Source: an optimization exercise on an open RTL-to-GDS flow (aim: small area). Production flows keep margins and buffers that such runs may drop. At most, simulation tests tie the RTL to the original design; equivalence was not proved. The series may have gaps, and a smaller design here may also do less where the tests do not look. Function not checked in runs 5 to 9: the RTL went through the layout flow alone. Power and IR drop assume default switching activity.

--- flow/run.sh ---
#!/bin/bash
# synth_recipe.tcl (not shown) runs the flow's synth.tcl, then flattens the netlist and writes it again
# the make line also repeats each setting of config.mk as NAME=value (left out here)
make -C /OpenROAD-flow-scripts/flow DESIGN_CONFIG=/design/flow/config.mk WORK_HOME=/design/flow/orfs CLKGATE_MAP_FILE= SYNTH_SCRIPT=/design/flow/synth_recipe.tcl finish
--- flow/config.mk ---
export PLATFORM = sky130hd
export DESIGN_NAME = sv_remapper_12k_top
export DESIGN_NICKNAME = sv_remapper_12k_top
export VERILOG_FILES = /design/flow/design.v
export SDC_FILE = /design/flow/constraint.sdc
export NUM_CORES = 4
export LEC_CHECK = 0
export CAP_MARGIN = 20
export CORE_MARGIN = 2
export CORE_UTILIZATION = 55
export CTS_BUF_LIST = sky130_fd_sc_hd__clkbuf_16
export CTS_CLUSTER_DIAMETER = 80
export CTS_CLUSTER_SIZE = 30
export GPL_TIMING_DRIVEN = 0
export SETUP_SLACK_MARGIN = 0.3
export SLEW_MARGIN = 20
--- flow/constraint.sdc ---
create_clock -name core_clock -period 4.0 [get_ports {i_clk}]
set_input_delay 0.8000 -clock core_clock [delete_from_list [all_inputs] [get_ports {i_clk}]]
set_output_delay 0.8000 -clock core_clock [all_outputs]
set_load 0.01 [all_outputs]
--- flow/design.v ---
`timescale 1ns / 1ps
module s_axis_remapper #(
  parameter DATA_WIDTH       = 8,
  parameter IMAGE_KERNEL_12K = 64
)(
  input  logic                  i_clk,
  input  logic                  i_aresetn,
  input  logic [DATA_WIDTH-1:0] i_axis_tdata,
  input  logic                  i_axis_tvalid,
  output logic [DATA_WIDTH-1:0] o_wr_data,      
  output logic                  o_wr_en,        
  output logic [5:0]            o_wr_idx_nx,    
  output logic                  o_kernel_done   
);
always_ff @( posedge i_clk )
  o_wr_data <= i_axis_tdata;
logic [5:0] wr_idx;
assign o_wr_idx_nx = wr_idx + o_wr_en;
always_ff @( posedge i_clk, negedge i_aresetn )
  begin
    if ( ~i_aresetn ) begin
      o_wr_en <= 1'b0;
      wr_idx  <= '0;
    end else begin
      o_wr_en <= i_axis_tvalid;
      wr_idx  <= o_wr_idx_nx;
    end
  end
assign o_kernel_done = o_wr_en & ( &wr_idx );
endmodule
`timescale 1ns / 1ps
module remapper_module #(
  parameter DATA_WIDTH       = 8,
  parameter IMAGE_KERNEL_12K = 64
)(
  input  logic                  i_clk,
  input  logic                  i_aresetn,
  input  logic [DATA_WIDTH-1:0] i_wr_data,
  input  logic                  i_wr_en,
  input  logic [5:0]            i_wr_idx_nx,    
  input  logic                  i_kernel_done,
  input  logic [5:0]            i_rd_idx_nx,    
  output logic [DATA_WIDTH-1:0] o_rd_data,
  output logic                  o_rd_frame_start,  
  output logic                  o_rd_line_end      
);
logic [8:0] kernel_cnt, kernel_cnt_nx;
logic [1:0] kernel_mod3, kernel_mod3_nx;
always_comb
  begin
    kernel_cnt_nx  = kernel_cnt;
    kernel_mod3_nx = kernel_mod3;
    if ( i_kernel_done ) begin
      kernel_cnt_nx  = kernel_cnt + 1'b1;
      kernel_mod3_nx = ( kernel_mod3 == 2'd2 ) ? 2'd0 : kernel_mod3 + 1'b1;
    end
  end
always_ff @( posedge i_clk, negedge i_aresetn )
  begin
    if ( ~i_aresetn ) begin
      kernel_cnt  <= '0;
      kernel_mod3 <= '0;
    end else begin
      kernel_cnt  <= kernel_cnt_nx;
      kernel_mod3 <= kernel_mod3_nx;
    end
  end
assign o_rd_frame_start = ( kernel_cnt == 9'd1 );
assign o_rd_line_end    = ( kernel_cnt[1:0] == 2'd0 );
function automatic logic [5:0] slot_of ( input logic [5:0] x, input logic [1:0] m3,
                                         input logic m0, input logic m1 );
  logic [5:0] y;
  case ( { m3, m0 } )
    3'b000 : y = x;                                            
    3'b011 : y = { x[0], x[3], x[2], x[1], x[5], x[4] };       
    3'b100 : y = { x[4], x[2], x[1], x[5], x[0], x[3] };       
    3'b001 : y = { x[3], x[1], x[5], x[0], x[4], x[2] };       
    3'b010 : y = { x[2], x[5], x[0], x[4], x[3], x[1] };       
    default: y = { x[1], x[0], x[4], x[3], x[2], x[5] };       
  endcase
  slot_of = y ^ { 6 { m1 } };
endfunction
logic [5:0] wr_slot, rd_slot;
always_ff @( posedge i_clk )
  begin
    wr_slot <= slot_of( i_wr_idx_nx, kernel_mod3_nx, kernel_cnt_nx[0], kernel_cnt_nx[1] );
    rd_slot <= slot_of( i_rd_idx_nx, kernel_mod3_nx, kernel_cnt_nx[0], kernel_cnt_nx[1] );
  end
logic [7:0] wr_hi, wr_lo, rd_hi, rd_lo;
always_comb
  begin
    for ( int i = 0; i < 8; i++ ) begin
      wr_hi[i] = i_wr_en & ( wr_slot[5:3] == i );
      wr_lo[i] = ( wr_slot[2:0] == i );
      rd_hi[i] = ( rd_slot[5:3] == i );
      rd_lo[i] = ( rd_slot[2:0] == i );
    end
  end
logic [DATA_WIDTH-1:0] mem [0:IMAGE_KERNEL_12K-1];
logic [DATA_WIDTH-1:0] rd_or;
always_ff @( posedge i_clk )
  for ( int s = 0; s < IMAGE_KERNEL_12K; s++ )
    if ( wr_hi[s/8] & wr_lo[s%8] ) mem[s] <= i_wr_data;
always_comb
  begin
    rd_or = '0;
    for ( int s = 0; s < IMAGE_KERNEL_12K; s++ )
      rd_or = rd_or | ( mem[s] & { DATA_WIDTH { rd_hi[s/8] & rd_lo[s%8] } } );
  end
assign o_rd_data = rd_or;
endmodule
`timescale 1ns / 1ps
module m_axis_remapper #(
  parameter DATA_WIDTH       = 8,
  parameter IMAGE_KERNEL_12K = 64
)(
  input  logic                  i_clk,
  input  logic                  i_aresetn,
  input  logic                  i_kernel_done,
  output logic [5:0]            o_rd_idx_nx,    
  input  logic [DATA_WIDTH-1:0] i_rd_data,
  input  logic                  i_rd_frame_start,
  input  logic                  i_rd_line_end,
  output logic [DATA_WIDTH-1:0] m_axis_tdata,
  output logic                  m_axis_tvalid,
  output logic                  m_axis_tuser,
  output logic                  m_axis_tlast
);
logic       rd_active;
logic [5:0] rd_idx;
assign o_rd_idx_nx = rd_idx + rd_active;
always_ff @( posedge i_clk, negedge i_aresetn )
  begin
    if ( ~i_aresetn ) begin
      rd_active     <= 1'b0;
      rd_idx        <= '0;
      m_axis_tvalid <= 1'b0;
      m_axis_tuser  <= 1'b0;
      m_axis_tlast  <= 1'b0;
    end else begin
      rd_active     <= i_kernel_done | ( rd_active & ~( &rd_idx ) );
      rd_idx        <= o_rd_idx_nx;
      m_axis_tvalid <= rd_active;
      m_axis_tuser  <= ( rd_idx == 6'd0 ) & i_rd_frame_start;
      m_axis_tlast  <= ( &rd_idx ) & i_rd_line_end;
    end
  end
always_ff @( posedge i_clk )
  m_axis_tdata <= i_rd_data;
endmodule
`timescale 1ns / 1ps
module sv_remapper_12k_top #(
  parameter DATA_WIDTH       = 8,
  parameter IMAGE_KERNEL_12K = 64,
  parameter IMG_WIDTH        = 256,
  parameter IMG_HEIGHT       = 128
)(
  input  logic                  i_clk,
  input  logic                  i_aresetn,
  input  logic [DATA_WIDTH-1:0] s_axis_tdata,
  input  logic                  s_axis_tvalid,
  input  logic                  s_axis_tuser,
  input  logic                  s_axis_tlast,
  output logic                  s_axis_tready,
  output logic [DATA_WIDTH-1:0] m_axis_tdata,
  output logic                  m_axis_tvalid,
  output logic                  m_axis_tuser,
  output logic                  m_axis_tlast
);
always_ff @( posedge i_clk, negedge i_aresetn )
  begin
    if ( ~i_aresetn ) s_axis_tready <= 1'b0;
    else              s_axis_tready <= 1'b1;
  end
logic [DATA_WIDTH-1:0] wr_data;
logic                  wr_en;
logic [5:0]            wr_idx_nx;
logic                  kernel_done;
logic [5:0]            rd_idx_nx;
logic [DATA_WIDTH-1:0] rd_data;
logic                  rd_frame_start;
logic                  rd_line_end;
s_axis_remapper #(
  .DATA_WIDTH       ( DATA_WIDTH       ),
  .IMAGE_KERNEL_12K ( IMAGE_KERNEL_12K )
) remapper_receiver (
  .i_clk         ( i_clk         ),
  .i_aresetn     ( i_aresetn     ),
  .i_axis_tdata  ( s_axis_tdata  ),
  .i_axis_tvalid ( s_axis_tvalid ),
  .o_wr_data     ( wr_data       ),
  .o_wr_en       ( wr_en         ),
  .o_wr_idx_nx   ( wr_idx_nx     ),
  .o_kernel_done ( kernel_done   )
);
remapper_module #(
  .DATA_WIDTH       ( DATA_WIDTH       ),
  .IMAGE_KERNEL_12K ( IMAGE_KERNEL_12K )
) remapper_proc (
  .i_clk            ( i_clk          ),
  .i_aresetn        ( i_aresetn      ),
  .i_wr_data        ( wr_data        ),
  .i_wr_en          ( wr_en          ),
  .i_wr_idx_nx      ( wr_idx_nx      ),
  .i_kernel_done    ( kernel_done    ),
  .i_rd_idx_nx      ( rd_idx_nx      ),
  .o_rd_data        ( rd_data        ),
  .o_rd_frame_start ( rd_frame_start ),
  .o_rd_line_end    ( rd_line_end    )
);
m_axis_remapper #(
  .DATA_WIDTH       ( DATA_WIDTH       ),
  .IMAGE_KERNEL_12K ( IMAGE_KERNEL_12K )
) remapper_transmitter (
  .i_clk            ( i_clk          ),
  .i_aresetn        ( i_aresetn      ),
  .i_kernel_done    ( kernel_done    ),
  .o_rd_idx_nx      ( rd_idx_nx      ),
  .i_rd_data        ( rd_data        ),
  .i_rd_frame_start ( rd_frame_start ),
  .i_rd_line_end    ( rd_line_end    ),
  .m_axis_tdata     ( m_axis_tdata   ),
  .m_axis_tvalid    ( m_axis_tvalid  ),
  .m_axis_tuser     ( m_axis_tuser   ),
  .m_axis_tlast     ( m_axis_tlast   )
);
endmodule
==> impl_metrics.py, run 1 <==
metrics = {
    "clocking": {
        "clk_pin_slew_ns": 0.10,
        "tritoncts": "done",
        "hold_buffers": 0,
        "cts_buffer_depth": 3,
    },
    "placement": {
        "hpwl_mm": 51.4,
        "place_inst": 1957,
        "io_buffers": 22,
        "place_area_sq_um": 23000,
    },
    "global_routing": {
        "grt_pass1_vias": 13100,
        "grt_max_degree": 65,
        "antenna_found_initial": 2,
        "grt_usage_pct": 37.4,
        "grt_remaining_overflow": 0,
    },
    "route": {
        "drc_errors": 0,
        "wl_mm": 76.1,
        "ant_nets": 0,
        "routedWlPerCell_um": 37.9,
        "drt-pass1-iter-count": 7,
    },
    "yosys": {
        "yosys_warnings": 5,
        "synth-main-ff-cell": "edfxtp_1",
        "ys_seq_elements": 569,
        "synth_area_sq_um": 21800,
        "ys_seq_area_share_pct": 76.5,
        "avgSynthCellArea_sq_um": 15.5,
        "synth-edff-count": 512,
    },
    "cells_and_area": {
        "num-fill-cells": 2915,
        "final_common_cell": "edfxtp_1",
        "final_cell_mix": "edfxtp_1 (512), a22oi_1 (247), nand2_1 (95)",
        "register_area_sq_um": 16700,
        "syn2layout_area_growth_pct": 10.1,
        "fin_nets": 1489,
        "drive_above_1_share_pct": 12.1,
        "diodes": 0,
        "multiInputGateArea_sq_um": 5050,
    },
    "pwr": {
        "power.density_nw_per_um2": 506,
        "ir_drop_mv": 0.390,
    },
    "critical_path": {
        "arrival_ns": 4.10,
        "start_kind": "flop",
        "cp_max_fo": 8,
        "required_ns": 4.45,
        "crit_path_end_kind": "flop",
    },
    "floorplanning": {
        "rows": 72,
        "start_util_pct": 56.1,
        "coreArea_sq_um": 38800,
        "io_pins": 25,
        "dieArea_sq_um": 41200,
    },
    "sta": {
        "drv_slew": 0,
        "finalCritPeriodShare_pct": 91.1,
        "slew-limit-headroom_pct": 11.1,
        "fin_setup_tns_ns": 0,
        "rsz0062_at_grt": "false",
        "finalCriticalPeriod_ns": 3.64,
        "hold_violations": 0,
    },
    "hold_path": {
        "hp-class": "input pin to asynchronous set/reset pin",
    },
    "run_status": {
        "run_status": "no timing/DRC/antenna violations",
    },
}
## run 1: metrics by stage
step                setup slack, ns  hold WS [ns]
floorplan                      1.98         0.377
global placement              0.136         0.389
detailed placement            0.125         0.400
CTS                           0.418         0.247
global route                  0.405         0.277
finish                        0.356         0.236
## run 1: worst paths after layout
path	startpoint	endpoint	slack, ns	cells after the start
worst max-delay path	remapper_proc.rd_slot[2]	remapper_transmitter.m_axis_tdata[6]	0.36	7
worst min-delay path	i_aresetn	remapper_proc.kernel_cnt[4]	0.24	1
worst max register to register	remapper_proc.rd_slot[2]	remapper_transmitter.m_axis_tdata[6]	0.36	7
worst min register to register	remapper_transmitter.rd_active	remapper_transmitter.m_axis_tvalid	0.42	0
max in group asynchronous	i_aresetn	remapper_transmitter.m_axis_tvalid	3.33	1
min in group core_clock	remapper_transmitter.rd_active	remapper_transmitter.m_axis_tvalid	0.42	0
## run 1: cells in the mapped netlist (6+ instances only)
| library cell | number | share of area [%] |
|---|---|---|
| and3_1 | 19 | 0.55 |
| xnor2_1 | 21 | 0.84 |
| ha_1 | 7 | 0.40 |
| clkbuf_1 | 15 | 0.26 |
| o21ai_0 | 7 | 0.16 |
| nor3_1 | 19 | 0.44 |
| edfxtp_1 | 512 | 71 |
| nand2_1 | 95 | 1.6 |
| nand3_1 | 32 | 0.74 |
| nand3b_1 | 6 | 0.21 |
| buf_2 | 14 | 0.32 |
| a2111oi_0 | 7 | 0.28 |
| xor2_1 | 7 | 0.28 |
| dfrtp_1 | 29 | 3.3 |
| nor4_1 | 21 | 0.60 |
| nand4_1 | 33 | 0.95 |
| nor2_1 | 156 | 2.7 |
| dfxtp_1 | 28 | 2.6 |
| a21oi_1 | 6 | 0.14 |
| inv_1 | 11 | 0.19 |
| a221oi_1 | 7 | 0.28 |
| a22oi_1 | 247 | 8.5 |
| a31oi_1 | 9 | 0.26 |
## run 1: what timing repair did
| item | in CTS | in global routing |
|---|---|---|
| endpoints found under the hold margin | 0 | 0 |
| resized for setup | 2 | 1 |
| endpoints found under the setup margin | 1 | 1 |
## run 1: worst max-delay path, stage by stage (launching register included)
cell and delay, ns:
dfxtp_1 0.34, or3b_1 0.16, clkbuf_1 0.47, nor2_1 0.42
a2111oi_1 0.83, nand3_1 0.41, nor4_2 0.68, nand3_1 0.18
## run 1: power by group
part	total, W	internal (W)	switching, W
clock	0.00331	0.00133	0.00198
combinational	0.00180	0.000541	0.00126
sequential	0.00702	0.00680	0.000220
## run 1: layer usage
layer	global-route usage, %	routed length, um	up-vias
met5	0	31	-
met4	16.9	4430	4
met3	9.81	10300	211
met2	55.5	33400	1109
met1	52.3	28000	7240
li1	-	-	5751
## run 1: cell families (layout without fill, tap and decap cells)
family | Yosys count | in the layout | share of synthesized area, %
adder cells (fa/ha/maj) | 7 | 7 | 0.402
XOR/XNOR | 28 | 28 | 1.13
buffers and inverters | 49 | 137 | 1.15
AO/OA/AOI/OAI | 321 | 321 | 11.3
other | 1 | 1 | 0.0172
flip-flops | 569 | 569 | 76.5
AND/OR/NAND/NOR | 424 | 424 | 9.41
multiplexers | 2 | 2 | 0.0919
## run 1: cell type report
| type | instances | share of cell area [%] |
|---|---|---|
| timing repair buffer | 39 | 1.83 |
| multi-input combinational | 783 | 21.0 |
| buffer | 37 | 0.856 |
| sequential | 569 | 69.6 |
| clock buffer | 27 | 2.82 |
| clock inverter | 22 | 0.955 |
| inverter | 12 | 0.188 |
| tap | 518 | 2.70 |
## run 1: registers in the layout, indices dropped and copies added (netlist names)
| signal | cells |
|---|---|
| remapper_transmitter.m_axis_tlast | 1 |
| remapper_proc.mem | 512 |
| remapper_proc.rd_slot | 6 |
| remapper_proc.kernel_mod3 | 2 |
| remapper_receiver.o_wr_data | 8 |
| remapper_proc.kernel_cnt | 9 |
| remapper_transmitter.rd_active | 1 |
| remapper_receiver.o_wr_en | 1 |
| remapper_transmitter.rd_idx | 6 |
| remapper_receiver.wr_idx | 6 |
| remapper_transmitter.m_axis_tuser | 1 |
| remapper_transmitter.m_axis_tvalid | 1 |
| s_axis_tready | 1 |
| remapper_transmitter.m_axis_tdata | 8 |
| remapper_proc.wr_slot | 6 |
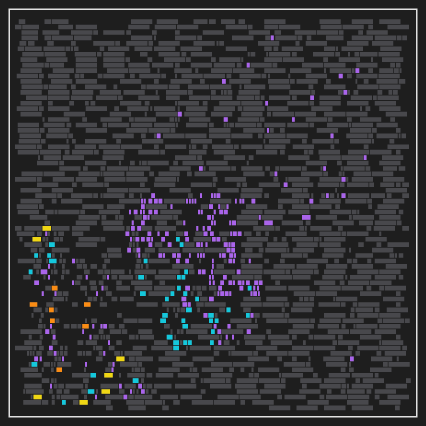
Figure 1: run 1, gate-type map.
(2 px per um)
Key: non-inverting ao/oa cells = orange [cells 7, where lower left]; fa/ha/maj cells = yellow [cells 7, most used ha_1]; and/or cells = cyan [cells 41, most used and3_1]; nor cells = purple [cells 208, most used nor2_1]

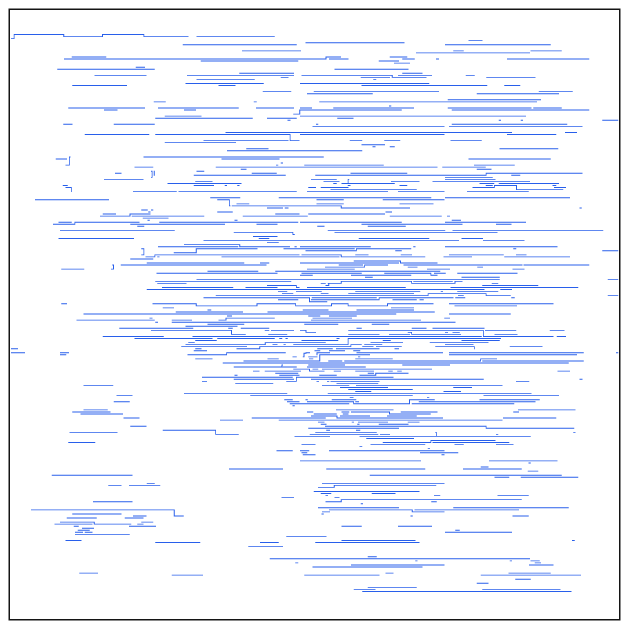
Figure 2: run 1, M3 wires.
(3 px per um)
The longest straight run is 115 um. The layer carries 10300 um of wire. 293 nets have wire on it. The layer holds 13% of the routed length. The wires run mostly horizontal.

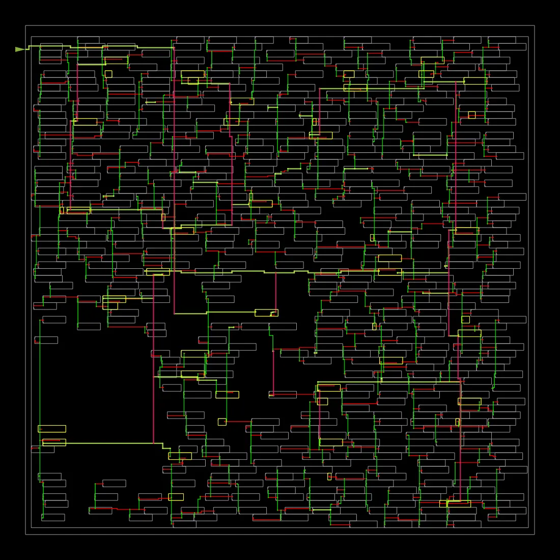
Figure 3: run 1, the clock network.
Setup Skew: 0.0324 ns
CTS Sinks: 569
Seq cells: 569
Clk. pwr: 0.00331 W
Num CTS Buffers: 27

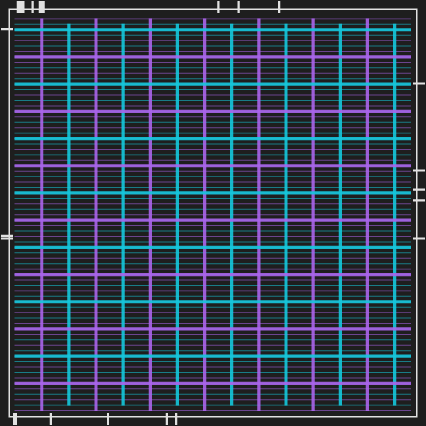
Figure 4: run 1, PDN straps and rails.
(2 px per um) Pins as bars on the die edge.
Key: VDD = cyan; VSS = purple
73 met1 rails follow the rows. The core has 72 rows. 25 signal pins sit on the boundary. 14 straps on met5. 14 straps on met4.
Die W: 203 um
Die Height: 203 um

Figure 5. Zoomed window (run 1).
Window x 41 to 61, y 142 to 162 um. Cells in gray, sequential cells in the stronger gray; small squares are vias.
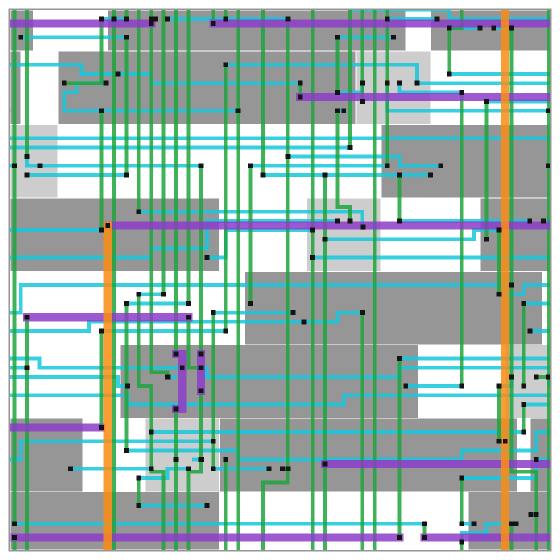

==> inputs of run 2 (changes only) <==
--- a/flow/config.mk
+++ b/flow/config.mk
@@ -10,5 +10,3 @@
 export CORE_UTILIZATION = 55
-export CTS_BUF_LIST = sky130_fd_sc_hd__clkbuf_16
-export CTS_CLUSTER_DIAMETER = 80
-export CTS_CLUSTER_SIZE = 30
+export CTS_BUF_LIST = sky130_fd_sc_hd__clkbuf_8
 export GPL_TIMING_DRIVEN = 0
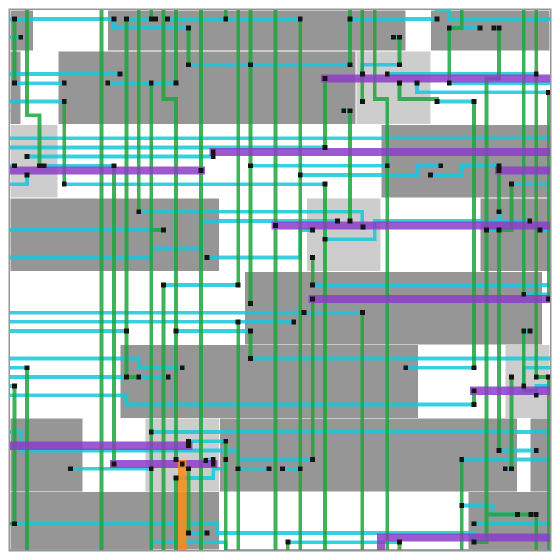
Figure 6: run 2, zoomed window.
Window x 41 to 61, y 142 to 162 um. Cells in gray, sequential cells in the stronger gray; small squares are vias.
Key: M2 = green; M3 = purple; M4 = orange; M1 = cyan
13 logic cells have their middle in the window. Sequential cells in the window: 8. Netlist names of flops here include remapper_proc.mem (8). Most frequent: edfxtp_1 (8), a22oi_1 (5).

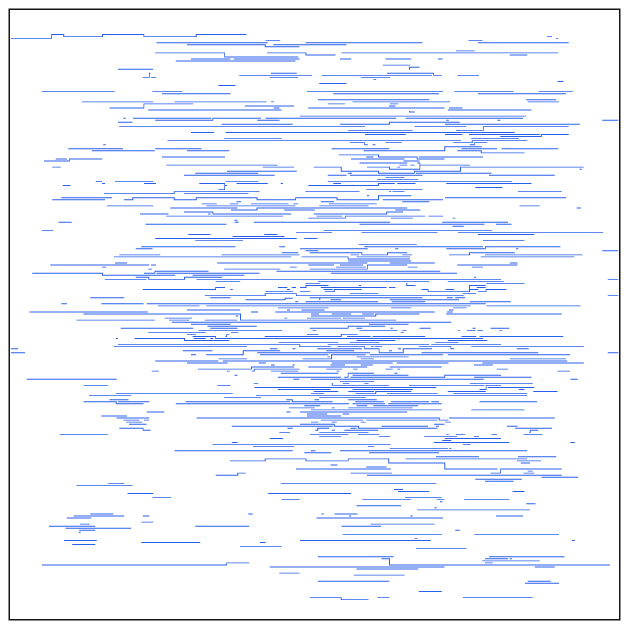
Figure 7: run 2, M3 wires.
(3 px per um)
final WL: 77.2 mm
GR Util met3: 11.7%

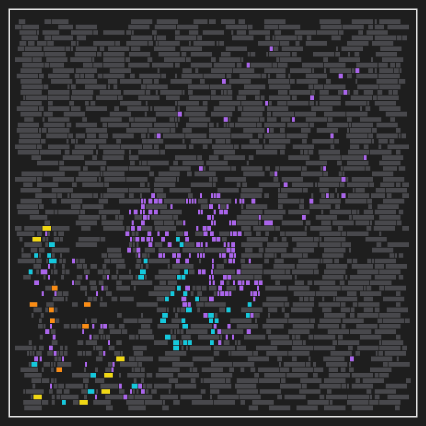
Figure 8: run 2, gate-type map.
(2 px per um)
Key: non-inverting ao/oa cells = orange [cells 7, where lower left]; nor cells = purple [cells 208, most used nor2_1]; and/or cells = cyan [cells 41, most used and3_1]; fa/ha/maj cells = yellow [cells 7, most used ha_1]
fraction of area in multi-input gates: 20.4%
commonest non-fill, non-tap cell in the layout: edfxtp_1
non-filler cells, final: 2120

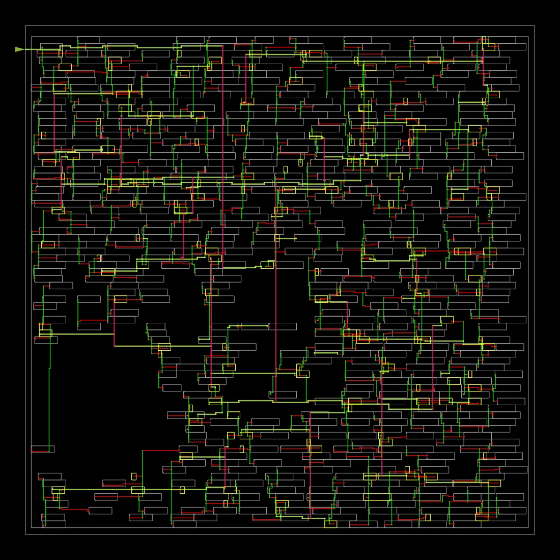
Figure 9: run 2, the clock network.
Num CTS Buffers: 87
Clk Latency, worst-skew pair: 0.67 ns

==> run 2 against run 1 <==
Global-route usage increased by 0.75 points. Setup slack got worse by 0.035 ns. Sequential share of layout area decreased by 1.9 points. Final area increased by 2.8%. Die area unchanged. Maximum frequency decreased by 0.95%. Critical path depth unchanged. Flip-flop and latch count unchanged. Clock skew decreased by 0.0045 ns.
==> impl_metrics.py, run 2 <==
metrics = {
    "critical_path": {
        "required_ns": 4.51,
        "cp_max_fo": 8,
        "start_kind": "flop",
        "arrival_ns": 4.19,
    },
    "cells_and_area": {
        "largest-register": "remapper_proc.mem",
        "reg_top3": "remapper_proc.mem x512, remapper_proc.kernel_cnt x9",
        "num-fill-cells": 2890,
        "fin_nets": 1550,
        "diodes": 0,
        "final_cell_mix": "edfxtp_1 (512), a22oi_1 (247), nand2_1 (95)",
        "drive_above_1_share_pct": 15.4,
        "multiInputGateArea_sq_um": 5040,
        "syn2layout_area_growth_pct": 13.2,
        "register_area_sq_um": 16700,
        "largest_reg_flops": 512,
    },
    "route": {
        "ant_nets": 0,
        "drt-pass1-iter-count": 6,
        "routedWlPerCell_um": 36.4,
    },
    "run_status": {
        "run_status": "no timing/DRC/antenna violations",
    },
    "yosys": {
        "synth-edff-count": 512,
        "ys_top_cells_by_area": "edfxtp_1 (71%), a22oi_1 (8.5%), dfrtp_1 (3.3%), nor2_1 (2.7%), dfxtp_1 (2.6%)",
        "synthDominantCellAreaShare_pct": 70.6,
        "yosys_warnings": 5,
        "synth_area_sq_um": 21800,
        "synth-main-ff-cell": "edfxtp_1",
        "ys_seq_area_share_pct": 76.5,
        "ys_seq_elements": 569,
        "avgSynthCellArea_sq_um": 15.5,
        "synth.largest_area_cell": "edfxtp_1",
    },
    "floorplanning": {
        "start_util_pct": 56.1,
        "die_w_um": 203,
        "die_h_um": 203,
        "dieArea_sq_um": 41200,
        "coreArea_sq_um": 38800,
        "io_pins": 25,
    },
    "global_routing": {
        "antenna_found_initial": 0,
        "grt_pass1_vias": 13700,
        "grt_usage_pct": 38.1,
    },
    "pwr": {
        "power.switching_w": 0.00373,
        "p_seq_share_pct": 53.0,
        "power.density_nw_per_um2": 539,
        "intPower_w": 0.00955,
        "p_clk_share_pct": 33.5,
        "netSwitchingFraction_pct": 28.1,
        "combPwrFrac_pct": 13.5,
    },
    "sta": {
        "slew-limit-headroom_pct": 10.6,
        "hold_violations": 0,
        "drv_slew": 0,
        "rsz0062_at_grt": "false",
        "fin_setup_tns_ns": 0,
        "finalCriticalPeriod_ns": 3.68,
        "skew_ns": 0.0279,
        "whs_ns": 0.176,
        "finalCritPeriodShare_pct": 92.0,
    },
    "clocking": {
        "tritoncts": "done",
        "cts_buffer_depth": 3,
        "clock-sinks": 569,
    },
    "placement": {
        "io_buffers": 22,
        "hpwl_mm": 51.4,
    },
    "hold_path": {
        "hp-class": "input pin to asynchronous set/reset pin",
    },
}
-- run 2: worst paths after layout --
check | to | from | slack, ns | cells past startpoint
worst min register to register | remapper_transmitter.m_axis_tvalid | remapper_transmitter.rd_active | 0.41 | 0
worst max register to register | remapper_transmitter.m_axis_tdata[6] | remapper_proc.rd_slot[2] | 0.32 | 7
max in group asynchronous | remapper_proc.kernel_cnt[2] | i_aresetn | 3.36 | 1
min in group core_clock | remapper_transmitter.m_axis_tvalid | remapper_transmitter.rd_active | 0.41 | 0
worst max-delay path | remapper_transmitter.m_axis_tdata[6] | remapper_proc.rd_slot[2] | 0.32 | 7
worst min-delay path | remapper_receiver.o_wr_en | i_aresetn | 0.18 | 1
-- run 2: metal layers --
layer / GRT usage [%] / share of wire, %
met5: 0 / 0
met4: 19.7 / 5.9
met3: 11.7 / 14
met2: 54.8 / 43
met1: 52.8 / 37
-- run 2: timing repair --
| action | CTS | global route |
|---|---|---|
| hold buffers | 0 | 0 |
| resized for setup | 1 | 2 |
| endpoints found under the setup margin | 1 | 2 |
| hold endpoints to repair | 0 | 0 |
-- run 2: power by group through the flow --
stage | Combinational, W | Sequential [W] | Clock (W)
floorplan | 0.000943 | 0.00711 | 0
global placement | 0.00163 | 0.00716 | 0
detailed placement | 0.00173 | 0.00715 | 0
CTS | 0.00174 | 0.00703 | 0.00443
global route | 0.00187 | 0.00707 | 0.00471
finish | 0.00180 | 0.00704 | 0.00445
-- run 2: area by class of cell --
cell class / instances / area share (%)
multi-input combinational: 783 / 20.4
timing repair buffer: 40 / 1.81
inverter: 12 / 0.183
tap: 518 / 2.63
sequential: 569 / 67.7
clock inverter: 69 / 1.26
buffer: 37 / 0.832
clock buffer: 92 / 5.14
-- run 2: per-stage QoR --
| stage | cell area (sq um) | instances | worst slack [ns] |
|---|---|---|---|
| 6_report | 24700 | 2120 | 0.321 |
| 5_1_grt | 24700 | 2120 | 0.384 |
| 4_1_cts | 24600 | 2118 | 0.302 |
| 3_5_place_dp | 23000 | 1957 | 0.125 |
| 3_3_place_gp | 22600 | 1941 | 0.136 |
| 2_1_floorplan | 21800 | 1401 | 1.98 |
-- run 2: logic make-up after synthesis --
| group | after synthesis | synth area share, % |
|---|---|---|
| flops | 569 | 76.5 |
| simple gates | 424 | 9.41 |
| compound gates | 321 | 11.3 |
| buf+inv | 49 | 1.15 |
| xor+xnor | 28 | 1.13 |
| fa+ha+maj | 7 | 0.402 |
| mux | 2 | 0.0919 |
| other cells | 1 | 0.0172 |
-- run 2: critical path, stage by stage (launching register included) --
cell,delay (ns)
dfxtp_1,0.32
or3b_1,0.16
clkbuf_1,0.48
nor2_1,0.42
a2111oi_1,0.88
nand3_1,0.43
nor4_2,0.68
nand3_1,0.17
==> inputs of run 3 (changes only) <==
--- a/flow/config.mk
+++ b/flow/config.mk
@@ -12,3 +12,2 @@
 export GPL_TIMING_DRIVEN = 0
-export SETUP_SLACK_MARGIN = 0.3
 export SLEW_MARGIN = 20
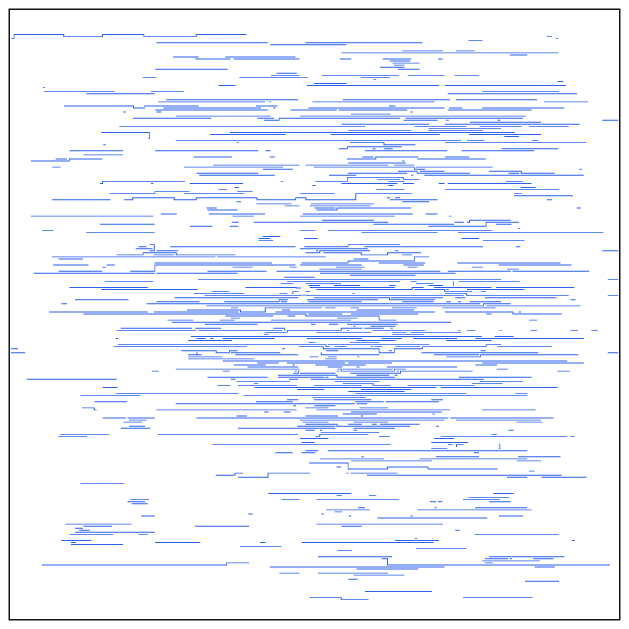
Figure 10: run 3, M3 wires.
(3 px per um)
305 nets have wire on it. The layer carries 10900 um of wire. The layer holds 14% of the routed length.
vias: 14600
final WL: 77.1 mm

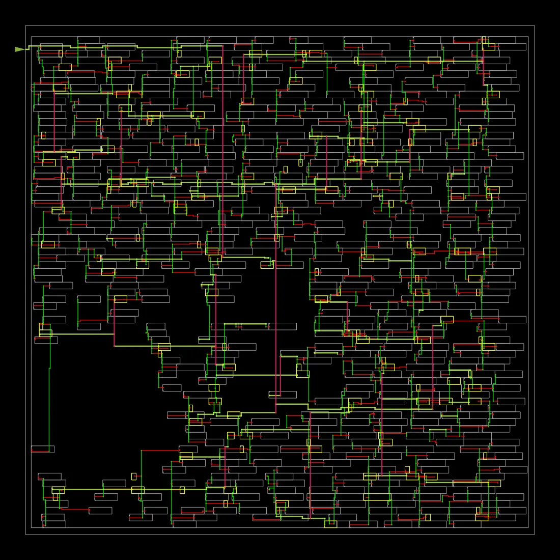
Figure 11: run 3, the clock network.
Setup Skew: 0.0281 ns
clkbuf count: 92
Clk. pwr: 0.00445 W

==> run 3 against run 2 <==
The layout now fails its checks (setup timing). Utilization is essentially flat. Sequential share of layout area about the same. Sequential power barely moved.
==> impl_metrics.py, run 3 <==
metrics = {
    "yosys": {
        "synthDominantCellAreaShare_pct": 70.6,
        "ys_top_cells_by_area": "edfxtp_1 (71%), a22oi_1 (8.5%), dfrtp_1 (3.3%), nor2_1 (2.7%), dfxtp_1 (2.6%)",
        "synth-main-ff-cell": "edfxtp_1",
        "synth-edff-count": 512,
        "synth.largest_area_cell": "edfxtp_1",
    },
    "run_status": {
        "violations": "setup timing",
        "run_status": "failed layout checks",
    },
    "critical_path": {
        "max_stage_delay_ns": 1.03,
        "start_kind": "flop",
        "reg2reg_depth": 7,
        "required_ns": 4.50,
        "slowest_stage": "nor4_1",
        "crit_path_end_kind": "flop",
    },
    "global_routing": {
        "antenna_found_initial": 0,
        "grt_remaining_overflow": 0,
        "grt_usage_pct": 38.1,
    },
    "pwr": {
        "p_seq_share_pct": 53.0,
        "power.switching_w": 0.00373,
        "ir_drop_mv": 0.347,
    },
    "cells_and_area": {
        "largest_reg_flops": 512,
        "reg_top3": "remapper_proc.mem x512, remapper_proc.kernel_cnt x9",
        "syn2layout_area_growth_pct": 13.1,
        "fin_nets": 1550,
    },
    "clocking": {
        "tritoncts": "done",
    },
    "placement": {
        "hpwl_mm": 51.4,
        "io_buffers": 22,
    },
    "sta": {
        "setup_viol": 1,
        "layout_setup_ws_ns": -0.140,
        "rsz0062_at_grt": "false",
    },
    "route": {
        "routedWlPerCell_um": 36.4,
    },
}
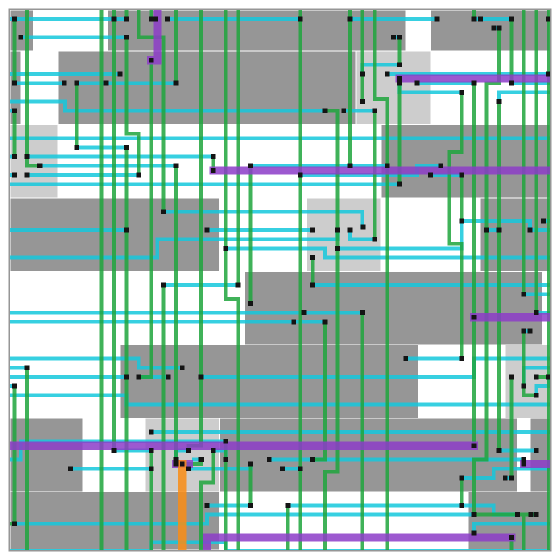
Figure 12: run 3, zoomed window.
Window x 41 to 61, y 142 to 162 um. Cells in gray, sequential cells in the stronger gray; small squares are vias.

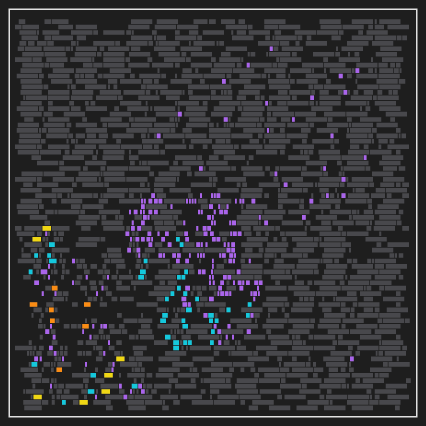
Figure 13: run 3, gate-type map.
(2 px per um)
fraction of area in multi-input gates: 20.4%

[run 3: cell counts after synthesis]
Identical to the previous run, type by type.
[run 3: logic make-up (layout without fill, tap and decap cells)]
logic type      after synthesis  count (layout)  share of synthesized area (%)
buf+inv                      49             250                           1.15
other cells                   1               1                         0.0172
xor+xnor                     28              28                           1.13
mux                           2               2                         0.0919
compound gates              321             321                           11.3
simple gates                424             424                           9.41
flops                       569             569                           76.5
fa+ha+maj                     7               7                          0.402
[run 3: power groups by stage]
| stage | registers, W | clock network [W] | logic, W |
|---|---|---|---|
| 2_1_floorplan | 0.00711 | 0 | 0.000943 |
| 3_5_place_dp | 0.00715 | 0 | 0.00173 |
| 3_3_place_gp | 0.00716 | 0 | 0.00163 |
| 5_1_grt | 0.00707 | 0.00471 | 0.00187 |
| 4_1_cts | 0.00703 | 0.00443 | 0.00174 |
| 6_report | 0.00704 | 0.00445 | 0.00180 |
[run 3: path summary, 6_finish.rpt]
kind	from	to	slack, ns
worst min-delay path	i_aresetn	remapper_receiver.o_wr_en	0.17
max in group asynchronous	i_aresetn	remapper_proc.kernel_cnt[2]	3.38
worst max register to register	remapper_proc.rd_slot[2]	remapper_transmitter.m_axis_tdata[6]	-0.14
min in group core_clock	remapper_transmitter.rd_active	remapper_transmitter.m_axis_tvalid	0.41
worst min register to register	remapper_transmitter.rd_active	remapper_transmitter.m_axis_tvalid	0.41
worst max-delay path	remapper_proc.rd_slot[2]	remapper_transmitter.m_axis_tdata[6]	-0.14
[run 3: worst max-delay path, delay by kind of cell, from the launching register on]
| kind | cells | cell delay [ns] |
|---|---|---|
| and+or+nand+nor | 5 | 2.23 |
| AOI/OAI and AO/OA | 1 | 0.95 |
| buffers and inverters | 1 | 0.47 |
| DFF | 1 | 0.32 |
[run 3: metrics by stage]
step,utilization (%),hold slack [ns],TNS (ns),area [sq um],std cells
3_5_place_dp,59.4,0.400,0,23000,1957
6_report,63.5,0.171,-0.140,24600,2120
2_1_floorplan,-,0.377,0,21800,1401
3_3_place_gp,58.3,0.389,0,22600,1941
4_1_cts,63.4,0.163,0,24600,2118
5_1_grt,63.5,0.217,0,24600,2120
[run 3: timing repair]
action,4_1_cts,5_1_grt
endpoints found under the hold margin,0,0
endpoints found under the setup margin,0,1
gates resized for setup,0,1
[run 3: cell type report]
class,instances,area [sq um],share of cell area (%)
Buffer,37,205,0.833
Clock buffer,92,1270,5.14
Clock inverter,69,312,1.26
Inverter,12,45.0,0.183
Multi-Input combinational cell,783,5030,20.4
Sequential cell,569,16700,67.7
Tap cell,518,648,2.63
Timing Repair Buffer,40,447,1.81
[run 3: routing by layer]
layer	wire (um)	share of wire [%]
met1	28400	37
met5	0	0
met4	4570	5.9
met3	10900	14
met2	33300	43
==> inputs of run 4 (changes only) <==
--- a/flow/config.mk
+++ b/flow/config.mk
@@ -9,4 +9,3 @@
 export CORE_MARGIN = 2
-export CORE_UTILIZATION = 55
-export CTS_BUF_LIST = sky130_fd_sc_hd__clkbuf_8
+export CORE_UTILIZATION = 40
 export GPL_TIMING_DRIVEN = 0
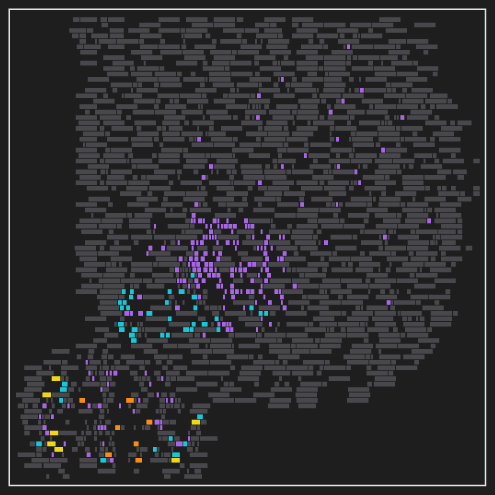
Figure 14: run 4, gate-type map.
(2 px per um)
fraction of area in multi-input gates: 20.0%
non-filler cells, final: 2235

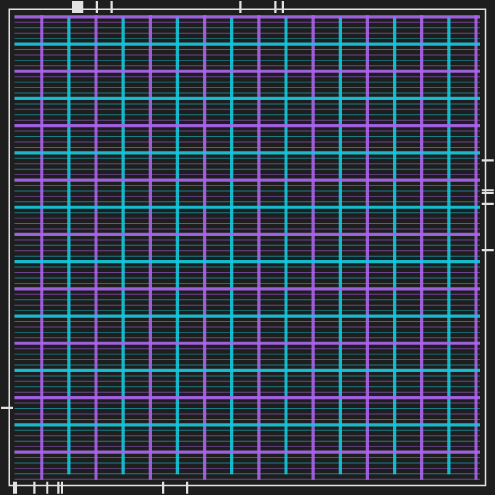
Figure 15: run 4, PDN straps and rails.
(2 px per um) Pins as bars on the die edge.
Die Height: 237 um
IR drop worst, VDD: 0.319 mV
core area: 53800 sq um
Die W: 237 um

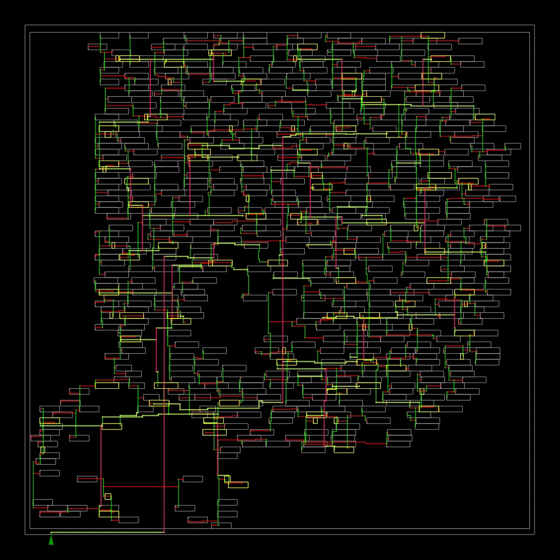
Figure 16: run 4, the clock network.
Clk Latency, worst-skew pair: 0.66 ns
Setup Skew: 0.0478 ns
clkbuf count: 70
Num CTS Buffers: 56
Clk. pwr: 0.00553 W

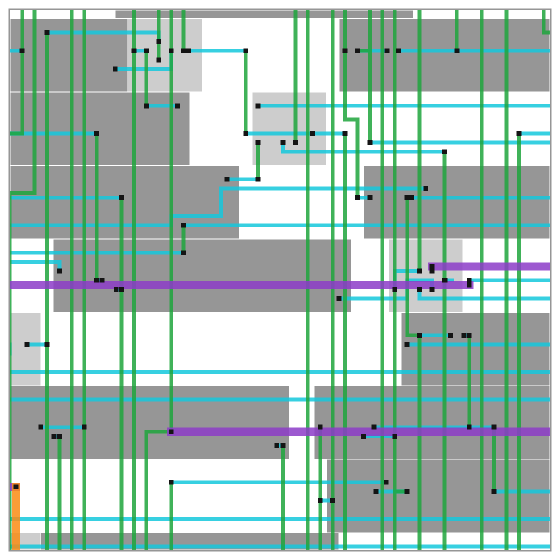
Figure 17: run 4, zoomed window.
Window x 49 to 69, y 168 to 188 um. Cells in gray, sequential cells in the stronger gray; small squares are vias.
Key: M4 = orange; M2 = green; M1 = cyan; M3 = purple
Sequential cells in the window: 8. Most frequent: edfxtp_1 (8), a22oi_1 (3). Netlist names of flops here include remapper_proc.mem (8). 11 logic cells have their middle in the window.

==> run 4 against run 3 <==
The run now finishes clean. Clock skew is 0.020 ns higher. Sequential power about the same. Global-route usage shrank 11 points. Critical path type unchanged. Largest power group unchanged.
==> impl_metrics.py, run 4 <==
metrics = {
    "cells_and_area": {
        "largest_reg_flops": 512,
        "final_cell_mix": "edfxtp_1 (512), a22oi_1 (247), nand2_1 (95)",
        "num-fill-cells": 4638,
        "drive_above_1_share_pct": 14.3,
    },
    "clocking": {
        "clk_pin_slew_ns": 0.07,
        "clock-sinks": 569,
        "hold_buffers": 0,
        "cts.repair.resized": 0,
    },
    "critical_path": {
        "crit_path_end_kind": "flop",
        "crit_chain": "buf_2, nand3b_2, nor2_1, a2111oi_0, nand3_1, nor4_1, nand3_1",
        "cp_max_fo": 10,
        "max_stage_delay_ns": 0.97,
    },
    "pwr": {
        "power.density_nw_per_um2": 570,
        "netSwitchingFraction_pct": 26.6,
        "combPwrFrac_pct": 12.4,
    },
    "yosys": {
        "synth-main-ff-cell": "edfxtp_1",
        "yosys_warnings": 5,
        "synthDominantCellAreaShare_pct": 70.6,
        "ys_seq_area_share_pct": 76.5,
        "synth-edff-count": 512,
    },
    "run_status": {
        "run_status": "no timing/DRC/antenna violations",
    },
    "sta": {
        "finalCritPeriodShare_pct": 94.7,
    },
    "floorplanning": {
        "io_pins": 25,
    },
    "route": {
        "vias": 14500,
        "ant_nets": 0,
    },
}
-- run 4: per-stage QoR --
| stage | instance area [sq um] | worst slack, ns | util [%] | hold slack (ns) | instances |
|---|---|---|---|---|---|
| final | 25200 | 0.212 | 46.8 | 0.205 | 2235 |
| after floorplan | 21800 | 1.98 | - | 0.377 | 1401 |
| after detailed placement | 23200 | 0.554 | 43.2 | 0.404 | 2133 |
| after CTS | 25200 | 0.562 | 46.8 | 0.213 | 2235 |
| after global routing | 25200 | 0.376 | 46.8 | 0.254 | 2235 |
| after global placement | 22900 | 0.518 | 42.5 | 0.402 | 2119 |
-- run 4: final cells by class --
| class | count | area, sq um | share of cell area [%] |
|---|---|---|---|
| well taps | 696 | 871 | 3.46 |
| clock inverters | 32 | 422 | 1.67 |
| flip-flops and latches | 569 | 16700 | 66.3 |
| plain buffers | 37 | 205 | 0.815 |
| multi-input cells | 783 | 5040 | 20.0 |
| clock buffers | 70 | 1500 | 5.97 |
| repair buffers | 36 | 413 | 1.64 |
| inverters | 12 | 45.0 | 0.179 |
-- run 4: power groups by stage --
stage	registers, W	clock network, W	logic [W]
finish	0.00704	0.00553	0.00178
global route	0.00707	0.00580	0.00186
CTS	0.00704	0.00554	0.00172
detailed placement	0.00716	0	0.00172
global placement	0.00717	0	0.00162
floorplan	0.00711	0	0.000943
-- run 4: kinds of logic after synthesis --
| group | after synthesis |
|---|---|
| flip-flops | 569 |
| multiplexers | 2 |
| AND/OR/NAND/NOR | 424 |
| other | 1 |
| adder cells (fa/ha/maj) | 7 |
| XOR/XNOR | 28 |
| AO/OA/AOI/OAI | 321 |
| buffers and inverters | 49 |
-- run 4: worst max-delay path: cells and delay by family (launching register included) --
kind / cells / cell delay, ns
buf+inv: 1 / 0.23
compound gates: 1 / 0.92
flops: 1 / 0.35
simple gates: 5 / 2.11
-- run 4: worst paths after layout --
| kind | end |
|---|---|
| worst min-delay path | remapper_transmitter.m_axis_tuser |
| worst min register to register | remapper_transmitter.m_axis_tvalid |
| max in group asynchronous | remapper_proc.kernel_cnt[1] |
| min in group core_clock | remapper_transmitter.m_axis_tvalid |
| worst max register to register | remapper_transmitter.m_axis_tdata[6] |
| worst max-delay path | remapper_transmitter.m_axis_tdata[6] |
-- run 4: layer usage --
layer	vias up	wire length (um)	global-route usage [%]
li1	5832	-	-
met1	7278	28900	36.4
met2	1152	33800	40.7
met3	229	10100	8.36
met4	2	4080	12.7
met5	-	8	0
Figure 18. M3 wires (run 4).
(2 px per um)
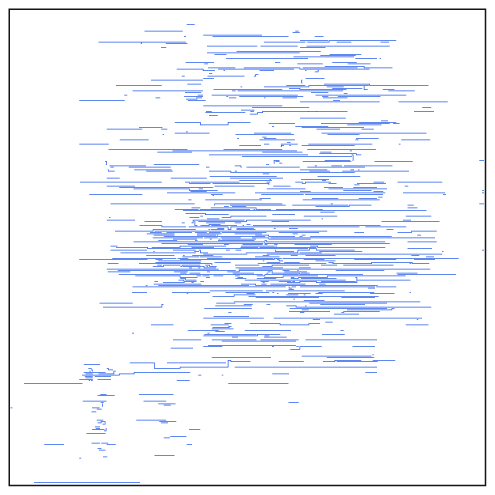

==> inputs of run 5 (changes only) <==
--- a/flow/design.v
+++ b/flow/design.v
@@ -11,3 +11,3 @@
   output logic                  o_wr_en,        
-  output logic [5:0]            o_wr_idx_nx,    
+  output logic [5:0]            o_wr_idx,       
   output logic                  o_kernel_done   
@@ -16,4 +16,2 @@
   o_wr_data <= i_axis_tdata;
-logic [5:0] wr_idx;
-assign o_wr_idx_nx = wr_idx + o_wr_en;
 always_ff @( posedge i_clk, negedge i_aresetn )
@@ -21,10 +19,10 @@
     if ( ~i_aresetn ) begin
-      o_wr_en <= 1'b0;
-      wr_idx  <= '0;
+      o_wr_en  <= 1'b0;
+      o_wr_idx <= '0;
     end else begin
       o_wr_en <= i_axis_tvalid;
-      wr_idx  <= o_wr_idx_nx;
-    end
-  end
-assign o_kernel_done = o_wr_en & ( &wr_idx );
+      if ( o_wr_en ) o_wr_idx <= o_wr_idx + 1'b1;
+    end
+  end
+assign o_kernel_done = o_wr_en & ( &o_wr_idx );
 endmodule
@@ -39,5 +37,5 @@
   input  logic                  i_wr_en,
-  input  logic [5:0]            i_wr_idx_nx,    
+  input  logic [5:0]            i_wr_idx,
   input  logic                  i_kernel_done,
-  input  logic [5:0]            i_rd_idx_nx,    
+  input  logic [5:0]            i_rd_idx,
   output logic [DATA_WIDTH-1:0] o_rd_data,
@@ -46,13 +44,4 @@
 );
-logic [8:0] kernel_cnt, kernel_cnt_nx;
-logic [1:0] kernel_mod3, kernel_mod3_nx;
-always_comb
-  begin
-    kernel_cnt_nx  = kernel_cnt;
-    kernel_mod3_nx = kernel_mod3;
-    if ( i_kernel_done ) begin
-      kernel_cnt_nx  = kernel_cnt + 1'b1;
-      kernel_mod3_nx = ( kernel_mod3 == 2'd2 ) ? 2'd0 : kernel_mod3 + 1'b1;
-    end
-  end
+logic [8:0] kernel_cnt;
+logic [1:0] kernel_mod3;
 always_ff @( posedge i_clk, negedge i_aresetn )
@@ -62,5 +51,5 @@
       kernel_mod3 <= '0;
-    end else begin
-      kernel_cnt  <= kernel_cnt_nx;
-      kernel_mod3 <= kernel_mod3_nx;
+    end else if ( i_kernel_done ) begin
+      kernel_cnt  <= kernel_cnt + 1'b1;
+      kernel_mod3 <= ( kernel_mod3 == 2'd2 ) ? 2'd0 : kernel_mod3 + 1'b1;
     end
@@ -83,7 +72,4 @@
 logic [5:0] wr_slot, rd_slot;
-always_ff @( posedge i_clk )
-  begin
-    wr_slot <= slot_of( i_wr_idx_nx, kernel_mod3_nx, kernel_cnt_nx[0], kernel_cnt_nx[1] );
-    rd_slot <= slot_of( i_rd_idx_nx, kernel_mod3_nx, kernel_cnt_nx[0], kernel_cnt_nx[1] );
-  end
+assign wr_slot = slot_of( i_wr_idx, kernel_mod3, kernel_cnt[0], kernel_cnt[1] );
+assign rd_slot = slot_of( i_rd_idx, kernel_mod3, kernel_cnt[0], kernel_cnt[1] );
 logic [7:0] wr_hi, wr_lo, rd_hi, rd_lo;
@@ -119,3 +105,3 @@
   input  logic                  i_kernel_done,
-  output logic [5:0]            o_rd_idx_nx,    
+  output logic [5:0]            o_rd_idx,
   input  logic [DATA_WIDTH-1:0] i_rd_data,
@@ -128,5 +114,3 @@
 );
-logic       rd_active;
-logic [5:0] rd_idx;
-assign o_rd_idx_nx = rd_idx + rd_active;
+logic rd_active;
 always_ff @( posedge i_clk, negedge i_aresetn )
@@ -135,3 +119,3 @@
       rd_active     <= 1'b0;
-      rd_idx        <= '0;
+      o_rd_idx      <= '0;
       m_axis_tvalid <= 1'b0;
@@ -140,7 +124,7 @@
     end else begin
-      rd_active     <= i_kernel_done | ( rd_active & ~( &rd_idx ) );
-      rd_idx        <= o_rd_idx_nx;
+      rd_active     <= i_kernel_done | ( rd_active & ~( &o_rd_idx ) );
+      if ( rd_active ) o_rd_idx <= o_rd_idx + 1'b1;
       m_axis_tvalid <= rd_active;
-      m_axis_tuser  <= ( rd_idx == 6'd0 ) & i_rd_frame_start;
-      m_axis_tlast  <= ( &rd_idx ) & i_rd_line_end;
+      m_axis_tuser  <= ( o_rd_idx == 6'd0 ) & i_rd_frame_start;
+      m_axis_tlast  <= ( &o_rd_idx ) & i_rd_line_end;
     end
@@ -176,5 +160,5 @@
 logic                  wr_en;
-logic [5:0]            wr_idx_nx;
+logic [5:0]            wr_idx;
 logic                  kernel_done;
-logic [5:0]            rd_idx_nx;
+logic [5:0]            rd_idx;
 logic [DATA_WIDTH-1:0] rd_data;
@@ -192,3 +176,3 @@
   .o_wr_en       ( wr_en         ),
-  .o_wr_idx_nx   ( wr_idx_nx     ),
+  .o_wr_idx      ( wr_idx        ),
   .o_kernel_done ( kernel_done   )
@@ -203,5 +187,5 @@
   .i_wr_en          ( wr_en          ),
-  .i_wr_idx_nx      ( wr_idx_nx      ),
+  .i_wr_idx         ( wr_idx         ),
   .i_kernel_done    ( kernel_done    ),
-  .i_rd_idx_nx      ( rd_idx_nx      ),
+  .i_rd_idx         ( rd_idx         ),
   .o_rd_data        ( rd_data        ),
@@ -217,3 +201,3 @@
   .i_kernel_done    ( kernel_done    ),
-  .o_rd_idx_nx      ( rd_idx_nx      ),
+  .o_rd_idx         ( rd_idx         ),
   .i_rd_data        ( rd_data        ),
--- a/flow/config.mk
+++ b/flow/config.mk
@@ -10,3 +10,2 @@
 export CORE_UTILIZATION = 40
-export GPL_TIMING_DRIVEN = 0
 export SLEW_MARGIN = 20
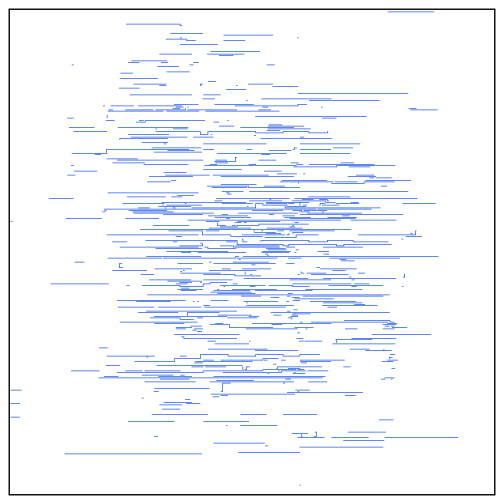
Figure 19: run 5, M3 wires.
(2 px per um)
vias: 16100
GR Util met3: 6.06%
final WL: 77.8 mm

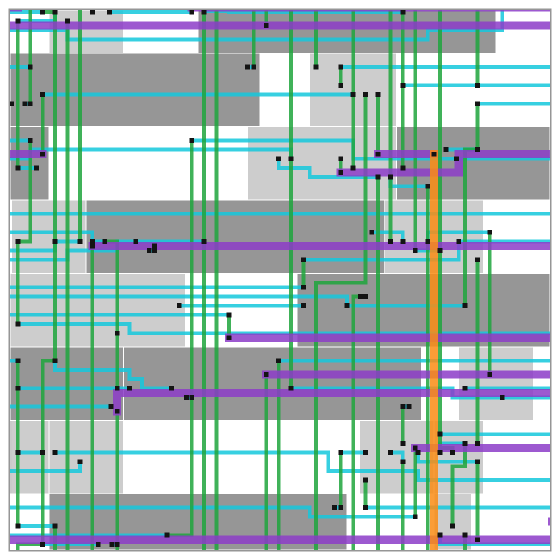
Figure 20: run 5, zoomed window.
Window x 51 to 71, y 172 to 192 um. Cells in gray, sequential cells in the stronger gray; small squares are vias.
Key: M1 = cyan; M3 = purple; M2 = green; M4 = orange
19 logic cells have their middle in the window. Sequential cells in the window: 7. Most frequent: edfxtp_1 (7), buf_4 (3), a22oi_1 (2). Netlist names of flops here include remapper_proc.mem (7).

==> run 5 against run 4 <==
Still clean. Area after synthesis is 4.0% higher. Combinational power is 140% higher. Largest power group unchanged. Critical endpoint is now remapper_transmitter.m_axis_tdata[3]. Maximum frequency is 3.1% lower. Clock-buffer cell count is 6 lower. Synthesized cell count is 9.8% higher. Clock skew is 0.018 ns lower.
==> impl_metrics.py, run 5 <==
metrics = {
    "critical_path": {
        "cp_num_buf_inv": 6,
        "max_stage_delay_ns": 0.54,
        "worst-r2r-setup-slack_ns": 0.09,
        "start_kind": "flop",
        "cpMostUsedCell": "buf_4",
        "crit_family": "simple AND/OR/NAND/NOR gates",
    },
    "clocking": {
        "tritoncts": "done",
        "cts_buffer_depth": 3,
        "clock-sinks": 557,
        "clock_latency_ns": 0.64,
    },
    "sta": {
        "drv_slew": 0,
        "slew-limit-headroom_pct": 28.6,
        "finalCriticalPeriod_ns": 3.91,
        "fin_setup_tns_ns": 0,
    },
    "yosys": {
        "synth.largest_area_cell": "edfxtp_1",
        "synth_area_sq_um": 22700,
        "synth-edff-count": 512,
        "synthDominantCellAreaShare_pct": 67.8,
    },
    "global_routing": {
        "grt_remaining_overflow": 0,
        "grt_pass1_vias": 15500,
        "grt_max_degree": 65,
        "antenna_found_initial": 0,
    },
    "run_status": {
        "run_status": "no timing/DRC/antenna violations",
    },
    "hold_path": {
        "holdPathStages": 1,
        "hold_end": "remapper_proc.kernel_cnt[8]",
        "hp-class": "flop to flop",
    },
    "floorplanning": {
        "dieArea_sq_um": 58600,
        "start_util_pct": 40.3,
    },
    "cells_and_area": {
        "num-fill-cells": 4897,
        "final_common_cell": "edfxtp_1",
        "largest-register": "remapper_proc.mem",
    },
    "route": {
        "drc_errors": 0,
    },
    "pwr": {
        "power.density_nw_per_um2": 606,
    },
}
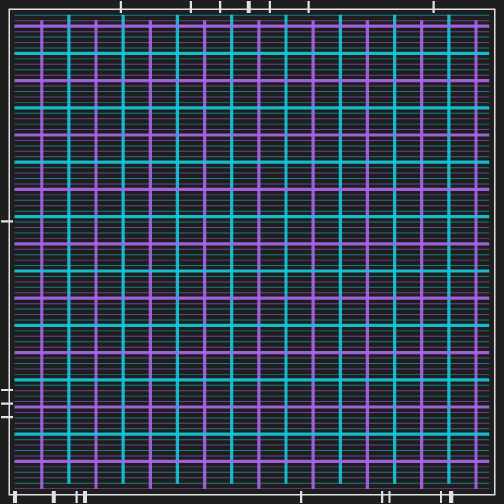
Figure 21: run 5, PDN straps and rails.
(2 px per um) Pins as bars on the die edge.
core area: 56200 sq um
IR drop worst, VDD: 0.395 mV
Die W: 242 um

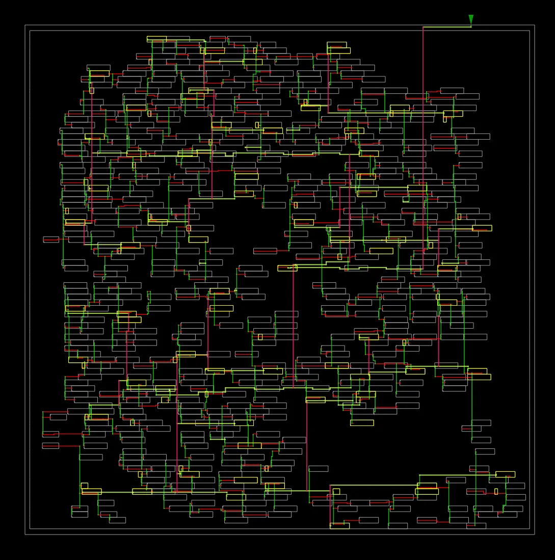
Figure 22: run 5, the clock network.
Setup Skew: 0.0299 ns
Seq cells: 557

-- run 5: how the worst max path moves through the flow --
stage | from | to | slack (ns) | cells after the start
floorplan | remapper_proc.kernel_cnt[0] | remapper_transmitter.m_axis_tdata[1] | 0.76 | 13
global placement | remapper_proc.kernel_mod3[0] | remapper_transmitter.m_axis_tdata[1] | 0.02 | 13
detailed placement | remapper_proc.kernel_mod3[0] | remapper_transmitter.m_axis_tdata[2] | 0.07 | 13
CTS | remapper_proc.kernel_mod3[1] | remapper_transmitter.m_axis_tdata[2] | 0.06 | 13
global route | remapper_proc.kernel_cnt[0] | remapper_transmitter.m_axis_tdata[2] | 0.004 | 14
finish | remapper_proc.kernel_cnt[0] | remapper_transmitter.m_axis_tdata[3] | 0.09 | 15
-- run 5: logic make-up after synthesis --
group	after synthesis
flops	557
simple gates	437
compound gates	378
buf+inv	86
mux	42
xor+xnor	31
fa+ha+maj	6
other cells	1
-- run 5: layout make-up --
class                   instances  area share [%]
flip-flops and latches        557            58.9
clock inverters                44            1.89
well taps                     756            3.39
clock buffers                  64            5.21
repair buffers                312            9.13
inverters                      17           0.233
multi-input cells             895            21.3
-- run 5: metal layers --
layer	track usage, %	part of all wire (%)	up-vias
li1	-	-	6828
met1	36.8	40	8118
met2	39.3	44	1016
met3	6.06	11	179
met4	11.6	4.9	0
met5	0	0	-
-- run 5: what timing repair did --
action,4_1_cts,5_1_grt
endpoints found under the setup margin,0,7
resized for setup,0,18
buffers inserted,0,4
-- run 5: report_power, final --
| group | switching [W] | internal (W) | total (W) | leakage, nW |
|---|---|---|---|---|
| sequential | 0.000242 | 0.00677 | 0.00701 | 5.13 |
| clock | 0.00230 | 0.00333 | 0.00563 | 0.973 |
| combinational | 0.00272 | 0.00157 | 0.00428 | 3.43 |
-- run 5: metrics by stage --
step	setup slack (ns)	util [%]	total power, W	instance area (sq um)	hold WS (ns)
floorplan	0.762	-	0.00897	22700	0.352
global placement	0.0162	46.0	0.0111	25800	0.454
detailed placement	0.0709	46.0	0.0112	25800	0.454
CTS	0.0640	49.5	0.0168	27800	0.467
global route	0.00371	49.7	0.0174	27900	0.484
finish	0.0909	49.7	0.0169	27900	0.464
Figure 23. Gate-type map (run 5).
(2 px per um)
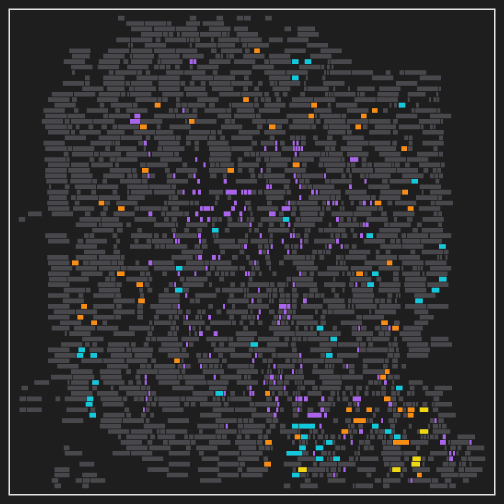

==> inputs of run 6 (changes only) <==
--- a/flow/config.mk
+++ b/flow/config.mk
@@ -10,2 +10,3 @@
 export CORE_UTILIZATION = 40
+export GPL_TIMING_DRIVEN = 0
 export SLEW_MARGIN = 20
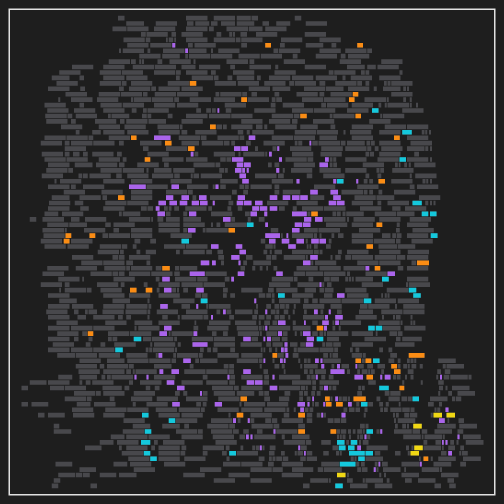
Figure 24: run 6, gate-type map.
(2 px per um)
fraction of area in multi-input gates: 25.2%
non-filler cells, final: 2460

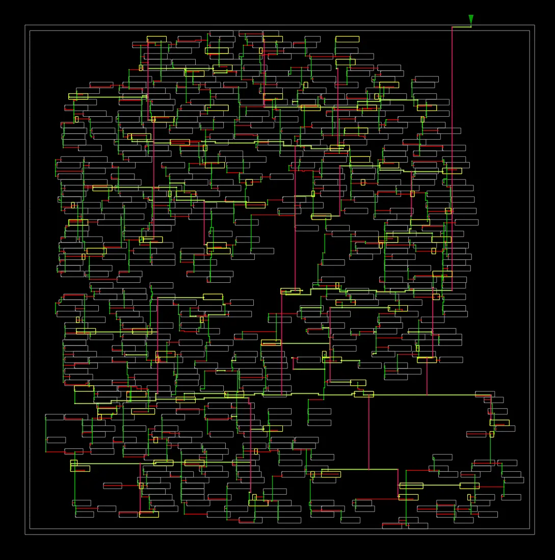
Figure 25: run 6, the clock network.
Clk. pwr: 0.00532 W
Clk Latency, worst-skew pair: 0.63 ns

==> run 6 against run 5 <==
Largest cell class unchanged. Routed wire length increased by 1.4%. Flip-flop and latch count did not move. Synthesized cell count is the same. Highest routed layer unchanged. Largest power group unchanged. Worst hold slack worse by 0.27 ns. Via count down 3.4%. Die area unchanged. Non-clock buffer count decreased by 179. The layout now fails its checks (setup timing). Critical path depth down 2.
==> impl_metrics.py, run 6 <==
metrics = {
    "yosys": {
        "synthDominantCellAreaShare_pct": 67.8,
        "synth.largest_area_cell": "edfxtp_1",
        "synth-edff-count": 512,
        "avgSynthCellArea_sq_um": 14.7,
        "synthTopCellsByCount": "edfxtp_1 (512), nand2_1 (121), nor2_1 (119), a22oi_1 (111), nor3_1 (46)",
        "synth_area_sq_um": 22700,
        "ys_seq_elements": 557,
        "synth-main-ff-cell": "edfxtp_1",
        "yosys.cell_count.top_type": "edfxtp_1",
        "ys_top_cells_by_area": "edfxtp_1 (68%), a22oi_1 (3.7%), dfrtp_1 (3.2%), nand2_1 (2.0%), nor2_1 (2.0%)",
    },
    "cells_and_area": {
        "final_cell_mix": "edfxtp_1 (512), a22oi_1 (102), nand2_1 (101)",
        "final_common_cell": "edfxtp_1",
        "reg_top3": "remapper_proc.mem x512, remapper_proc.kernel_cnt x9",
        "largest-register": "remapper_proc.mem",
        "syn2layout_area_growth_pct": 20.6,
        "drive_above_1_share_pct": 22.9,
        "largest_reg_flops": 512,
    },
    "clocking": {
        "tritoncts": "done",
        "cts_inserted_buffers": 56,
        "hold_buffers": 0,
        "cts_buffer_depth": 3,
        "clk_pin_slew_ns": 0.06,
        "clock-sinks": 557,
    },
    "global_routing": {
        "grt_remaining_overflow": 0,
        "grt_usage_pct": 26.6,
        "grt_pass1_vias": 14800,
        "grt-busiest-layer": "met2",
        "met2_usage_pct": 40.1,
        "grtUsageMet3_pct": 5.76,
        "use_met1_pct": 37.2,
    },
    "floorplanning": {
        "start_util_pct": 40.3,
        "die_h_um": 242,
        "coreArea_sq_um": 56200,
        "io_pins": 25,
        "rows": 87,
    },
    "sta": {
        "rsz0062_at_grt": "true",
        "skew_ns": 0.0295,
        "finalCritPeriodShare_pct": 103,
        "finalCriticalPeriod_ns": 4.12,
        "setup_viol": 2,
        "slew-limit-headroom_pct": 15.0,
        "hold_violations": 0,
        "layout_setup_ws_ns": -0.118,
        "drv_slew": 0,
    },
    "route": {
        "drt-pass1-iter-count": 5,
        "ant_nets": 0,
    },
    "run_status": {
        "run_status": "failed layout checks",
        "violations": "setup timing",
    },
    "critical_path": {
        "start_kind": "flop",
        "reg2reg_to": "remapper_transmitter.m_axis_tdata[6]",
        "cp_max_fo": 10,
        "worst-r2r-setup-slack_ns": -0.12,
        "required_ns": 4.44,
        "reg2reg_depth": 13,
    },
    "hold_path": {
        "hp-class": "input pin to asynchronous set/reset pin",
    },
    "placement": {
        "io_buffers": 22,
        "place_inst": 2334,
    },
    "pwr": {
        "fin_total_pwr_w": 0.0167,
    },
}
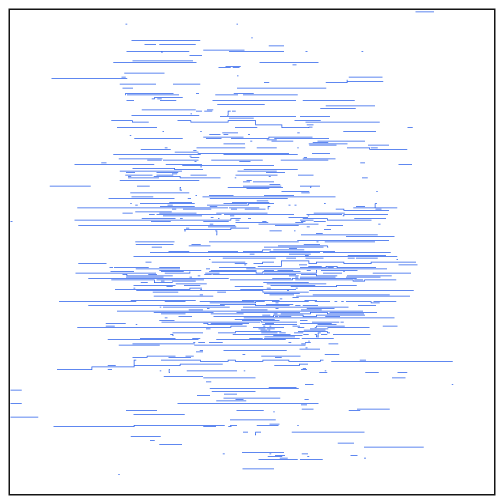
Figure 26: run 6, M3 wires.
(2 px per um)
The layer holds 11% of the routed length. The wires run mostly horizontal. The longest straight run is 132 um.
final WL: 78.9 mm
vias: 15600

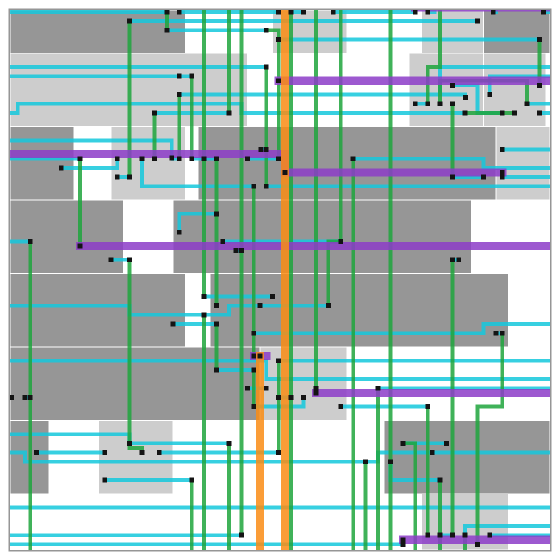
Figure 27: run 6, zoomed window.
Window x 51 to 71, y 172 to 192 um. Cells in gray, sequential cells in the stronger gray; small squares are vias.
Key: M4 = orange; M3 = purple; M1 = cyan; M2 = green
16 logic cells have their middle in the window. Netlist names of flops here include remapper_proc.mem (7). Sequential cells in the window: 7. Most frequent: edfxtp_1 (7), a22oi_1 (4), nand4_1 (2).

## run 6: changes by cell type in the layout (fill, tap and decap cells not counted), moves of 17 or more
cell,previous run,this run
clkbuf_1,7,26
nand2_1,119,101
buf_4,278,40
nand2_2,3,20
nor2_1,118,47
nor2_4,1,64
## run 6: cell families after synthesis
logic type,after synthesis,share of synthesized area (%)
XOR/XNOR,31,1.48
adder cells (fa/ha/maj),6,0.331
other,1,0.0165
AND/OR/NAND/NOR,437,9.35
flip-flops,557,72.5
buffers and inverters,86,1.78
multiplexers,42,2.02
AO/OA/AOI/OAI,378,12.6
## run 6: final cells by class
type	count	area, sq um
fill	4861	28800
sequential	557	16500
multi-input combinational	895	6880
clock buffer	65	1460
tap	756	946
timing repair buffer	69	727
buffer	64	415
clock inverter	36	373
inverter	17	66.3
antenna	1	2.50
## run 6: power breakdown
| group | leakage [nW] | internal [W] | switching (W) | total (W) |
|---|---|---|---|---|
| clock | 0.906 | 0.00306 | 0.00227 | 0.00532 |
| sequential | 5.13 | 0.00677 | 0.000178 | 0.00694 |
| combinational | 2.60 | 0.00125 | 0.00318 | 0.00443 |
| total | 8.64 | 0.0111 | 0.00563 | 0.0167 |
## run 6: per-layer routing
layer  routed length [um]  share of wire, %  vias up
met1                31400                40     7914
met2                34900                44     1013
li1                     -                 -     6463
met4                 4050               5.1        0
met3                 8580                11      195
met5                    0                 0        -
## run 6: stage by stage
step | worst slack (ns) | area [sq um] | TNS (ns) | util [%] | hold slack, ns
after global routing | -0.103 | 27300 | -0.254 | 48.6 | 0.249
after global placement | -1.34 | 23800 | -205.80 | 42.4 | 0.360
after detailed placement | -1.30 | 24200 | -217.66 | 43.0 | 0.358
after floorplan | 0.762 | 22700 | 0 | - | 0.352
after CTS | -0.247 | 26800 | -42.23 | 47.7 | 0.210
final | -0.118 | 27300 | -0.122 | 48.6 | 0.196
## run 6: worst max-delay path by stage
| stage | from | to | slack, ns | depth (start not counted) |
|---|---|---|---|---|
| 6_report | remapper_proc.kernel_cnt[0] | remapper_transmitter.m_axis_tdata[6] | -0.12 | 13 |
| 3_3_place_gp | remapper_transmitter.o_rd_idx[1] | remapper_transmitter.m_axis_tdata[4] | -1.34 | 13 |
| 5_1_grt | remapper_proc.kernel_cnt[0] | remapper_transmitter.m_axis_tdata[6] | -0.10 | 13 |
| 2_1_floorplan | remapper_proc.kernel_cnt[0] | remapper_transmitter.m_axis_tdata[1] | 0.76 | 13 |
| 4_1_cts | remapper_proc.kernel_cnt[1] | remapper_proc.mem[13][0] | -0.25 | 9 |
| 3_5_place_dp | remapper_transmitter.o_rd_idx[1] | remapper_transmitter.m_axis_tdata[4] | -1.30 | 13 |
## run 6: critical path, stage by stage, from the launching register on
cell       delay, ns
dfrtp_1         0.39
buf_6           0.16
buf_8           0.14
mux2i_2         0.25
nand2_2         0.17
and3_1          0.23
buf_4           0.17
xnor2_2         0.40
clkbuf_8        0.33
mux2i_2         0.41
a2bb2oi_1       0.32
nand4_1         0.25
nor4_4          0.47
nand4_1         0.23
## run 6: what timing repair did
action	in CTS	in global routing
gates resized for setup	166	126
endpoints found under the setup margin	520	520
setup buffers	22	7
pin swaps	12	16
==> inputs of run 7 (changes only) <==
--- a/flow/config.mk
+++ b/flow/config.mk
@@ -9,3 +9,4 @@
 export CORE_MARGIN = 2
-export CORE_UTILIZATION = 40
+export CORE_UTILIZATION = 55
+export CTS_BUF_LIST = sky130_fd_sc_hd__clkbuf_4 sky130_fd_sc_hd__clkbuf_8
 export GPL_TIMING_DRIVEN = 0
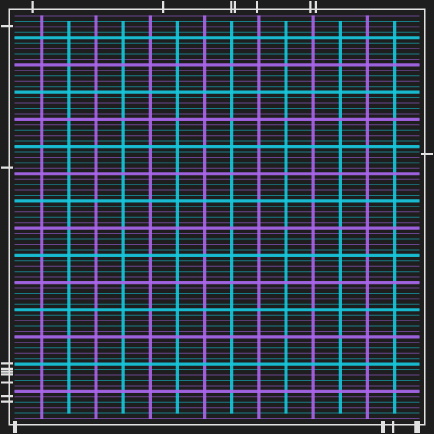
Figure 28: run 7, PDN straps and rails.
(2 px per um) Pins as bars on the die edge.
Key: VDD = cyan; VSS = purple
The core has 74 rows. 14 straps on met5.

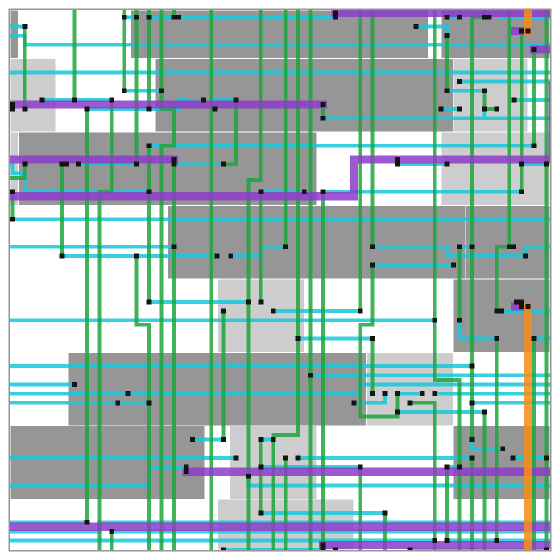
Figure 29: run 7, zoomed window.
Window x 42 to 62, y 145 to 165 um. Cells in gray, sequential cells in the stronger gray; small squares are vias.
Key: M3 = purple; M1 = cyan; M2 = green; M4 = orange
13 logic cells have their middle in the window. Sequential cells in the window: 6. Netlist names of flops here include remapper_proc.mem (6). Most frequent: edfxtp_1 (6), a22oi_1 (2), clkbuf_8 (2).

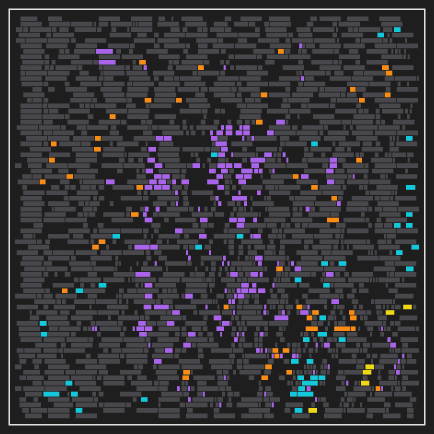
Figure 30: run 7, gate-type map.
(2 px per um)
Key: nor cells = purple [cells 188, most used nor2_4]; non-inverting ao/oa cells = orange [cells 48, most used a22o_1, where spread over the die]; mux cells = cyan [cells 42, most used mux2i_1]; fa/ha/maj cells = yellow [cells 6, most used ha_1, where lower right]

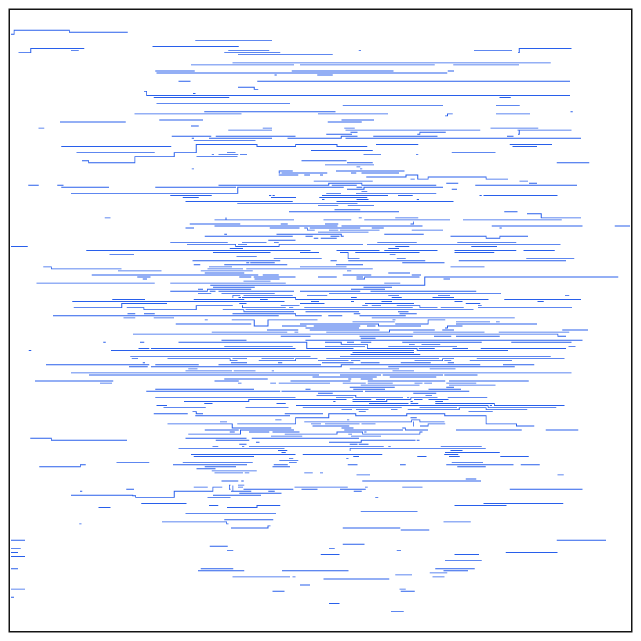
Figure 31: run 7, M3 wires.
(3 px per um)
The longest straight run is 167 um. The layer carries 9900 um of wire. The wires run mostly horizontal. The layer holds 13% of the routed length.
vias: 15900
final WL: 77.4 mm
GR Util met3: 12.8%

==> run 7 against run 6 <==
Still fails the layout checks on setup timing. Die area decreased by 27%. Sequential power about the same. Clock-buffer cell count increased by 72. Non-clock buffer count increased by 9. First-iteration DRC count increased by 6.2%. Routed wire length decreased by 2.0%. Cell count decreased by 6.2%. Maximum frequency increased by 1.3%. Synthesized cell count unchanged. Largest cell class unchanged. Largest power group unchanged.
==> impl_metrics.py, run 7 <==
metrics = {
    "run_status": {
        "run_status": "failed layout checks",
        "violations": "setup timing",
    },
    "critical_path": {
        "required_ns": 4.54,
        "worst-r2r-setup-slack_ns": -0.07,
        "reg2reg_depth": 14,
        "crit_path_end_kind": "flop",
        "arrival_ns": 4.61,
        "cp_max_fo": 10,
        "reg2reg_to": "remapper_transmitter.m_axis_tdata[3]",
        "regToRegStartpoint": "remapper_proc.kernel_cnt[0]",
    },
    "yosys": {
        "synth-edff-count": 512,
        "ys_seq_area_share_pct": 72.5,
        "synth-main-ff-cell": "edfxtp_1",
        "synthTopCellsByCount": "edfxtp_1 (512), nand2_1 (121), nor2_1 (119), a22oi_1 (111), nor3_1 (46)",
        "ys_top_cells_by_area": "edfxtp_1 (68%), a22oi_1 (3.7%), dfrtp_1 (3.2%), nand2_1 (2.0%), nor2_1 (2.0%)",
        "ys_seq_elements": 557,
        "synthDominantCellAreaShare_pct": 67.8,
        "yosys_warnings": 5,
        "avgSynthCellArea_sq_um": 14.7,
    },
    "sta": {
        "finalCritPeriodShare_pct": 102,
        "rsz0062_at_grt": "true",
        "hold_violations": 0,
        "skew_ns": 0.0410,
        "layout_setup_ws_ns": -0.0665,
        "setup_viol": 4,
        "finalCriticalPeriod_ns": 4.07,
        "drv_slew": 0,
        "slew-limit-headroom_pct": 29.0,
    },
    "clocking": {
        "tritoncts": "done",
        "clock_latency_ns": 0.69,
        "cts_inserted_buffers": 88,
        "cts_buffer_depth": 3,
        "clock-sinks": 557,
        "clk_pin_slew_ns": 0.06,
    },
    "pwr": {
        "fin_total_pwr_w": 0.0163,
        "power.density_nw_per_um2": 601,
        "ir_drop_mv": 0.400,
    },
    "route": {
        "drc_errors": 0,
        "drt-pass1-iter-count": 5,
        "ant_nets": 0,
    },
    "global_routing": {
        "grt_pass1_vias": 14700,
        "grt_remaining_overflow": 0,
        "grt_max_degree": 65,
    },
    "floorplanning": {
        "rows": 74,
        "die_w_um": 207,
        "start_util_pct": 55.6,
        "io_pins": 25,
        "coreArea_sq_um": 40700,
    },
    "cells_and_area": {
        "fin_nets": 1720,
        "final_common_cell": "edfxtp_1",
        "largest_reg_flops": 512,
        "reg_top3": "remapper_proc.mem x512, remapper_proc.kernel_cnt x9",
        "final_cell_mix": "edfxtp_1 (512), a22oi_1 (105), nand2_1 (99), clkbuf_8 (99), nor2_4 (61)",
        "largest-register": "remapper_proc.mem",
    },
    "placement": {
        "hpwl_mm": 51.9,
        "place_ws_ns": -1.33,
    },
}
-- run 7: cell counts after synthesis --
Identical to the previous run, type by type.
-- run 7: worst max-delay path by stage --
stage,depth (start not counted),start,slack [ns],to
final,14,remapper_proc.kernel_cnt[0],-0.07,remapper_transmitter.m_axis_tdata[3]
after global routing,12,remapper_proc.kernel_cnt[0],-0.06,remapper_transmitter.m_axis_tdata[2]
after CTS,9,remapper_proc.kernel_cnt[1],-0.23,remapper_proc.mem[11][1]
after detailed placement,13,remapper_proc.kernel_cnt[0],-1.33,remapper_transmitter.m_axis_tdata[6]
after global placement,13,remapper_proc.kernel_cnt[0],-1.26,remapper_transmitter.m_axis_tdata[6]
after floorplan,13,remapper_proc.kernel_cnt[0],0.76,remapper_transmitter.m_axis_tdata[1]
-- run 7: cells by family after synthesis --
| group | share of synthesized area [%] |
|---|---|
| AOI/OAI and AO/OA | 12.6 |
| xor gates and xnor gates | 1.48 |
| adders and majority gates | 0.331 |
| buffers and inverters | 1.78 |
| DFF | 72.5 |
| muxes | 2.02 |
| other | 0.0165 |
| and+or+nand+nor | 9.35 |
-- run 7: critical path: stages (launching register included) --
cell and delay, ns:
dfrtp_1 0.40, buf_6 0.15, buf_8 0.14, o22a_1 0.19
nor2_1 0.18, or3_1 0.24, and3_1 0.21, buf_6 0.15
nor2_1 0.12, buf_6 0.17, a22oi_2 0.38, o22ai_2 0.18
a211oi_4 0.40, nand4_1 0.38, or4_4 0.62
-- run 7: cell type report --
class | instances | area [sq um]
Clock inverter | 26 | 144
Tap cell | 532 | 666
Antenna cell | 1 | 2.50
Multi-Input combinational cell | 895 | 6990
Timing Repair Buffer | 78 | 758
Sequential cell | 557 | 16500
Fill cell | 2887 | 13600
Inverter | 17 | 66.3
Buffer | 64 | 418
Clock buffer | 137 | 1640
-- run 7: where the power goes --
part | internal, W | switching (W) | total, W
logic | 0.00129 | 0.00318 | 0.00447
clock network | 0.00267 | 0.00222 | 0.00489
registers | 0.00677 | 0.000178 | 0.00695
-- run 7: what timing repair did --
item                                    CTS  global route
gates resized for setup                 173           141
endpoints found under the setup margin  520           499
pin swaps                                10            28
gates cloned                              0             1
setup buffers                            13            24
-- run 7: per-layer routing --
metal	GRT usage (%)	share of wire [%]	up-vias
met5	0	0.017	-
met4	16.2	4.8	2
met3	12.8	13	200
met2	52.4	43	1155
met1	50.8	39	8010
li1	-	-	6570
-- run 7: through the flow --
stage	instance area, sq um	hold slack [ns]	util, %	setup TNS (ns)	instances
3_3_place_gp	23500	0.361	57.8	-180.32	2092
4_1_cts	26500	0.146	64.9	-16.65	2283
6_report	27100	0.147	66.6	-0.116	2307
5_1_grt	27100	0.180	66.6	-0.180	2306
3_5_place_dp	23900	0.359	58.7	-171.04	2109
2_1_floorplan	22700	0.352	-	0	1538
Figure 32. The clock network (run 7).
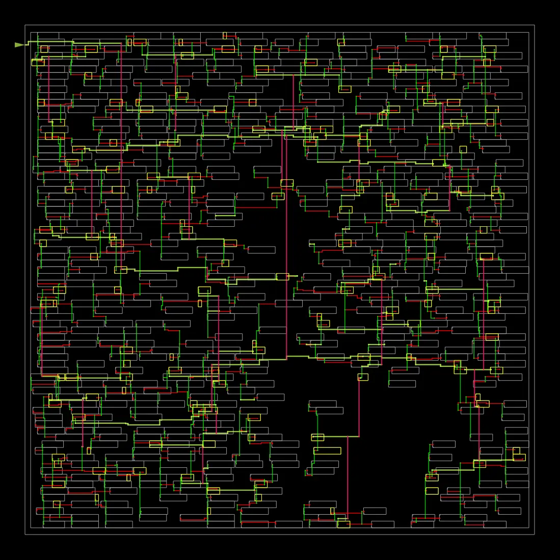

==> inputs of run 8 (changes only) <==
--- a/flow/design.v
+++ b/flow/design.v
@@ -74,24 +74,6 @@
 assign rd_slot = slot_of( i_rd_idx, kernel_mod3, kernel_cnt[0], kernel_cnt[1] );
-logic [7:0] wr_hi, wr_lo, rd_hi, rd_lo;
-always_comb
-  begin
-    for ( int i = 0; i < 8; i++ ) begin
-      wr_hi[i] = i_wr_en & ( wr_slot[5:3] == i );
-      wr_lo[i] = ( wr_slot[2:0] == i );
-      rd_hi[i] = ( rd_slot[5:3] == i );
-      rd_lo[i] = ( rd_slot[2:0] == i );
-    end
-  end
 logic [DATA_WIDTH-1:0] mem [0:IMAGE_KERNEL_12K-1];
-logic [DATA_WIDTH-1:0] rd_or;
 always_ff @( posedge i_clk )
-  for ( int s = 0; s < IMAGE_KERNEL_12K; s++ )
-    if ( wr_hi[s/8] & wr_lo[s%8] ) mem[s] <= i_wr_data;
-always_comb
-  begin
-    rd_or = '0;
-    for ( int s = 0; s < IMAGE_KERNEL_12K; s++ )
-      rd_or = rd_or | ( mem[s] & { DATA_WIDTH { rd_hi[s/8] & rd_lo[s%8] } } );
-  end
-assign o_rd_data = rd_or;
+  if ( i_wr_en ) mem[wr_slot] <= i_wr_data;
+assign o_rd_data = mem[rd_slot];
 endmodule
--- a/flow/config.mk
+++ b/flow/config.mk
@@ -9,5 +9,3 @@
 export CORE_MARGIN = 2
-export CORE_UTILIZATION = 55
-export CTS_BUF_LIST = sky130_fd_sc_hd__clkbuf_4 sky130_fd_sc_hd__clkbuf_8
-export GPL_TIMING_DRIVEN = 0
+export CORE_UTILIZATION = 40
 export SLEW_MARGIN = 20
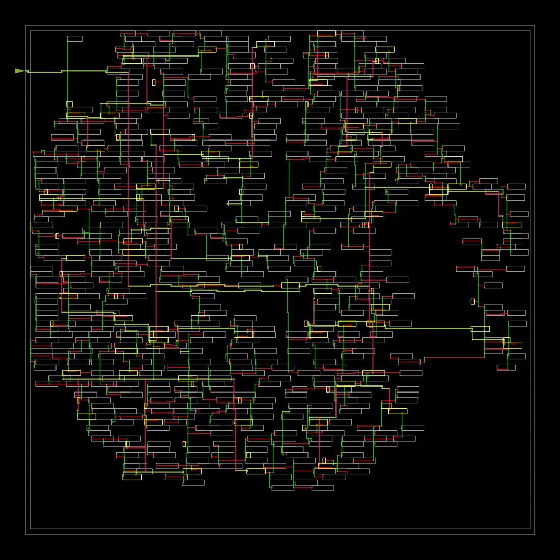
Figure 33: run 8, the clock network.
Setup Skew: 0.0528 ns
Clk Latency, worst-skew pair: 0.65 ns
clkbuf count: 80

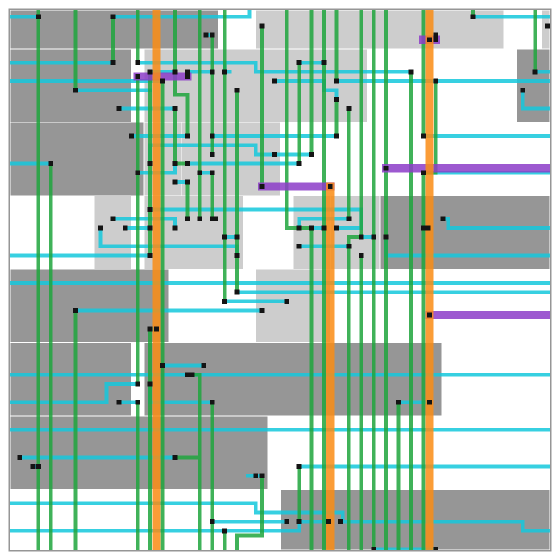
Figure 34: run 8, zoomed window.
Window x 53 to 73, y 180 to 200 um. Cells in gray, sequential cells in the stronger gray; small squares are vias.

==> run 8 against run 7 <==
The run now finishes clean. Highest routed layer unchanged. Non-clock buffer count grew 76. Via count grew 9.0%. Sequential share of layout area shrank 3.7 points. Flip-flop and latch count is the same. Utilization shrank 20 points. Total power shrank 7.4%. Sequential power shrank 2%. Synthesized cell count grew 21%. Critical path type unchanged. Clock power grew 6.7%. Maximum frequency grew 7.4%. First-iteration DRC count shrank 15%. Cell count grew 23%.
==> impl_metrics.py, run 8 <==
metrics = {
    "run_status": {
        "run_status": "no timing/DRC/antenna violations",
    },
    "global_routing": {
        "grt_remaining_overflow": 0,
        "antenna_found_initial": 1,
        "grt_usage_pct": 22.6,
        "grt_max_degree": 66,
        "grt_pass1_vias": 16600,
    },
    "clocking": {
        "postCtsSetupBuffers": 0,
        "clk_pin_slew_ns": 0.06,
    },
    "critical_path": {
        "cp_max_fo": 10,
        "arrival_ns": 4.12,
        "worst-r2r-setup-slack_ns": 0.21,
    },
    "sta": {
        "finalCriticalPeriod_ns": 3.79,
        "slew-limit-headroom_pct": 31.6,
        "hold_violations": 0,
        "rsz0062_at_grt": "false",
    },
    "placement": {
        "io_buffers": 22,
        "place_inst": 2736,
    },
    "cells_and_area": {
        "largest_reg_flops": 512,
    },
    "floorplanning": {
        "start_util_pct": 40.3,
    },
    "yosys": {
        "synth-main-ff-cell": "edfxtp_1",
        "ys_seq_area_share_pct": 66.3,
        "synth_compound_area_share_pct": 12.8,
        "synthSimpleGateAreaFrac_pct": 10.3,
        "synthDominantCellAreaShare_pct": 62.1,
    },
    "route": {
        "drc_errors": 0,
    },
}
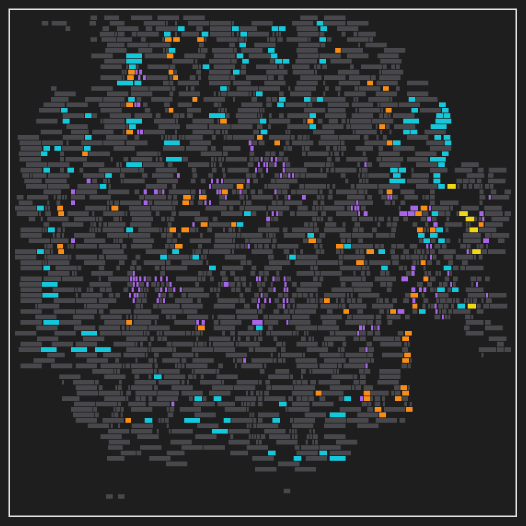
Figure 35: run 8, gate-type map.
(2 px per um)
non-filler cells, final: 2843
fraction of area in multi-input gates: 26.9%

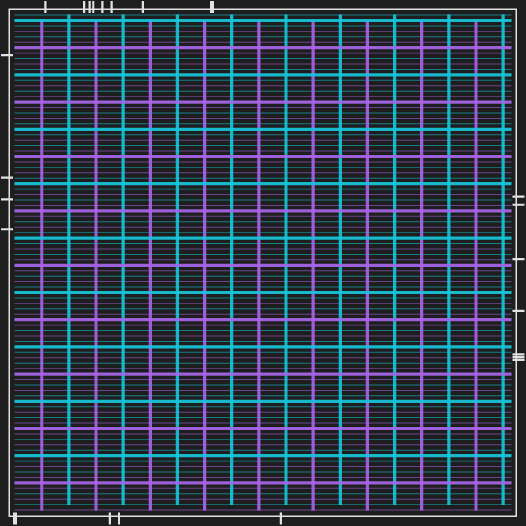
Figure 36: run 8, PDN straps and rails.
(2 px per um) Pins as bars on the die edge.
core area: 61500 sq um
IR drop worst, VDD: 0.441 mV
Die Height: 253 um
Die W: 253 um

-- run 8: power breakdown --
part	total [W]	switching [W]	internal, W
Combinational	0.00304	0.00192	0.00112
Sequential	0.00684	0.000194	0.00664
Clock	0.00522	0.00227	0.00295
-- run 8: cell families after synthesis --
| kind of cell | Yosys count |
|---|---|
| AND/OR/NAND/NOR | 566 |
| flip-flops | 557 |
| AO/OA/AOI/OAI | 428 |
| buffers and inverters | 150 |
| multiplexers | 130 |
| XOR/XNOR | 30 |
| adder cells (fa/ha/maj) | 6 |
| other | 1 |
-- run 8: area by class of cell --
type                            count  area (sq um)  share of cell area (%)
Clock buffer                       80          1580                    5.46
Clock inverter                     27           255                   0.885
Inverter                           10          37.5                   0.130
Multi-Input combinational cell   1161          7760                    26.9
Sequential cell                   557         16400                    57.0
Tap cell                          790           988                    3.43
Timing Repair Buffer              218          1800                    6.25
-- run 8: repair_timing --
item / CTS / global route
gates resized for setup: 0 / 2
setup endpoints to repair: 0 / 82
hold buffers: 0 / 0
-- run 8: stage by stage --
step                      util [%]  setup WS, ns
after floorplan                  -         0.775
after global placement        43.9        0.0669
after detailed placement      43.9        0.0783
after CTS                     46.9        0.0299
after global routing          46.9        0.0602
final                         46.9         0.213
-- run 8: worst min path at each step --
stage | to | slack [ns] | depth (start not counted)
after floorplan | remapper_transmitter.m_axis_tvalid | 0.35 | 0
after global placement | remapper_proc.mem[59][5] | 0.45 | 0
after detailed placement | remapper_proc.mem[59][5] | 0.44 | 0
after CTS | remapper_proc.mem[59][5] | 0.45 | 0
after global routing | remapper_proc.mem[59][5] | 0.46 | 0
final | remapper_proc.mem[59][5] | 0.45 | 0
-- run 8: routing by layer --
metal / track usage, % / share of wire, % / vias to the layer above / wire (um)
met3: 3.88 / 8.8 / 135 / 6390
met5: 0 / 0.015 / - / 11
met2: 36.7 / 47 / 855 / 34300
li1: - / - / 7640 / -
met4: 8.54 / 3.6 / 2 / 2620
met1: 30.5 / 40 / 8746 / 29500
-- run 8: critical path: stages, from the launching register on --
cell      delay [ns]
dfrtp_1         0.46
buf_4           0.21
nor2b_1         0.23
buf_4           0.16
a32oi_1         0.09
o211ai_1        0.12
o21ai_0         0.38
xnor2_1         0.73
nand3_1         0.51
nor2_1          0.38
buf_4           0.23
Figure 37. M3 wires (run 8).
(2 px per um)
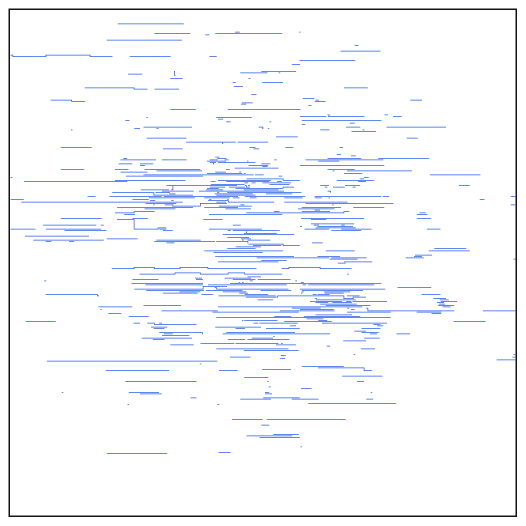

## Run 9: files that changed since run 8, shown whole
==> flow/design.v <==
`timescale 1ns / 1ps
module s_axis_remapper #(
  parameter DATA_WIDTH       = 8,
  parameter IMAGE_KERNEL_12K = 64
)(
  input  logic                  i_clk,
  input  logic                  i_aresetn,
  input  logic [DATA_WIDTH-1:0] i_axis_tdata,
  input  logic                  i_axis_tvalid,
  output logic [DATA_WIDTH-1:0] o_wr_data,      
  output logic                  o_wr_en,        
  output logic [5:0]            o_wr_idx_nx,    
  output logic                  o_kernel_done   
);
always_ff @( posedge i_clk )
  o_wr_data <= i_axis_tdata;
logic [5:0] wr_idx;
assign o_wr_idx_nx = wr_idx + o_wr_en;
always_ff @( posedge i_clk, negedge i_aresetn )
  begin
    if ( ~i_aresetn ) begin
      o_wr_en <= 1'b0;
      wr_idx  <= '0;
    end else begin
      o_wr_en <= i_axis_tvalid;
      wr_idx  <= o_wr_idx_nx;
    end
  end
assign o_kernel_done = o_wr_en & ( &wr_idx );
endmodule
`timescale 1ns / 1ps
module remapper_module #(
  parameter DATA_WIDTH       = 8,
  parameter IMAGE_KERNEL_12K = 64
)(
  input  logic                  i_clk,
  input  logic                  i_aresetn,
  input  logic [DATA_WIDTH-1:0] i_wr_data,
  input  logic                  i_wr_en,
  input  logic [5:0]            i_wr_idx_nx,    
  input  logic                  i_kernel_done,
  input  logic [5:0]            i_rd_idx_nx,    
  output logic [DATA_WIDTH-1:0] o_rd_data,
  output logic                  o_rd_frame_start,  
  output logic                  o_rd_line_end      
);
logic [8:0] kernel_cnt;
logic [1:0] kernel_mod3;
always_ff @( posedge i_clk, negedge i_aresetn )
  begin
    if ( ~i_aresetn ) begin
      kernel_cnt  <= '0;
      kernel_mod3 <= '0;
    end else if ( i_kernel_done ) begin
      kernel_cnt  <= kernel_cnt + 1'b1;
      kernel_mod3 <= ( kernel_mod3 == 2'd2 ) ? 2'd0 : kernel_mod3 + 1'b1;
    end
  end
assign o_rd_frame_start = ( kernel_cnt == 9'd1 );
assign o_rd_line_end    = ( kernel_cnt[1:0] == 2'd0 );
logic [5:0] wr_slot, rd_slot, wr_slot_nx, rd_slot_nx;
remapper_slot wr_slot_map (
  .i_idx_nx ( i_wr_idx_nx    ),
  .i_m3     ( kernel_mod3    ),
  .i_m      ( kernel_cnt[1:0] ),
  .i_done   ( i_kernel_done  ),
  .o_slot   ( wr_slot_nx     )
);
remapper_slot rd_slot_map (
  .i_idx_nx ( i_rd_idx_nx    ),
  .i_m3     ( kernel_mod3    ),
  .i_m      ( kernel_cnt[1:0] ),
  .i_done   ( i_kernel_done  ),
  .o_slot   ( rd_slot_nx     )
);
always_ff @( posedge i_clk )
  begin
    wr_slot <= wr_slot_nx;
    rd_slot <= rd_slot_nx;
  end
logic [7:0] wr_hi, wr_lo, rd_hi, rd_lo;
always_comb
  begin
    for ( int i = 0; i < 8; i++ ) begin
      wr_hi[i] = i_wr_en & ( wr_slot[5:3] == i );
      wr_lo[i] = ( wr_slot[2:0] == i );
      rd_hi[i] = ( rd_slot[5:3] == i );
      rd_lo[i] = ( rd_slot[2:0] == i );
    end
  end
logic [DATA_WIDTH-1:0] mem [0:IMAGE_KERNEL_12K-1];
always_ff @( posedge i_clk )
  for ( int s = 0; s < IMAGE_KERNEL_12K; s++ )
    if ( wr_hi[s/8] & wr_lo[s%8] ) mem[s] <= i_wr_data;
logic [IMAGE_KERNEL_12K-1:0] rd_sel;
always_comb
  for ( int s = 0; s < IMAGE_KERNEL_12K; s++ )
    rd_sel[s] = rd_hi[s/8] & rd_lo[s%8];
for ( genvar b = 0; b < DATA_WIDTH; b++ ) begin : g_rd_bit
  logic [IMAGE_KERNEL_12K-1:0] col;
  for ( genvar s = 0; s < IMAGE_KERNEL_12K; s++ ) begin : g_col
    assign col[s] = mem[s][b];
  end
  remapper_rd_bit rd_bit ( .i_data ( col ), .i_sel ( rd_sel ), .o_bit ( o_rd_data[b] ) );
end
endmodule
module remapper_rd_bit (
  input  logic [63:0] i_data,
  input  logic [63:0] i_sel,
  output logic        o_bit
);
logic [21:0] nterm;    
for ( genvar t = 0; t < 21; t++ ) begin : g_aoi
  remapper_aoi222 aoi (
    .i_a ( i_data[3*t+2:3*t] ),
    .i_b ( i_sel[3*t+2:3*t]  ),
    .o_y ( nterm[t]          )
  );
end
assign nterm[21] = ~( i_data[63] & i_sel[63] );
assign o_bit = ~&nterm;
endmodule
module remapper_aoi222 (
  input  logic [2:0] i_a,
  input  logic [2:0] i_b,
  output logic       o_y
);
assign o_y = ~|( i_a & i_b );
endmodule
module remapper_slot (
  input  logic [5:0] i_idx_nx,
  input  logic [1:0] i_m3,       
  input  logic [1:0] i_m,        
  input  logic       i_done,
  output logic [5:0] o_slot
);
logic [5:0] b, t, u;
logic       fill;
assign b    = { i_idx_nx[4], i_idx_nx[3], i_idx_nx[2], i_idx_nx[1], i_idx_nx[5], i_idx_nx[0] };
assign fill = i_m[1] ^ i_m[0];
for ( genvar j = 0; j < 6; j++ ) begin : g_bit
  remapper_mux4 rot_m3 (
    .i_d ( { b[j], b[(j+4)%6], b[(j+2)%6], b[j] } ),
    .i_s ( i_m3 ),
    .o_y ( t[j] )
  );
  remapper_mux2 rot_m0 (
    .i_d0 ( t[j]       ),
    .i_d1 ( t[(j+3)%6] ),
    .i_s  ( i_m[0]     ),
    .o_y  ( u[j]       )
  );
  assign o_slot[j] = i_done ? fill : u[j] ^ i_m[1];
end
endmodule
module remapper_mux4 (
  input  logic [3:0] i_d,
  input  logic [1:0] i_s,
  output logic       o_y
);
assign o_y = i_d[i_s];
endmodule
module remapper_mux2 (
  input  logic i_d0,
  input  logic i_d1,
  input  logic i_s,
  output logic o_y
);
assign o_y = i_s ? i_d1 : i_d0;
endmodule
`timescale 1ns / 1ps
module m_axis_remapper #(
  parameter DATA_WIDTH       = 8,
  parameter IMAGE_KERNEL_12K = 64
)(
  input  logic                  i_clk,
  input  logic                  i_aresetn,
  input  logic                  i_kernel_done,
  output logic [5:0]            o_rd_idx_nx,    
  input  logic [DATA_WIDTH-1:0] i_rd_data,
  input  logic                  i_rd_frame_start,
  input  logic                  i_rd_line_end,
  output logic [DATA_WIDTH-1:0] m_axis_tdata,
  output logic                  m_axis_tvalid,
  output logic                  m_axis_tuser,
  output logic                  m_axis_tlast
);
logic       rd_active;
logic [5:0] rd_idx;
assign o_rd_idx_nx = rd_idx + rd_active;
always_ff @( posedge i_clk, negedge i_aresetn )
  begin
    if ( ~i_aresetn ) begin
      rd_active     <= 1'b0;
      rd_idx        <= '0;
      m_axis_tvalid <= 1'b0;
      m_axis_tuser  <= 1'b0;
      m_axis_tlast  <= 1'b0;
    end else begin
      rd_active     <= i_kernel_done | ( rd_active & ~( &rd_idx ) );
      rd_idx        <= o_rd_idx_nx;
      m_axis_tvalid <= rd_active;
      m_axis_tuser  <= ( rd_idx == 6'd0 ) & i_rd_frame_start;
      m_axis_tlast  <= ( &rd_idx ) & i_rd_line_end;
    end
  end
always_ff @( posedge i_clk )
  m_axis_tdata <= i_rd_data;
endmodule
`timescale 1ns / 1ps
module sv_remapper_12k_top #(
  parameter DATA_WIDTH       = 8,
  parameter IMAGE_KERNEL_12K = 64,
  parameter IMG_WIDTH        = 256,
  parameter IMG_HEIGHT       = 128
)(
  input  logic                  i_clk,
  input  logic                  i_aresetn,
  input  logic [DATA_WIDTH-1:0] s_axis_tdata,
  input  logic                  s_axis_tvalid,
  input  logic                  s_axis_tuser,
  input  logic                  s_axis_tlast,
  output logic                  s_axis_tready,
  output logic [DATA_WIDTH-1:0] m_axis_tdata,
  output logic                  m_axis_tvalid,
  output logic                  m_axis_tuser,
  output logic                  m_axis_tlast
);
always_ff @( posedge i_clk, negedge i_aresetn )
  begin
    if ( ~i_aresetn ) s_axis_tready <= 1'b0;
    else              s_axis_tready <= 1'b1;
  end
logic [DATA_WIDTH-1:0] wr_data;
logic                  wr_en;
logic [5:0]            wr_idx_nx;
logic                  kernel_done;
logic [5:0]            rd_idx_nx;
logic [DATA_WIDTH-1:0] rd_data;
logic                  rd_frame_start;
logic                  rd_line_end;
s_axis_remapper #(
  .DATA_WIDTH       ( DATA_WIDTH       ),
  .IMAGE_KERNEL_12K ( IMAGE_KERNEL_12K )
) remapper_receiver (
  .i_clk         ( i_clk         ),
  .i_aresetn     ( i_aresetn     ),
  .i_axis_tdata  ( s_axis_tdata  ),
  .i_axis_tvalid ( s_axis_tvalid ),
  .o_wr_data     ( wr_data       ),
  .o_wr_en       ( wr_en         ),
  .o_wr_idx_nx   ( wr_idx_nx     ),
  .o_kernel_done ( kernel_done   )
);
remapper_module #(
  .DATA_WIDTH       ( DATA_WIDTH       ),
  .IMAGE_KERNEL_12K ( IMAGE_KERNEL_12K )
) remapper_proc (
  .i_clk            ( i_clk          ),
  .i_aresetn        ( i_aresetn      ),
  .i_wr_data        ( wr_data        ),
  .i_wr_en          ( wr_en          ),
  .i_wr_idx_nx      ( wr_idx_nx      ),
  .i_kernel_done    ( kernel_done    ),
  .i_rd_idx_nx      ( rd_idx_nx      ),
  .o_rd_data        ( rd_data        ),
  .o_rd_frame_start ( rd_frame_start ),
  .o_rd_line_end    ( rd_line_end    )
);
m_axis_remapper #(
  .DATA_WIDTH       ( DATA_WIDTH       ),
  .IMAGE_KERNEL_12K ( IMAGE_KERNEL_12K )
) remapper_transmitter (
  .i_clk            ( i_clk          ),
  .i_aresetn        ( i_aresetn      ),
  .i_kernel_done    ( kernel_done    ),
  .o_rd_idx_nx      ( rd_idx_nx      ),
  .i_rd_data        ( rd_data        ),
  .i_rd_frame_start ( rd_frame_start ),
  .i_rd_line_end    ( rd_line_end    ),
  .m_axis_tdata     ( m_axis_tdata   ),
  .m_axis_tvalid    ( m_axis_tvalid  ),
  .m_axis_tuser     ( m_axis_tuser   ),
  .m_axis_tlast     ( m_axis_tlast   )
);
endmodule
==> flow/config.mk <==
export PLATFORM = sky130hd
export DESIGN_NAME = sv_remapper_12k_top
export DESIGN_NICKNAME = sv_remapper_12k_top
export VERILOG_FILES = /design/flow/design.v
export SDC_FILE = /design/flow/constraint.sdc
export NUM_CORES = 4
export LEC_CHECK = 0
export CAP_MARGIN = 20
export CORE_MARGIN = 2
export CORE_UTILIZATION = 55
export CTS_BUF_LIST = sky130_fd_sc_hd__clkbuf_16
export CTS_CLUSTER_DIAMETER = 80
export CTS_CLUSTER_SIZE = 30
export GPL_TIMING_DRIVEN = 0
export SETUP_SLACK_MARGIN = 0.3
export SLEW_MARGIN = 20
export SYNTH_HIERARCHICAL = 1
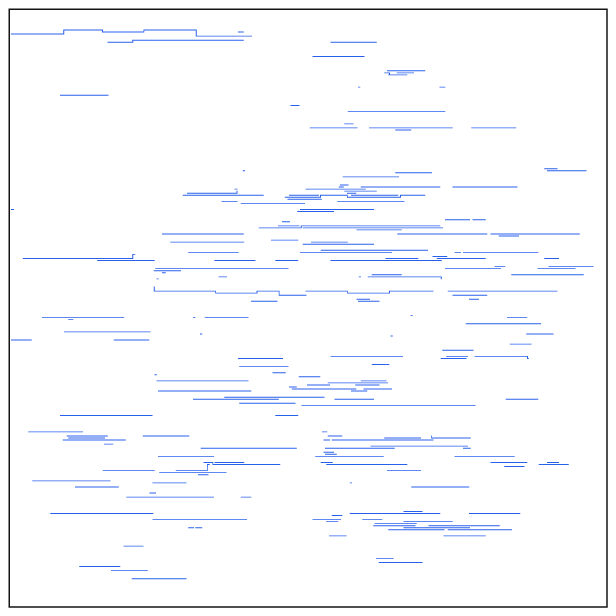
Figure 38: run 9, M3 wires.
(3 px per um)
The layer holds 6.6% of the routed length. The wires run mostly horizontal. 127 nets have wire on it. The layer carries 3080 um of wire.

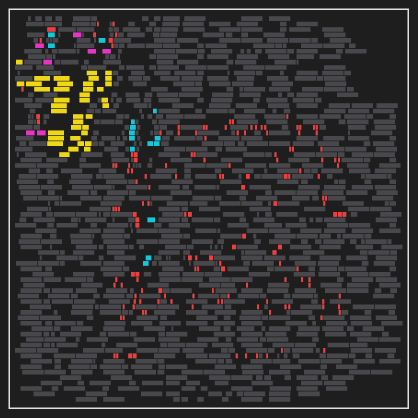
Figure 39: run 9, gate-type map.
(2 px per um)
Key: fa/ha/maj cells = magenta [cells 7, most used ha_1, where upper left]; nor cells = red [cells 151, most used nor2_1]; mux cells = yellow [cells 38, most used mux2i_1, where upper left]; and/or cells = cyan [cells 15, most used or3b_1]
fraction of area in multi-input gates: 17.5%
non-filler cells, final: 1692

==> run 9 against run 8 <==
Final area is 21% lower. Total power down 22%. Sequential share of layout area increased by 17 points. Sequential power rose by 2.9%. First-iteration DRC count fell by 14%. Critical endpoint is now remapper_transmitter.m_axis_tdata[5].
==> impl_metrics.py, run 9 <==
metrics = {
    "sta": {
        "finalCriticalPeriod_ns": 3.40,
        "fin_setup_tns_ns": 0,
        "slew-limit-headroom_pct": 40.2,
        "setup_viol": 0,
    },
    "clocking": {
        "cts_buffer_depth": 3,
        "tritoncts": "done",
        "clock-sinks": 569,
    },
    "route": {
        "ant_nets": 0,
        "drt-pass1-iter-count": 9,
        "drc_errors": 0,
    },
    "floorplanning": {
        "dieArea_sq_um": 39500,
        "start_util_pct": 55.7,
    },
    "pwr": {
        "p_clk_share_pct": 27.6,
        "netSwitchingFraction_pct": 25.2,
        "intPower_w": 0.00876,
        "power.density_nw_per_um2": 516,
        "power.switching_w": 0.00295,
        "combPwrFrac_pct": 12.3,
        "p_seq_share_pct": 60.2,
        "ir_drop_mv": 0.496,
    },
    "yosys": {
        "yosys_warnings": 11,
        "synthDominantCellAreaShare_pct": 73.7,
        "synth.largest_area_cell": "edfxtp_1",
    },
    "cells_and_area": {
        "final_util_pct": 60.4,
        "diodes": 0,
        "drive_above_1_share_pct": 10.1,
        "reg_top3": "remapper_proc.mem x512, remapper_proc.kernel_cnt x9",
        "num-fill-cells": 2873,
    },
    "critical_path": {
        "reg2reg_to": "remapper_transmitter.m_axis_tdata[5]",
        "crit_path_end_kind": "flop",
        "regToRegStartpoint": "remapper_proc.rd_slot[2]",
    },
    "run_status": {
        "run_status": "no timing/DRC/antenna violations",
    },
    "hold_path": {
        "hp-class": "input pin to asynchronous set/reset pin",
    },
    "global_routing": {
        "antenna_found_initial": 0,
        "grt_remaining_overflow": 0,
    },
    "placement": {
        "place_inst": 1644,
    },
}
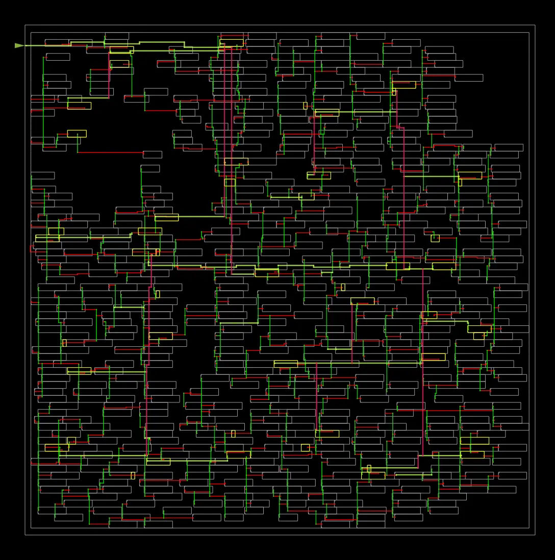
Figure 40: run 9, the clock network.
Num CTS Buffers: 26
Seq cells: 569
Clk Latency, worst-skew pair: 0.60 ns
Setup Skew: 0.0332 ns

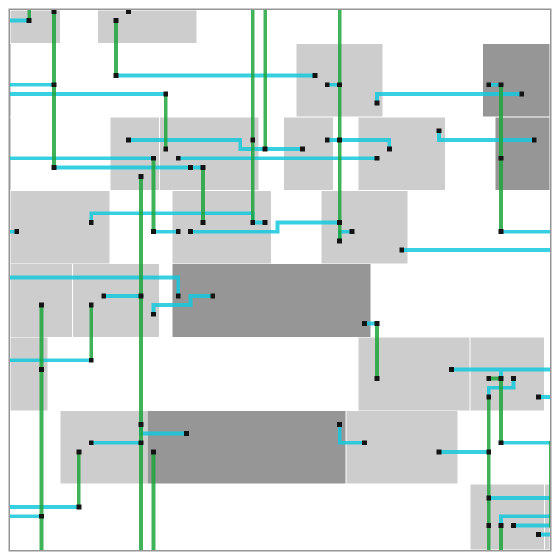
Figure 41: run 9, zoomed window.
Window x 40 to 60, y 139 to 159 um. Cells in gray, sequential cells in the stronger gray; small squares are vias.
Key: M1 = cyan; M2 = green
17 logic cells have their middle in the window. Netlist names of flops here include remapper_proc.wr_slot (2). Most frequent: xnor2_1 (5), buf_6 (4). Sequential cells in the window: 2.

[run 9: changes by cell type in the layout (fill, tap and decap cells not counted), sizes merged, moves of 38 or more]
cell	delta
nand3	-38
o21ai	-50
o22ai	-50
buf	-171
nand2	-237
a221oi	-42
mux2i	-76
clkbuf	-51
a222oi	+168
a21oi	-42
[run 9: how the worst max path moves through the flow]
stage                                         start                                   end  slack, ns  cells after the start
after global routing       remapper_proc.rd_slot[2]  remapper_transmitter.m_axis_tdata[5]       0.57                      7
after CTS                  remapper_proc.rd_slot[2]  remapper_transmitter.m_axis_tdata[4]       0.67                      7
after detailed placement   remapper_proc.rd_slot[2]  remapper_transmitter.m_axis_tdata[4]       0.69                      7
after floorplan           remapper_receiver.o_wr_en              remapper_proc.wr_slot[3]       1.87                      7
after global placement     remapper_proc.rd_slot[2]  remapper_transmitter.m_axis_tdata[4]       0.70                      7
final                      remapper_proc.rd_slot[2]  remapper_transmitter.m_axis_tdata[5]       0.60                      7
[run 9: power groups by stage]
stage	sequential (W)	combinational (W)	clock [W]
after floorplan	0.00713	0.000876	0
after detailed placement	0.00718	0.00145	0
after global placement	0.00719	0.00142	0
after global routing	0.00708	0.00153	0.00348
after CTS	0.00705	0.00145	0.00328
final	0.00704	0.00144	0.00323
[run 9: logic make-up after synthesis]
| kind of cell | synth area share [%] |
|---|---|
| multiplexers | 2.84 |
| flip-flops | 79.9 |
| XOR/XNOR | 1.18 |
| buffers and inverters | 1.09 |
| other | 0.0180 |
| AND/OR/NAND/NOR | 6.20 |
| AO/OA/AOI/OAI | 8.41 |
| adder cells (fa/ha/maj) | 0.420 |
[run 9: modules after synthesis, one instance, submodules excluded, a selection]
module	flops+latches	copies in the design	area, sq um
remapper_slot	0	2	129
remapper_rd_bit	0	8	51.3
sv_remapper_12k_top	1	1	28.8
remapper_mux4	0	12	22.5
remapper_mux2	0	12	15.0
remapper_aoi222	0	168	10.0
[run 9: per-stage QoR]
stage	hold WS (ns)	instance area (sq um)
3_3_place_gp	0.402	21700
6_report	0.228	22700
4_1_cts	0.227	22700
2_1_floorplan	0.381	20900
5_1_grt	0.259	22700
3_5_place_dp	0.409	21800
[run 9: routing by layer]
layer | GRT usage [%] | part of all wire [%] | vias up
li1 | - | - | 4872
met1 | 34.3 | 42 | 5549
met2 | 39.4 | 50 | 408
met3 | 2.87 | 6.6 | 46
met4 | 5.06 | 1.9 | 0
met5 | 0 | 0 | -
[run 9: area by class of cell]
cell class | count | area, sq um | area share (%)
multi-input combinational | 513 | 3980 | 17.5
sequential | 569 | 16700 | 73.7
inverter | 3 | 11.3 | 0.0497
buffer | 25 | 215 | 0.950
clock inverter | 21 | 205 | 0.906
timing repair buffer | 23 | 243 | 1.07
clock buffer | 27 | 676 | 2.98
tap | 511 | 639 | 2.82
[run 9: worst max-delay path: cells and delay by family, from the launching register on]
kind,cells,cell delay [ns]
and+or+nand+nor,5,2.19
AOI/OAI and AO/OA,1,0.57
DFF,1,0.34
buffers and inverters,1,0.12
Figure 42. PDN straps and rails (run 9).
(2 px per um) Pins as bars on the die edge.
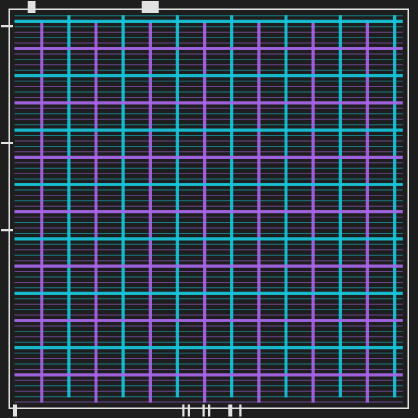

==> inputs of run 10 (changes only) <==
--- a/flow/design.v
+++ b/flow/design.v
@@ -136,6 +136,6 @@
 );
-logic [5:0] b, t, u;
-logic       fill;
+logic [5:0] b, t, u_n;
+logic       inv;
 assign b    = { i_idx_nx[4], i_idx_nx[3], i_idx_nx[2], i_idx_nx[1], i_idx_nx[5], i_idx_nx[0] };
-assign fill = i_m[1] ^ i_m[0];
+assign inv  = i_m[1] ^ ( i_done & i_m[0] );
 for ( genvar j = 0; j < 6; j++ ) begin : g_bit
@@ -146,3 +146,3 @@
   );
-  remapper_mux2 rot_m0 (
+  remapper_mux2i rot_m0 (
     .i_d0 ( t[j]       ),
@@ -150,5 +150,9 @@
     .i_s  ( i_m[0]     ),
-    .o_y  ( u[j]       )
-  );
-  assign o_slot[j] = i_done ? fill : u[j] ^ i_m[1];
+    .o_y  ( u_n[j]     )
+  );
+  remapper_xnor2 apply_inv (
+    .i_a ( u_n[j]    ),
+    .i_b ( inv       ),
+    .o_y ( o_slot[j] )
+  );
 end
@@ -162,3 +166,3 @@
 endmodule
-module remapper_mux2 (
+module remapper_mux2i (
   input  logic i_d0,
@@ -168,3 +172,10 @@
 );
-assign o_y = i_s ? i_d1 : i_d0;
+assign o_y = ~( i_s ? i_d1 : i_d0 );
+endmodule
+module remapper_xnor2 (
+  input  logic i_a,
+  input  logic i_b,
+  output logic o_y
+);
+assign o_y = ~( i_a ^ i_b );
 endmodule
--- a/flow/config.mk
+++ b/flow/config.mk
@@ -9,3 +9,3 @@
 export CORE_MARGIN = 2
-export CORE_UTILIZATION = 55
+export CORE_UTILIZATION = 70
 export CTS_BUF_LIST = sky130_fd_sc_hd__clkbuf_16
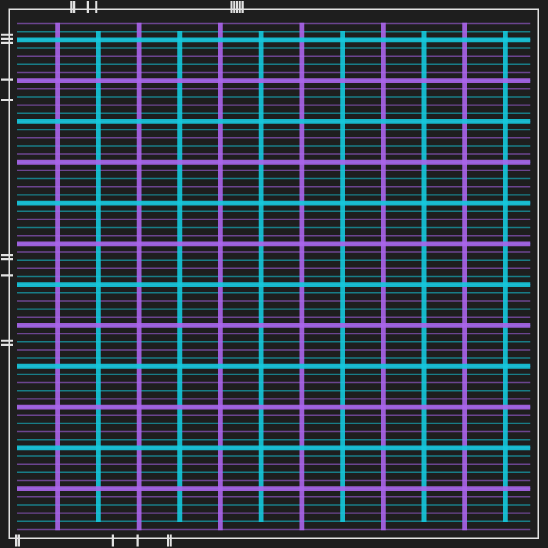
Figure 43: run 10, PDN straps and rails.
(3 px per um) Pins as bars on the die edge.
Key: VSS = purple; VDD = cyan
12 straps on met5. 12 straps on met4. 25 signal pins sit on the boundary. 63 met1 rails follow the rows. The core has 62 rows.

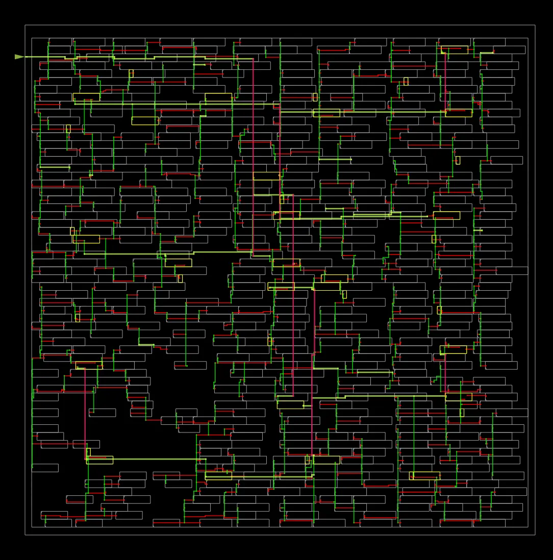
Figure 44: run 10, the clock network.
Clk. pwr: 0.00266 W
Clk Latency, worst-skew pair: 0.56 ns
Num CTS Buffers: 22
clkbuf count: 23
Setup Skew: 0.0157 ns

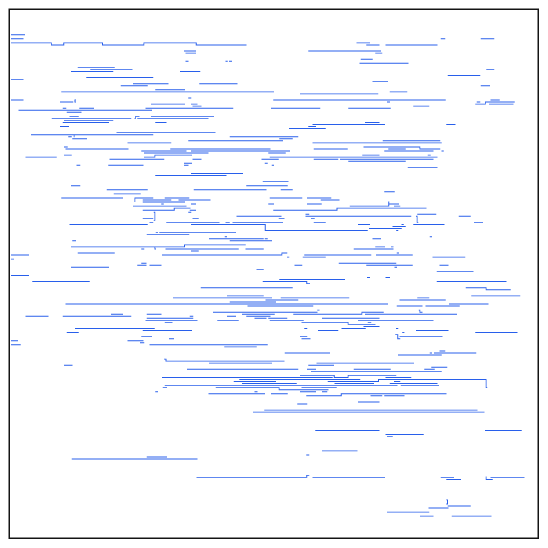
Figure 45: run 10, M3 wires.
(3 px per um)
vias: 11100
final WL: 44.1 mm
GR Util met3: 4.81%

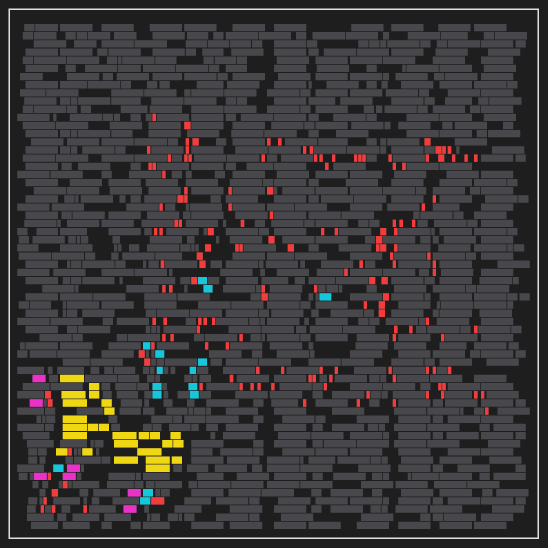
Figure 46: run 10, gate-type map.
(3 px per um)
non-filler cells, final: 1551
fraction of area in multi-input gates: 17.2%

==> run 10 against run 9 <==
Routed wire length decreased by 5.3%. Cell count decreased by 8.3%. Setup slack got worse by 0.20 ns. Via count increased by 2.1%. Area after synthesis decreased by 0.90%. Critical path type unchanged. Critical endpoint is now remapper_transmitter.m_axis_tdata[0]. Largest cell class unchanged. Highest routed layer unchanged.
==> impl_metrics.py, run 10 <==
metrics = {
    "critical_path": {
        "slowest_stage": "nor4_1",
        "cp_max_fo": 8,
        "cp_num_buf_inv": 1,
        "arrival_ns": 4.00,
        "crit_family": "simple AND/OR/NAND/NOR gates",
        "crit_chain": "buf_2, nand3b_1, nor2_1, a222oi_1, nand4_1, nor4_1, nand2_1",
    },
    "yosys": {
        "synth_area_sq_um": 20700,
        "ys_seq_elements": 569,
    },
    "run_status": {
        "run_status": "no timing/DRC/antenna violations",
    },
    "hold_path": {
        "hp-class": "input pin to asynchronous set/reset pin",
    },
    "route": {
        "drt-pass1-iter-count": 8,
    },
    "cells_and_area": {
        "final_common_cell": "edfxtp_1",
        "largest_reg_flops": 512,
        "fin_nets": 1171,
        "drive_above_1_share_pct": 7.97,
        "largest-register": "remapper_proc.mem",
        "final_cell_mix": "edfxtp_1 (512), a222oi_1 (168), nor2_1 (121)",
    },
    "pwr": {
        "ir_drop_mv": 0.470,
        "p_seq_share_pct": 63.4,
        "p_clk_share_pct": 24.1,
        "combPwrFrac_pct": 12.4,
        "intPower_w": 0.00838,
    },
    "floorplanning": {
        "die_h_um": 176,
        "start_util_pct": 71.6,
    },
    "placement": {
        "place_ws_ns": 0.683,
    },
    "clocking": {
        "cts.repair.resized": 0,
        "postCtsSetupBuffers": 0,
        "clock-sinks": 569,
    },
    "global_routing": {
        "grt_usage_pct": 29.0,
        "grt_pass1_vias": 10800,
        "antenna_found_initial": 0,
    },
    "sta": {
        "finalCritPeriodShare_pct": 90.2,
    },
}
[run 10: cell types whose count changed in the layout (fill, tap and decap cells not counted), sizes merged, moves of 3 or more]
cell    delta
mux2      -12
clkbuf     -6
clkinv     -6
buf        +4
inv        +3
[run 10: layout make-up]
cell class	instances	area [sq um]	area share [%]
sequential	569	16700	75.2
clock buffer	23	576	2.59
timing repair buffer	29	378	1.70
multi-input combinational	505	3820	17.2
inverter	3	11.3	0.0508
clock inverter	17	63.8	0.288
tap	384	480	2.17
buffer	21	183	0.823
[run 10: per-module statistics from Yosys (local to each module, per instance), a selection]
module / copies in the design / flip-flops and latches / cells
remapper_rd_bit: 8 / 0 / 9
sv_remapper_12k_top: 1 / 1 / 2
remapper_mux4: 12 / 0 / 1
remapper_slot: 2 / 0 / 2
remapper_aoi222: 168 / 0 / 1
remapper_mux2i: 12 / 0 / 1
remapper_xnor2: 12 / 0 / 1
[run 10: metrics by stage]
| stage | utilization (%) | area (sq um) | std cells | power (W) | hold slack [ns] |
|---|---|---|---|---|---|
| 2_1_floorplan | - | 20700 | 1098 | 0.00791 | 0.381 |
| 3_3_place_gp | 74.1 | 21400 | 1504 | 0.00844 | 0.400 |
| 3_5_place_dp | 74.7 | 21500 | 1511 | 0.00849 | 0.405 |
| 4_1_cts | 76.9 | 22200 | 1551 | 0.0111 | 0.263 |
| 5_1_grt | 76.9 | 22200 | 1551 | 0.0114 | 0.290 |
| 6_report | 76.9 | 22200 | 1551 | 0.0110 | 0.258 |
[run 10: cells by family after synthesis]
kind of cell	after synthesis	synth area share, %
buffers and inverters	24	0.938
multiplexers	26	1.99
AND/OR/NAND/NOR	263	6.29
flip-flops	569	80.6
adder cells (fa/ha/maj)	7	0.424
other	1	0.0181
XOR/XNOR	30	1.27
AO/OA/AOI/OAI	178	8.48
[run 10: power groups by stage]
stage	Sequential (W)	Combinational (W)	Clock, W
floorplan	0.00713	0.000785	0
detailed placement	0.00714	0.00135	0
CTS	0.00701	0.00136	0.00269
global placement	0.00717	0.00127	0
finish	0.00701	0.00137	0.00266
global route	0.00704	0.00146	0.00289
[run 10: path summary, 6_finish.rpt]
kind / from / to / slack, ns / cells after the start
min in group core_clock: remapper_transmitter.rd_active / remapper_transmitter.m_axis_tvalid / 0.43 / 0
max in group asynchronous: i_aresetn / remapper_transmitter.rd_idx[2] / 3.32 / 1
worst max register to register: remapper_proc.rd_slot[1] / remapper_transmitter.m_axis_tdata[0] / 0.39 / 7
worst max-delay path: remapper_proc.rd_slot[1] / remapper_transmitter.m_axis_tdata[0] / 0.39 / 7
worst min register to register: remapper_transmitter.rd_active / remapper_transmitter.m_axis_tvalid / 0.43 / 0
worst min-delay path: i_aresetn / remapper_receiver.wr_idx[5] / 0.26 / 1
[run 10: layer usage]
layer | vias up | share of wire (%) | track usage (%) | wire length [um]
li1 | 4825 | - | - | -
met1 | 5539 | 38 | 41.3 | 16900
met2 | 663 | 49 | 47.2 | 21400
met3 | 73 | 9.9 | 4.81 | 4350
met4 | 0 | 3.2 | 8.92 | 1430
met5 | - | 0 | 0 | 0

## separate check: timing with driven ports
No port has a modelled driver above. Below, the same layouts with a new extraction and two added sets of constraints. Step 1 sets driving cells, clkbuf_16 on the clock port and buf_2 on the other inputs (assumed; they add their load-dependent delay and slew). Step 2 times the ports against the registers' clock, not the clock port: input delays grow and output delays shrink by t, the midpoint of the rising clock arrivals with the driver on. Three values: no drivers, after step 1, after step 2; two values: the first two.
run | t (ns) | setup slack, ns | hold WS [ns] | worst register clock-pin slew, ns | cell pins on the clock port's net
run 1 | 0.652 | 0.356 / 0.356 / 0.356 | 0.236 / 0.197 / 0.417 | 0.12 / 0.12 | 1
run 2 | 0.703 | 0.321 / 0.321 / 0.321 | 0.176 / 0.148 / 0.409 | 0.07 / 0.07 | 1
run 3 | 0.704 | -0.140 / -0.140 / -0.140 | 0.171 / 0.141 / 0.409 | 0.07 / 0.07 | 1
run 4 | 0.700 | 0.212 / 0.212 / 0.212 | 0.205 / 0.162 / 0.413 | 0.07 / 0.07 | 1
run 5 | 0.686 | 0.091 / 0.091 / 0.091 | 0.464 / 0.447 / 0.464 | 0.06 / 0.06 | 1
run 6 | 0.680 | -0.118 / -0.118 / -0.118 | 0.196 / 0.160 / 0.372 | 0.07 / 0.07 | 1
run 7 | 0.725 | -0.067 / -0.067 / -0.067 | 0.147 / 0.115 / 0.376 | 0.08 / 0.08 | 1
run 8 | 0.690 | 0.213 / 0.213 / 0.213 | 0.448 / 0.448 / 0.448 | 0.07 / 0.07 | 1
run 9 | 0.635 | 0.597 / 0.597 / 0.597 | 0.228 / 0.199 / 0.429 | 0.12 / 0.12 | 1
run 10 | 0.599 | 0.393 / 0.393 / 0.393 | 0.258 / 0.229 / 0.428 | 0.11 / 0.11 | 1
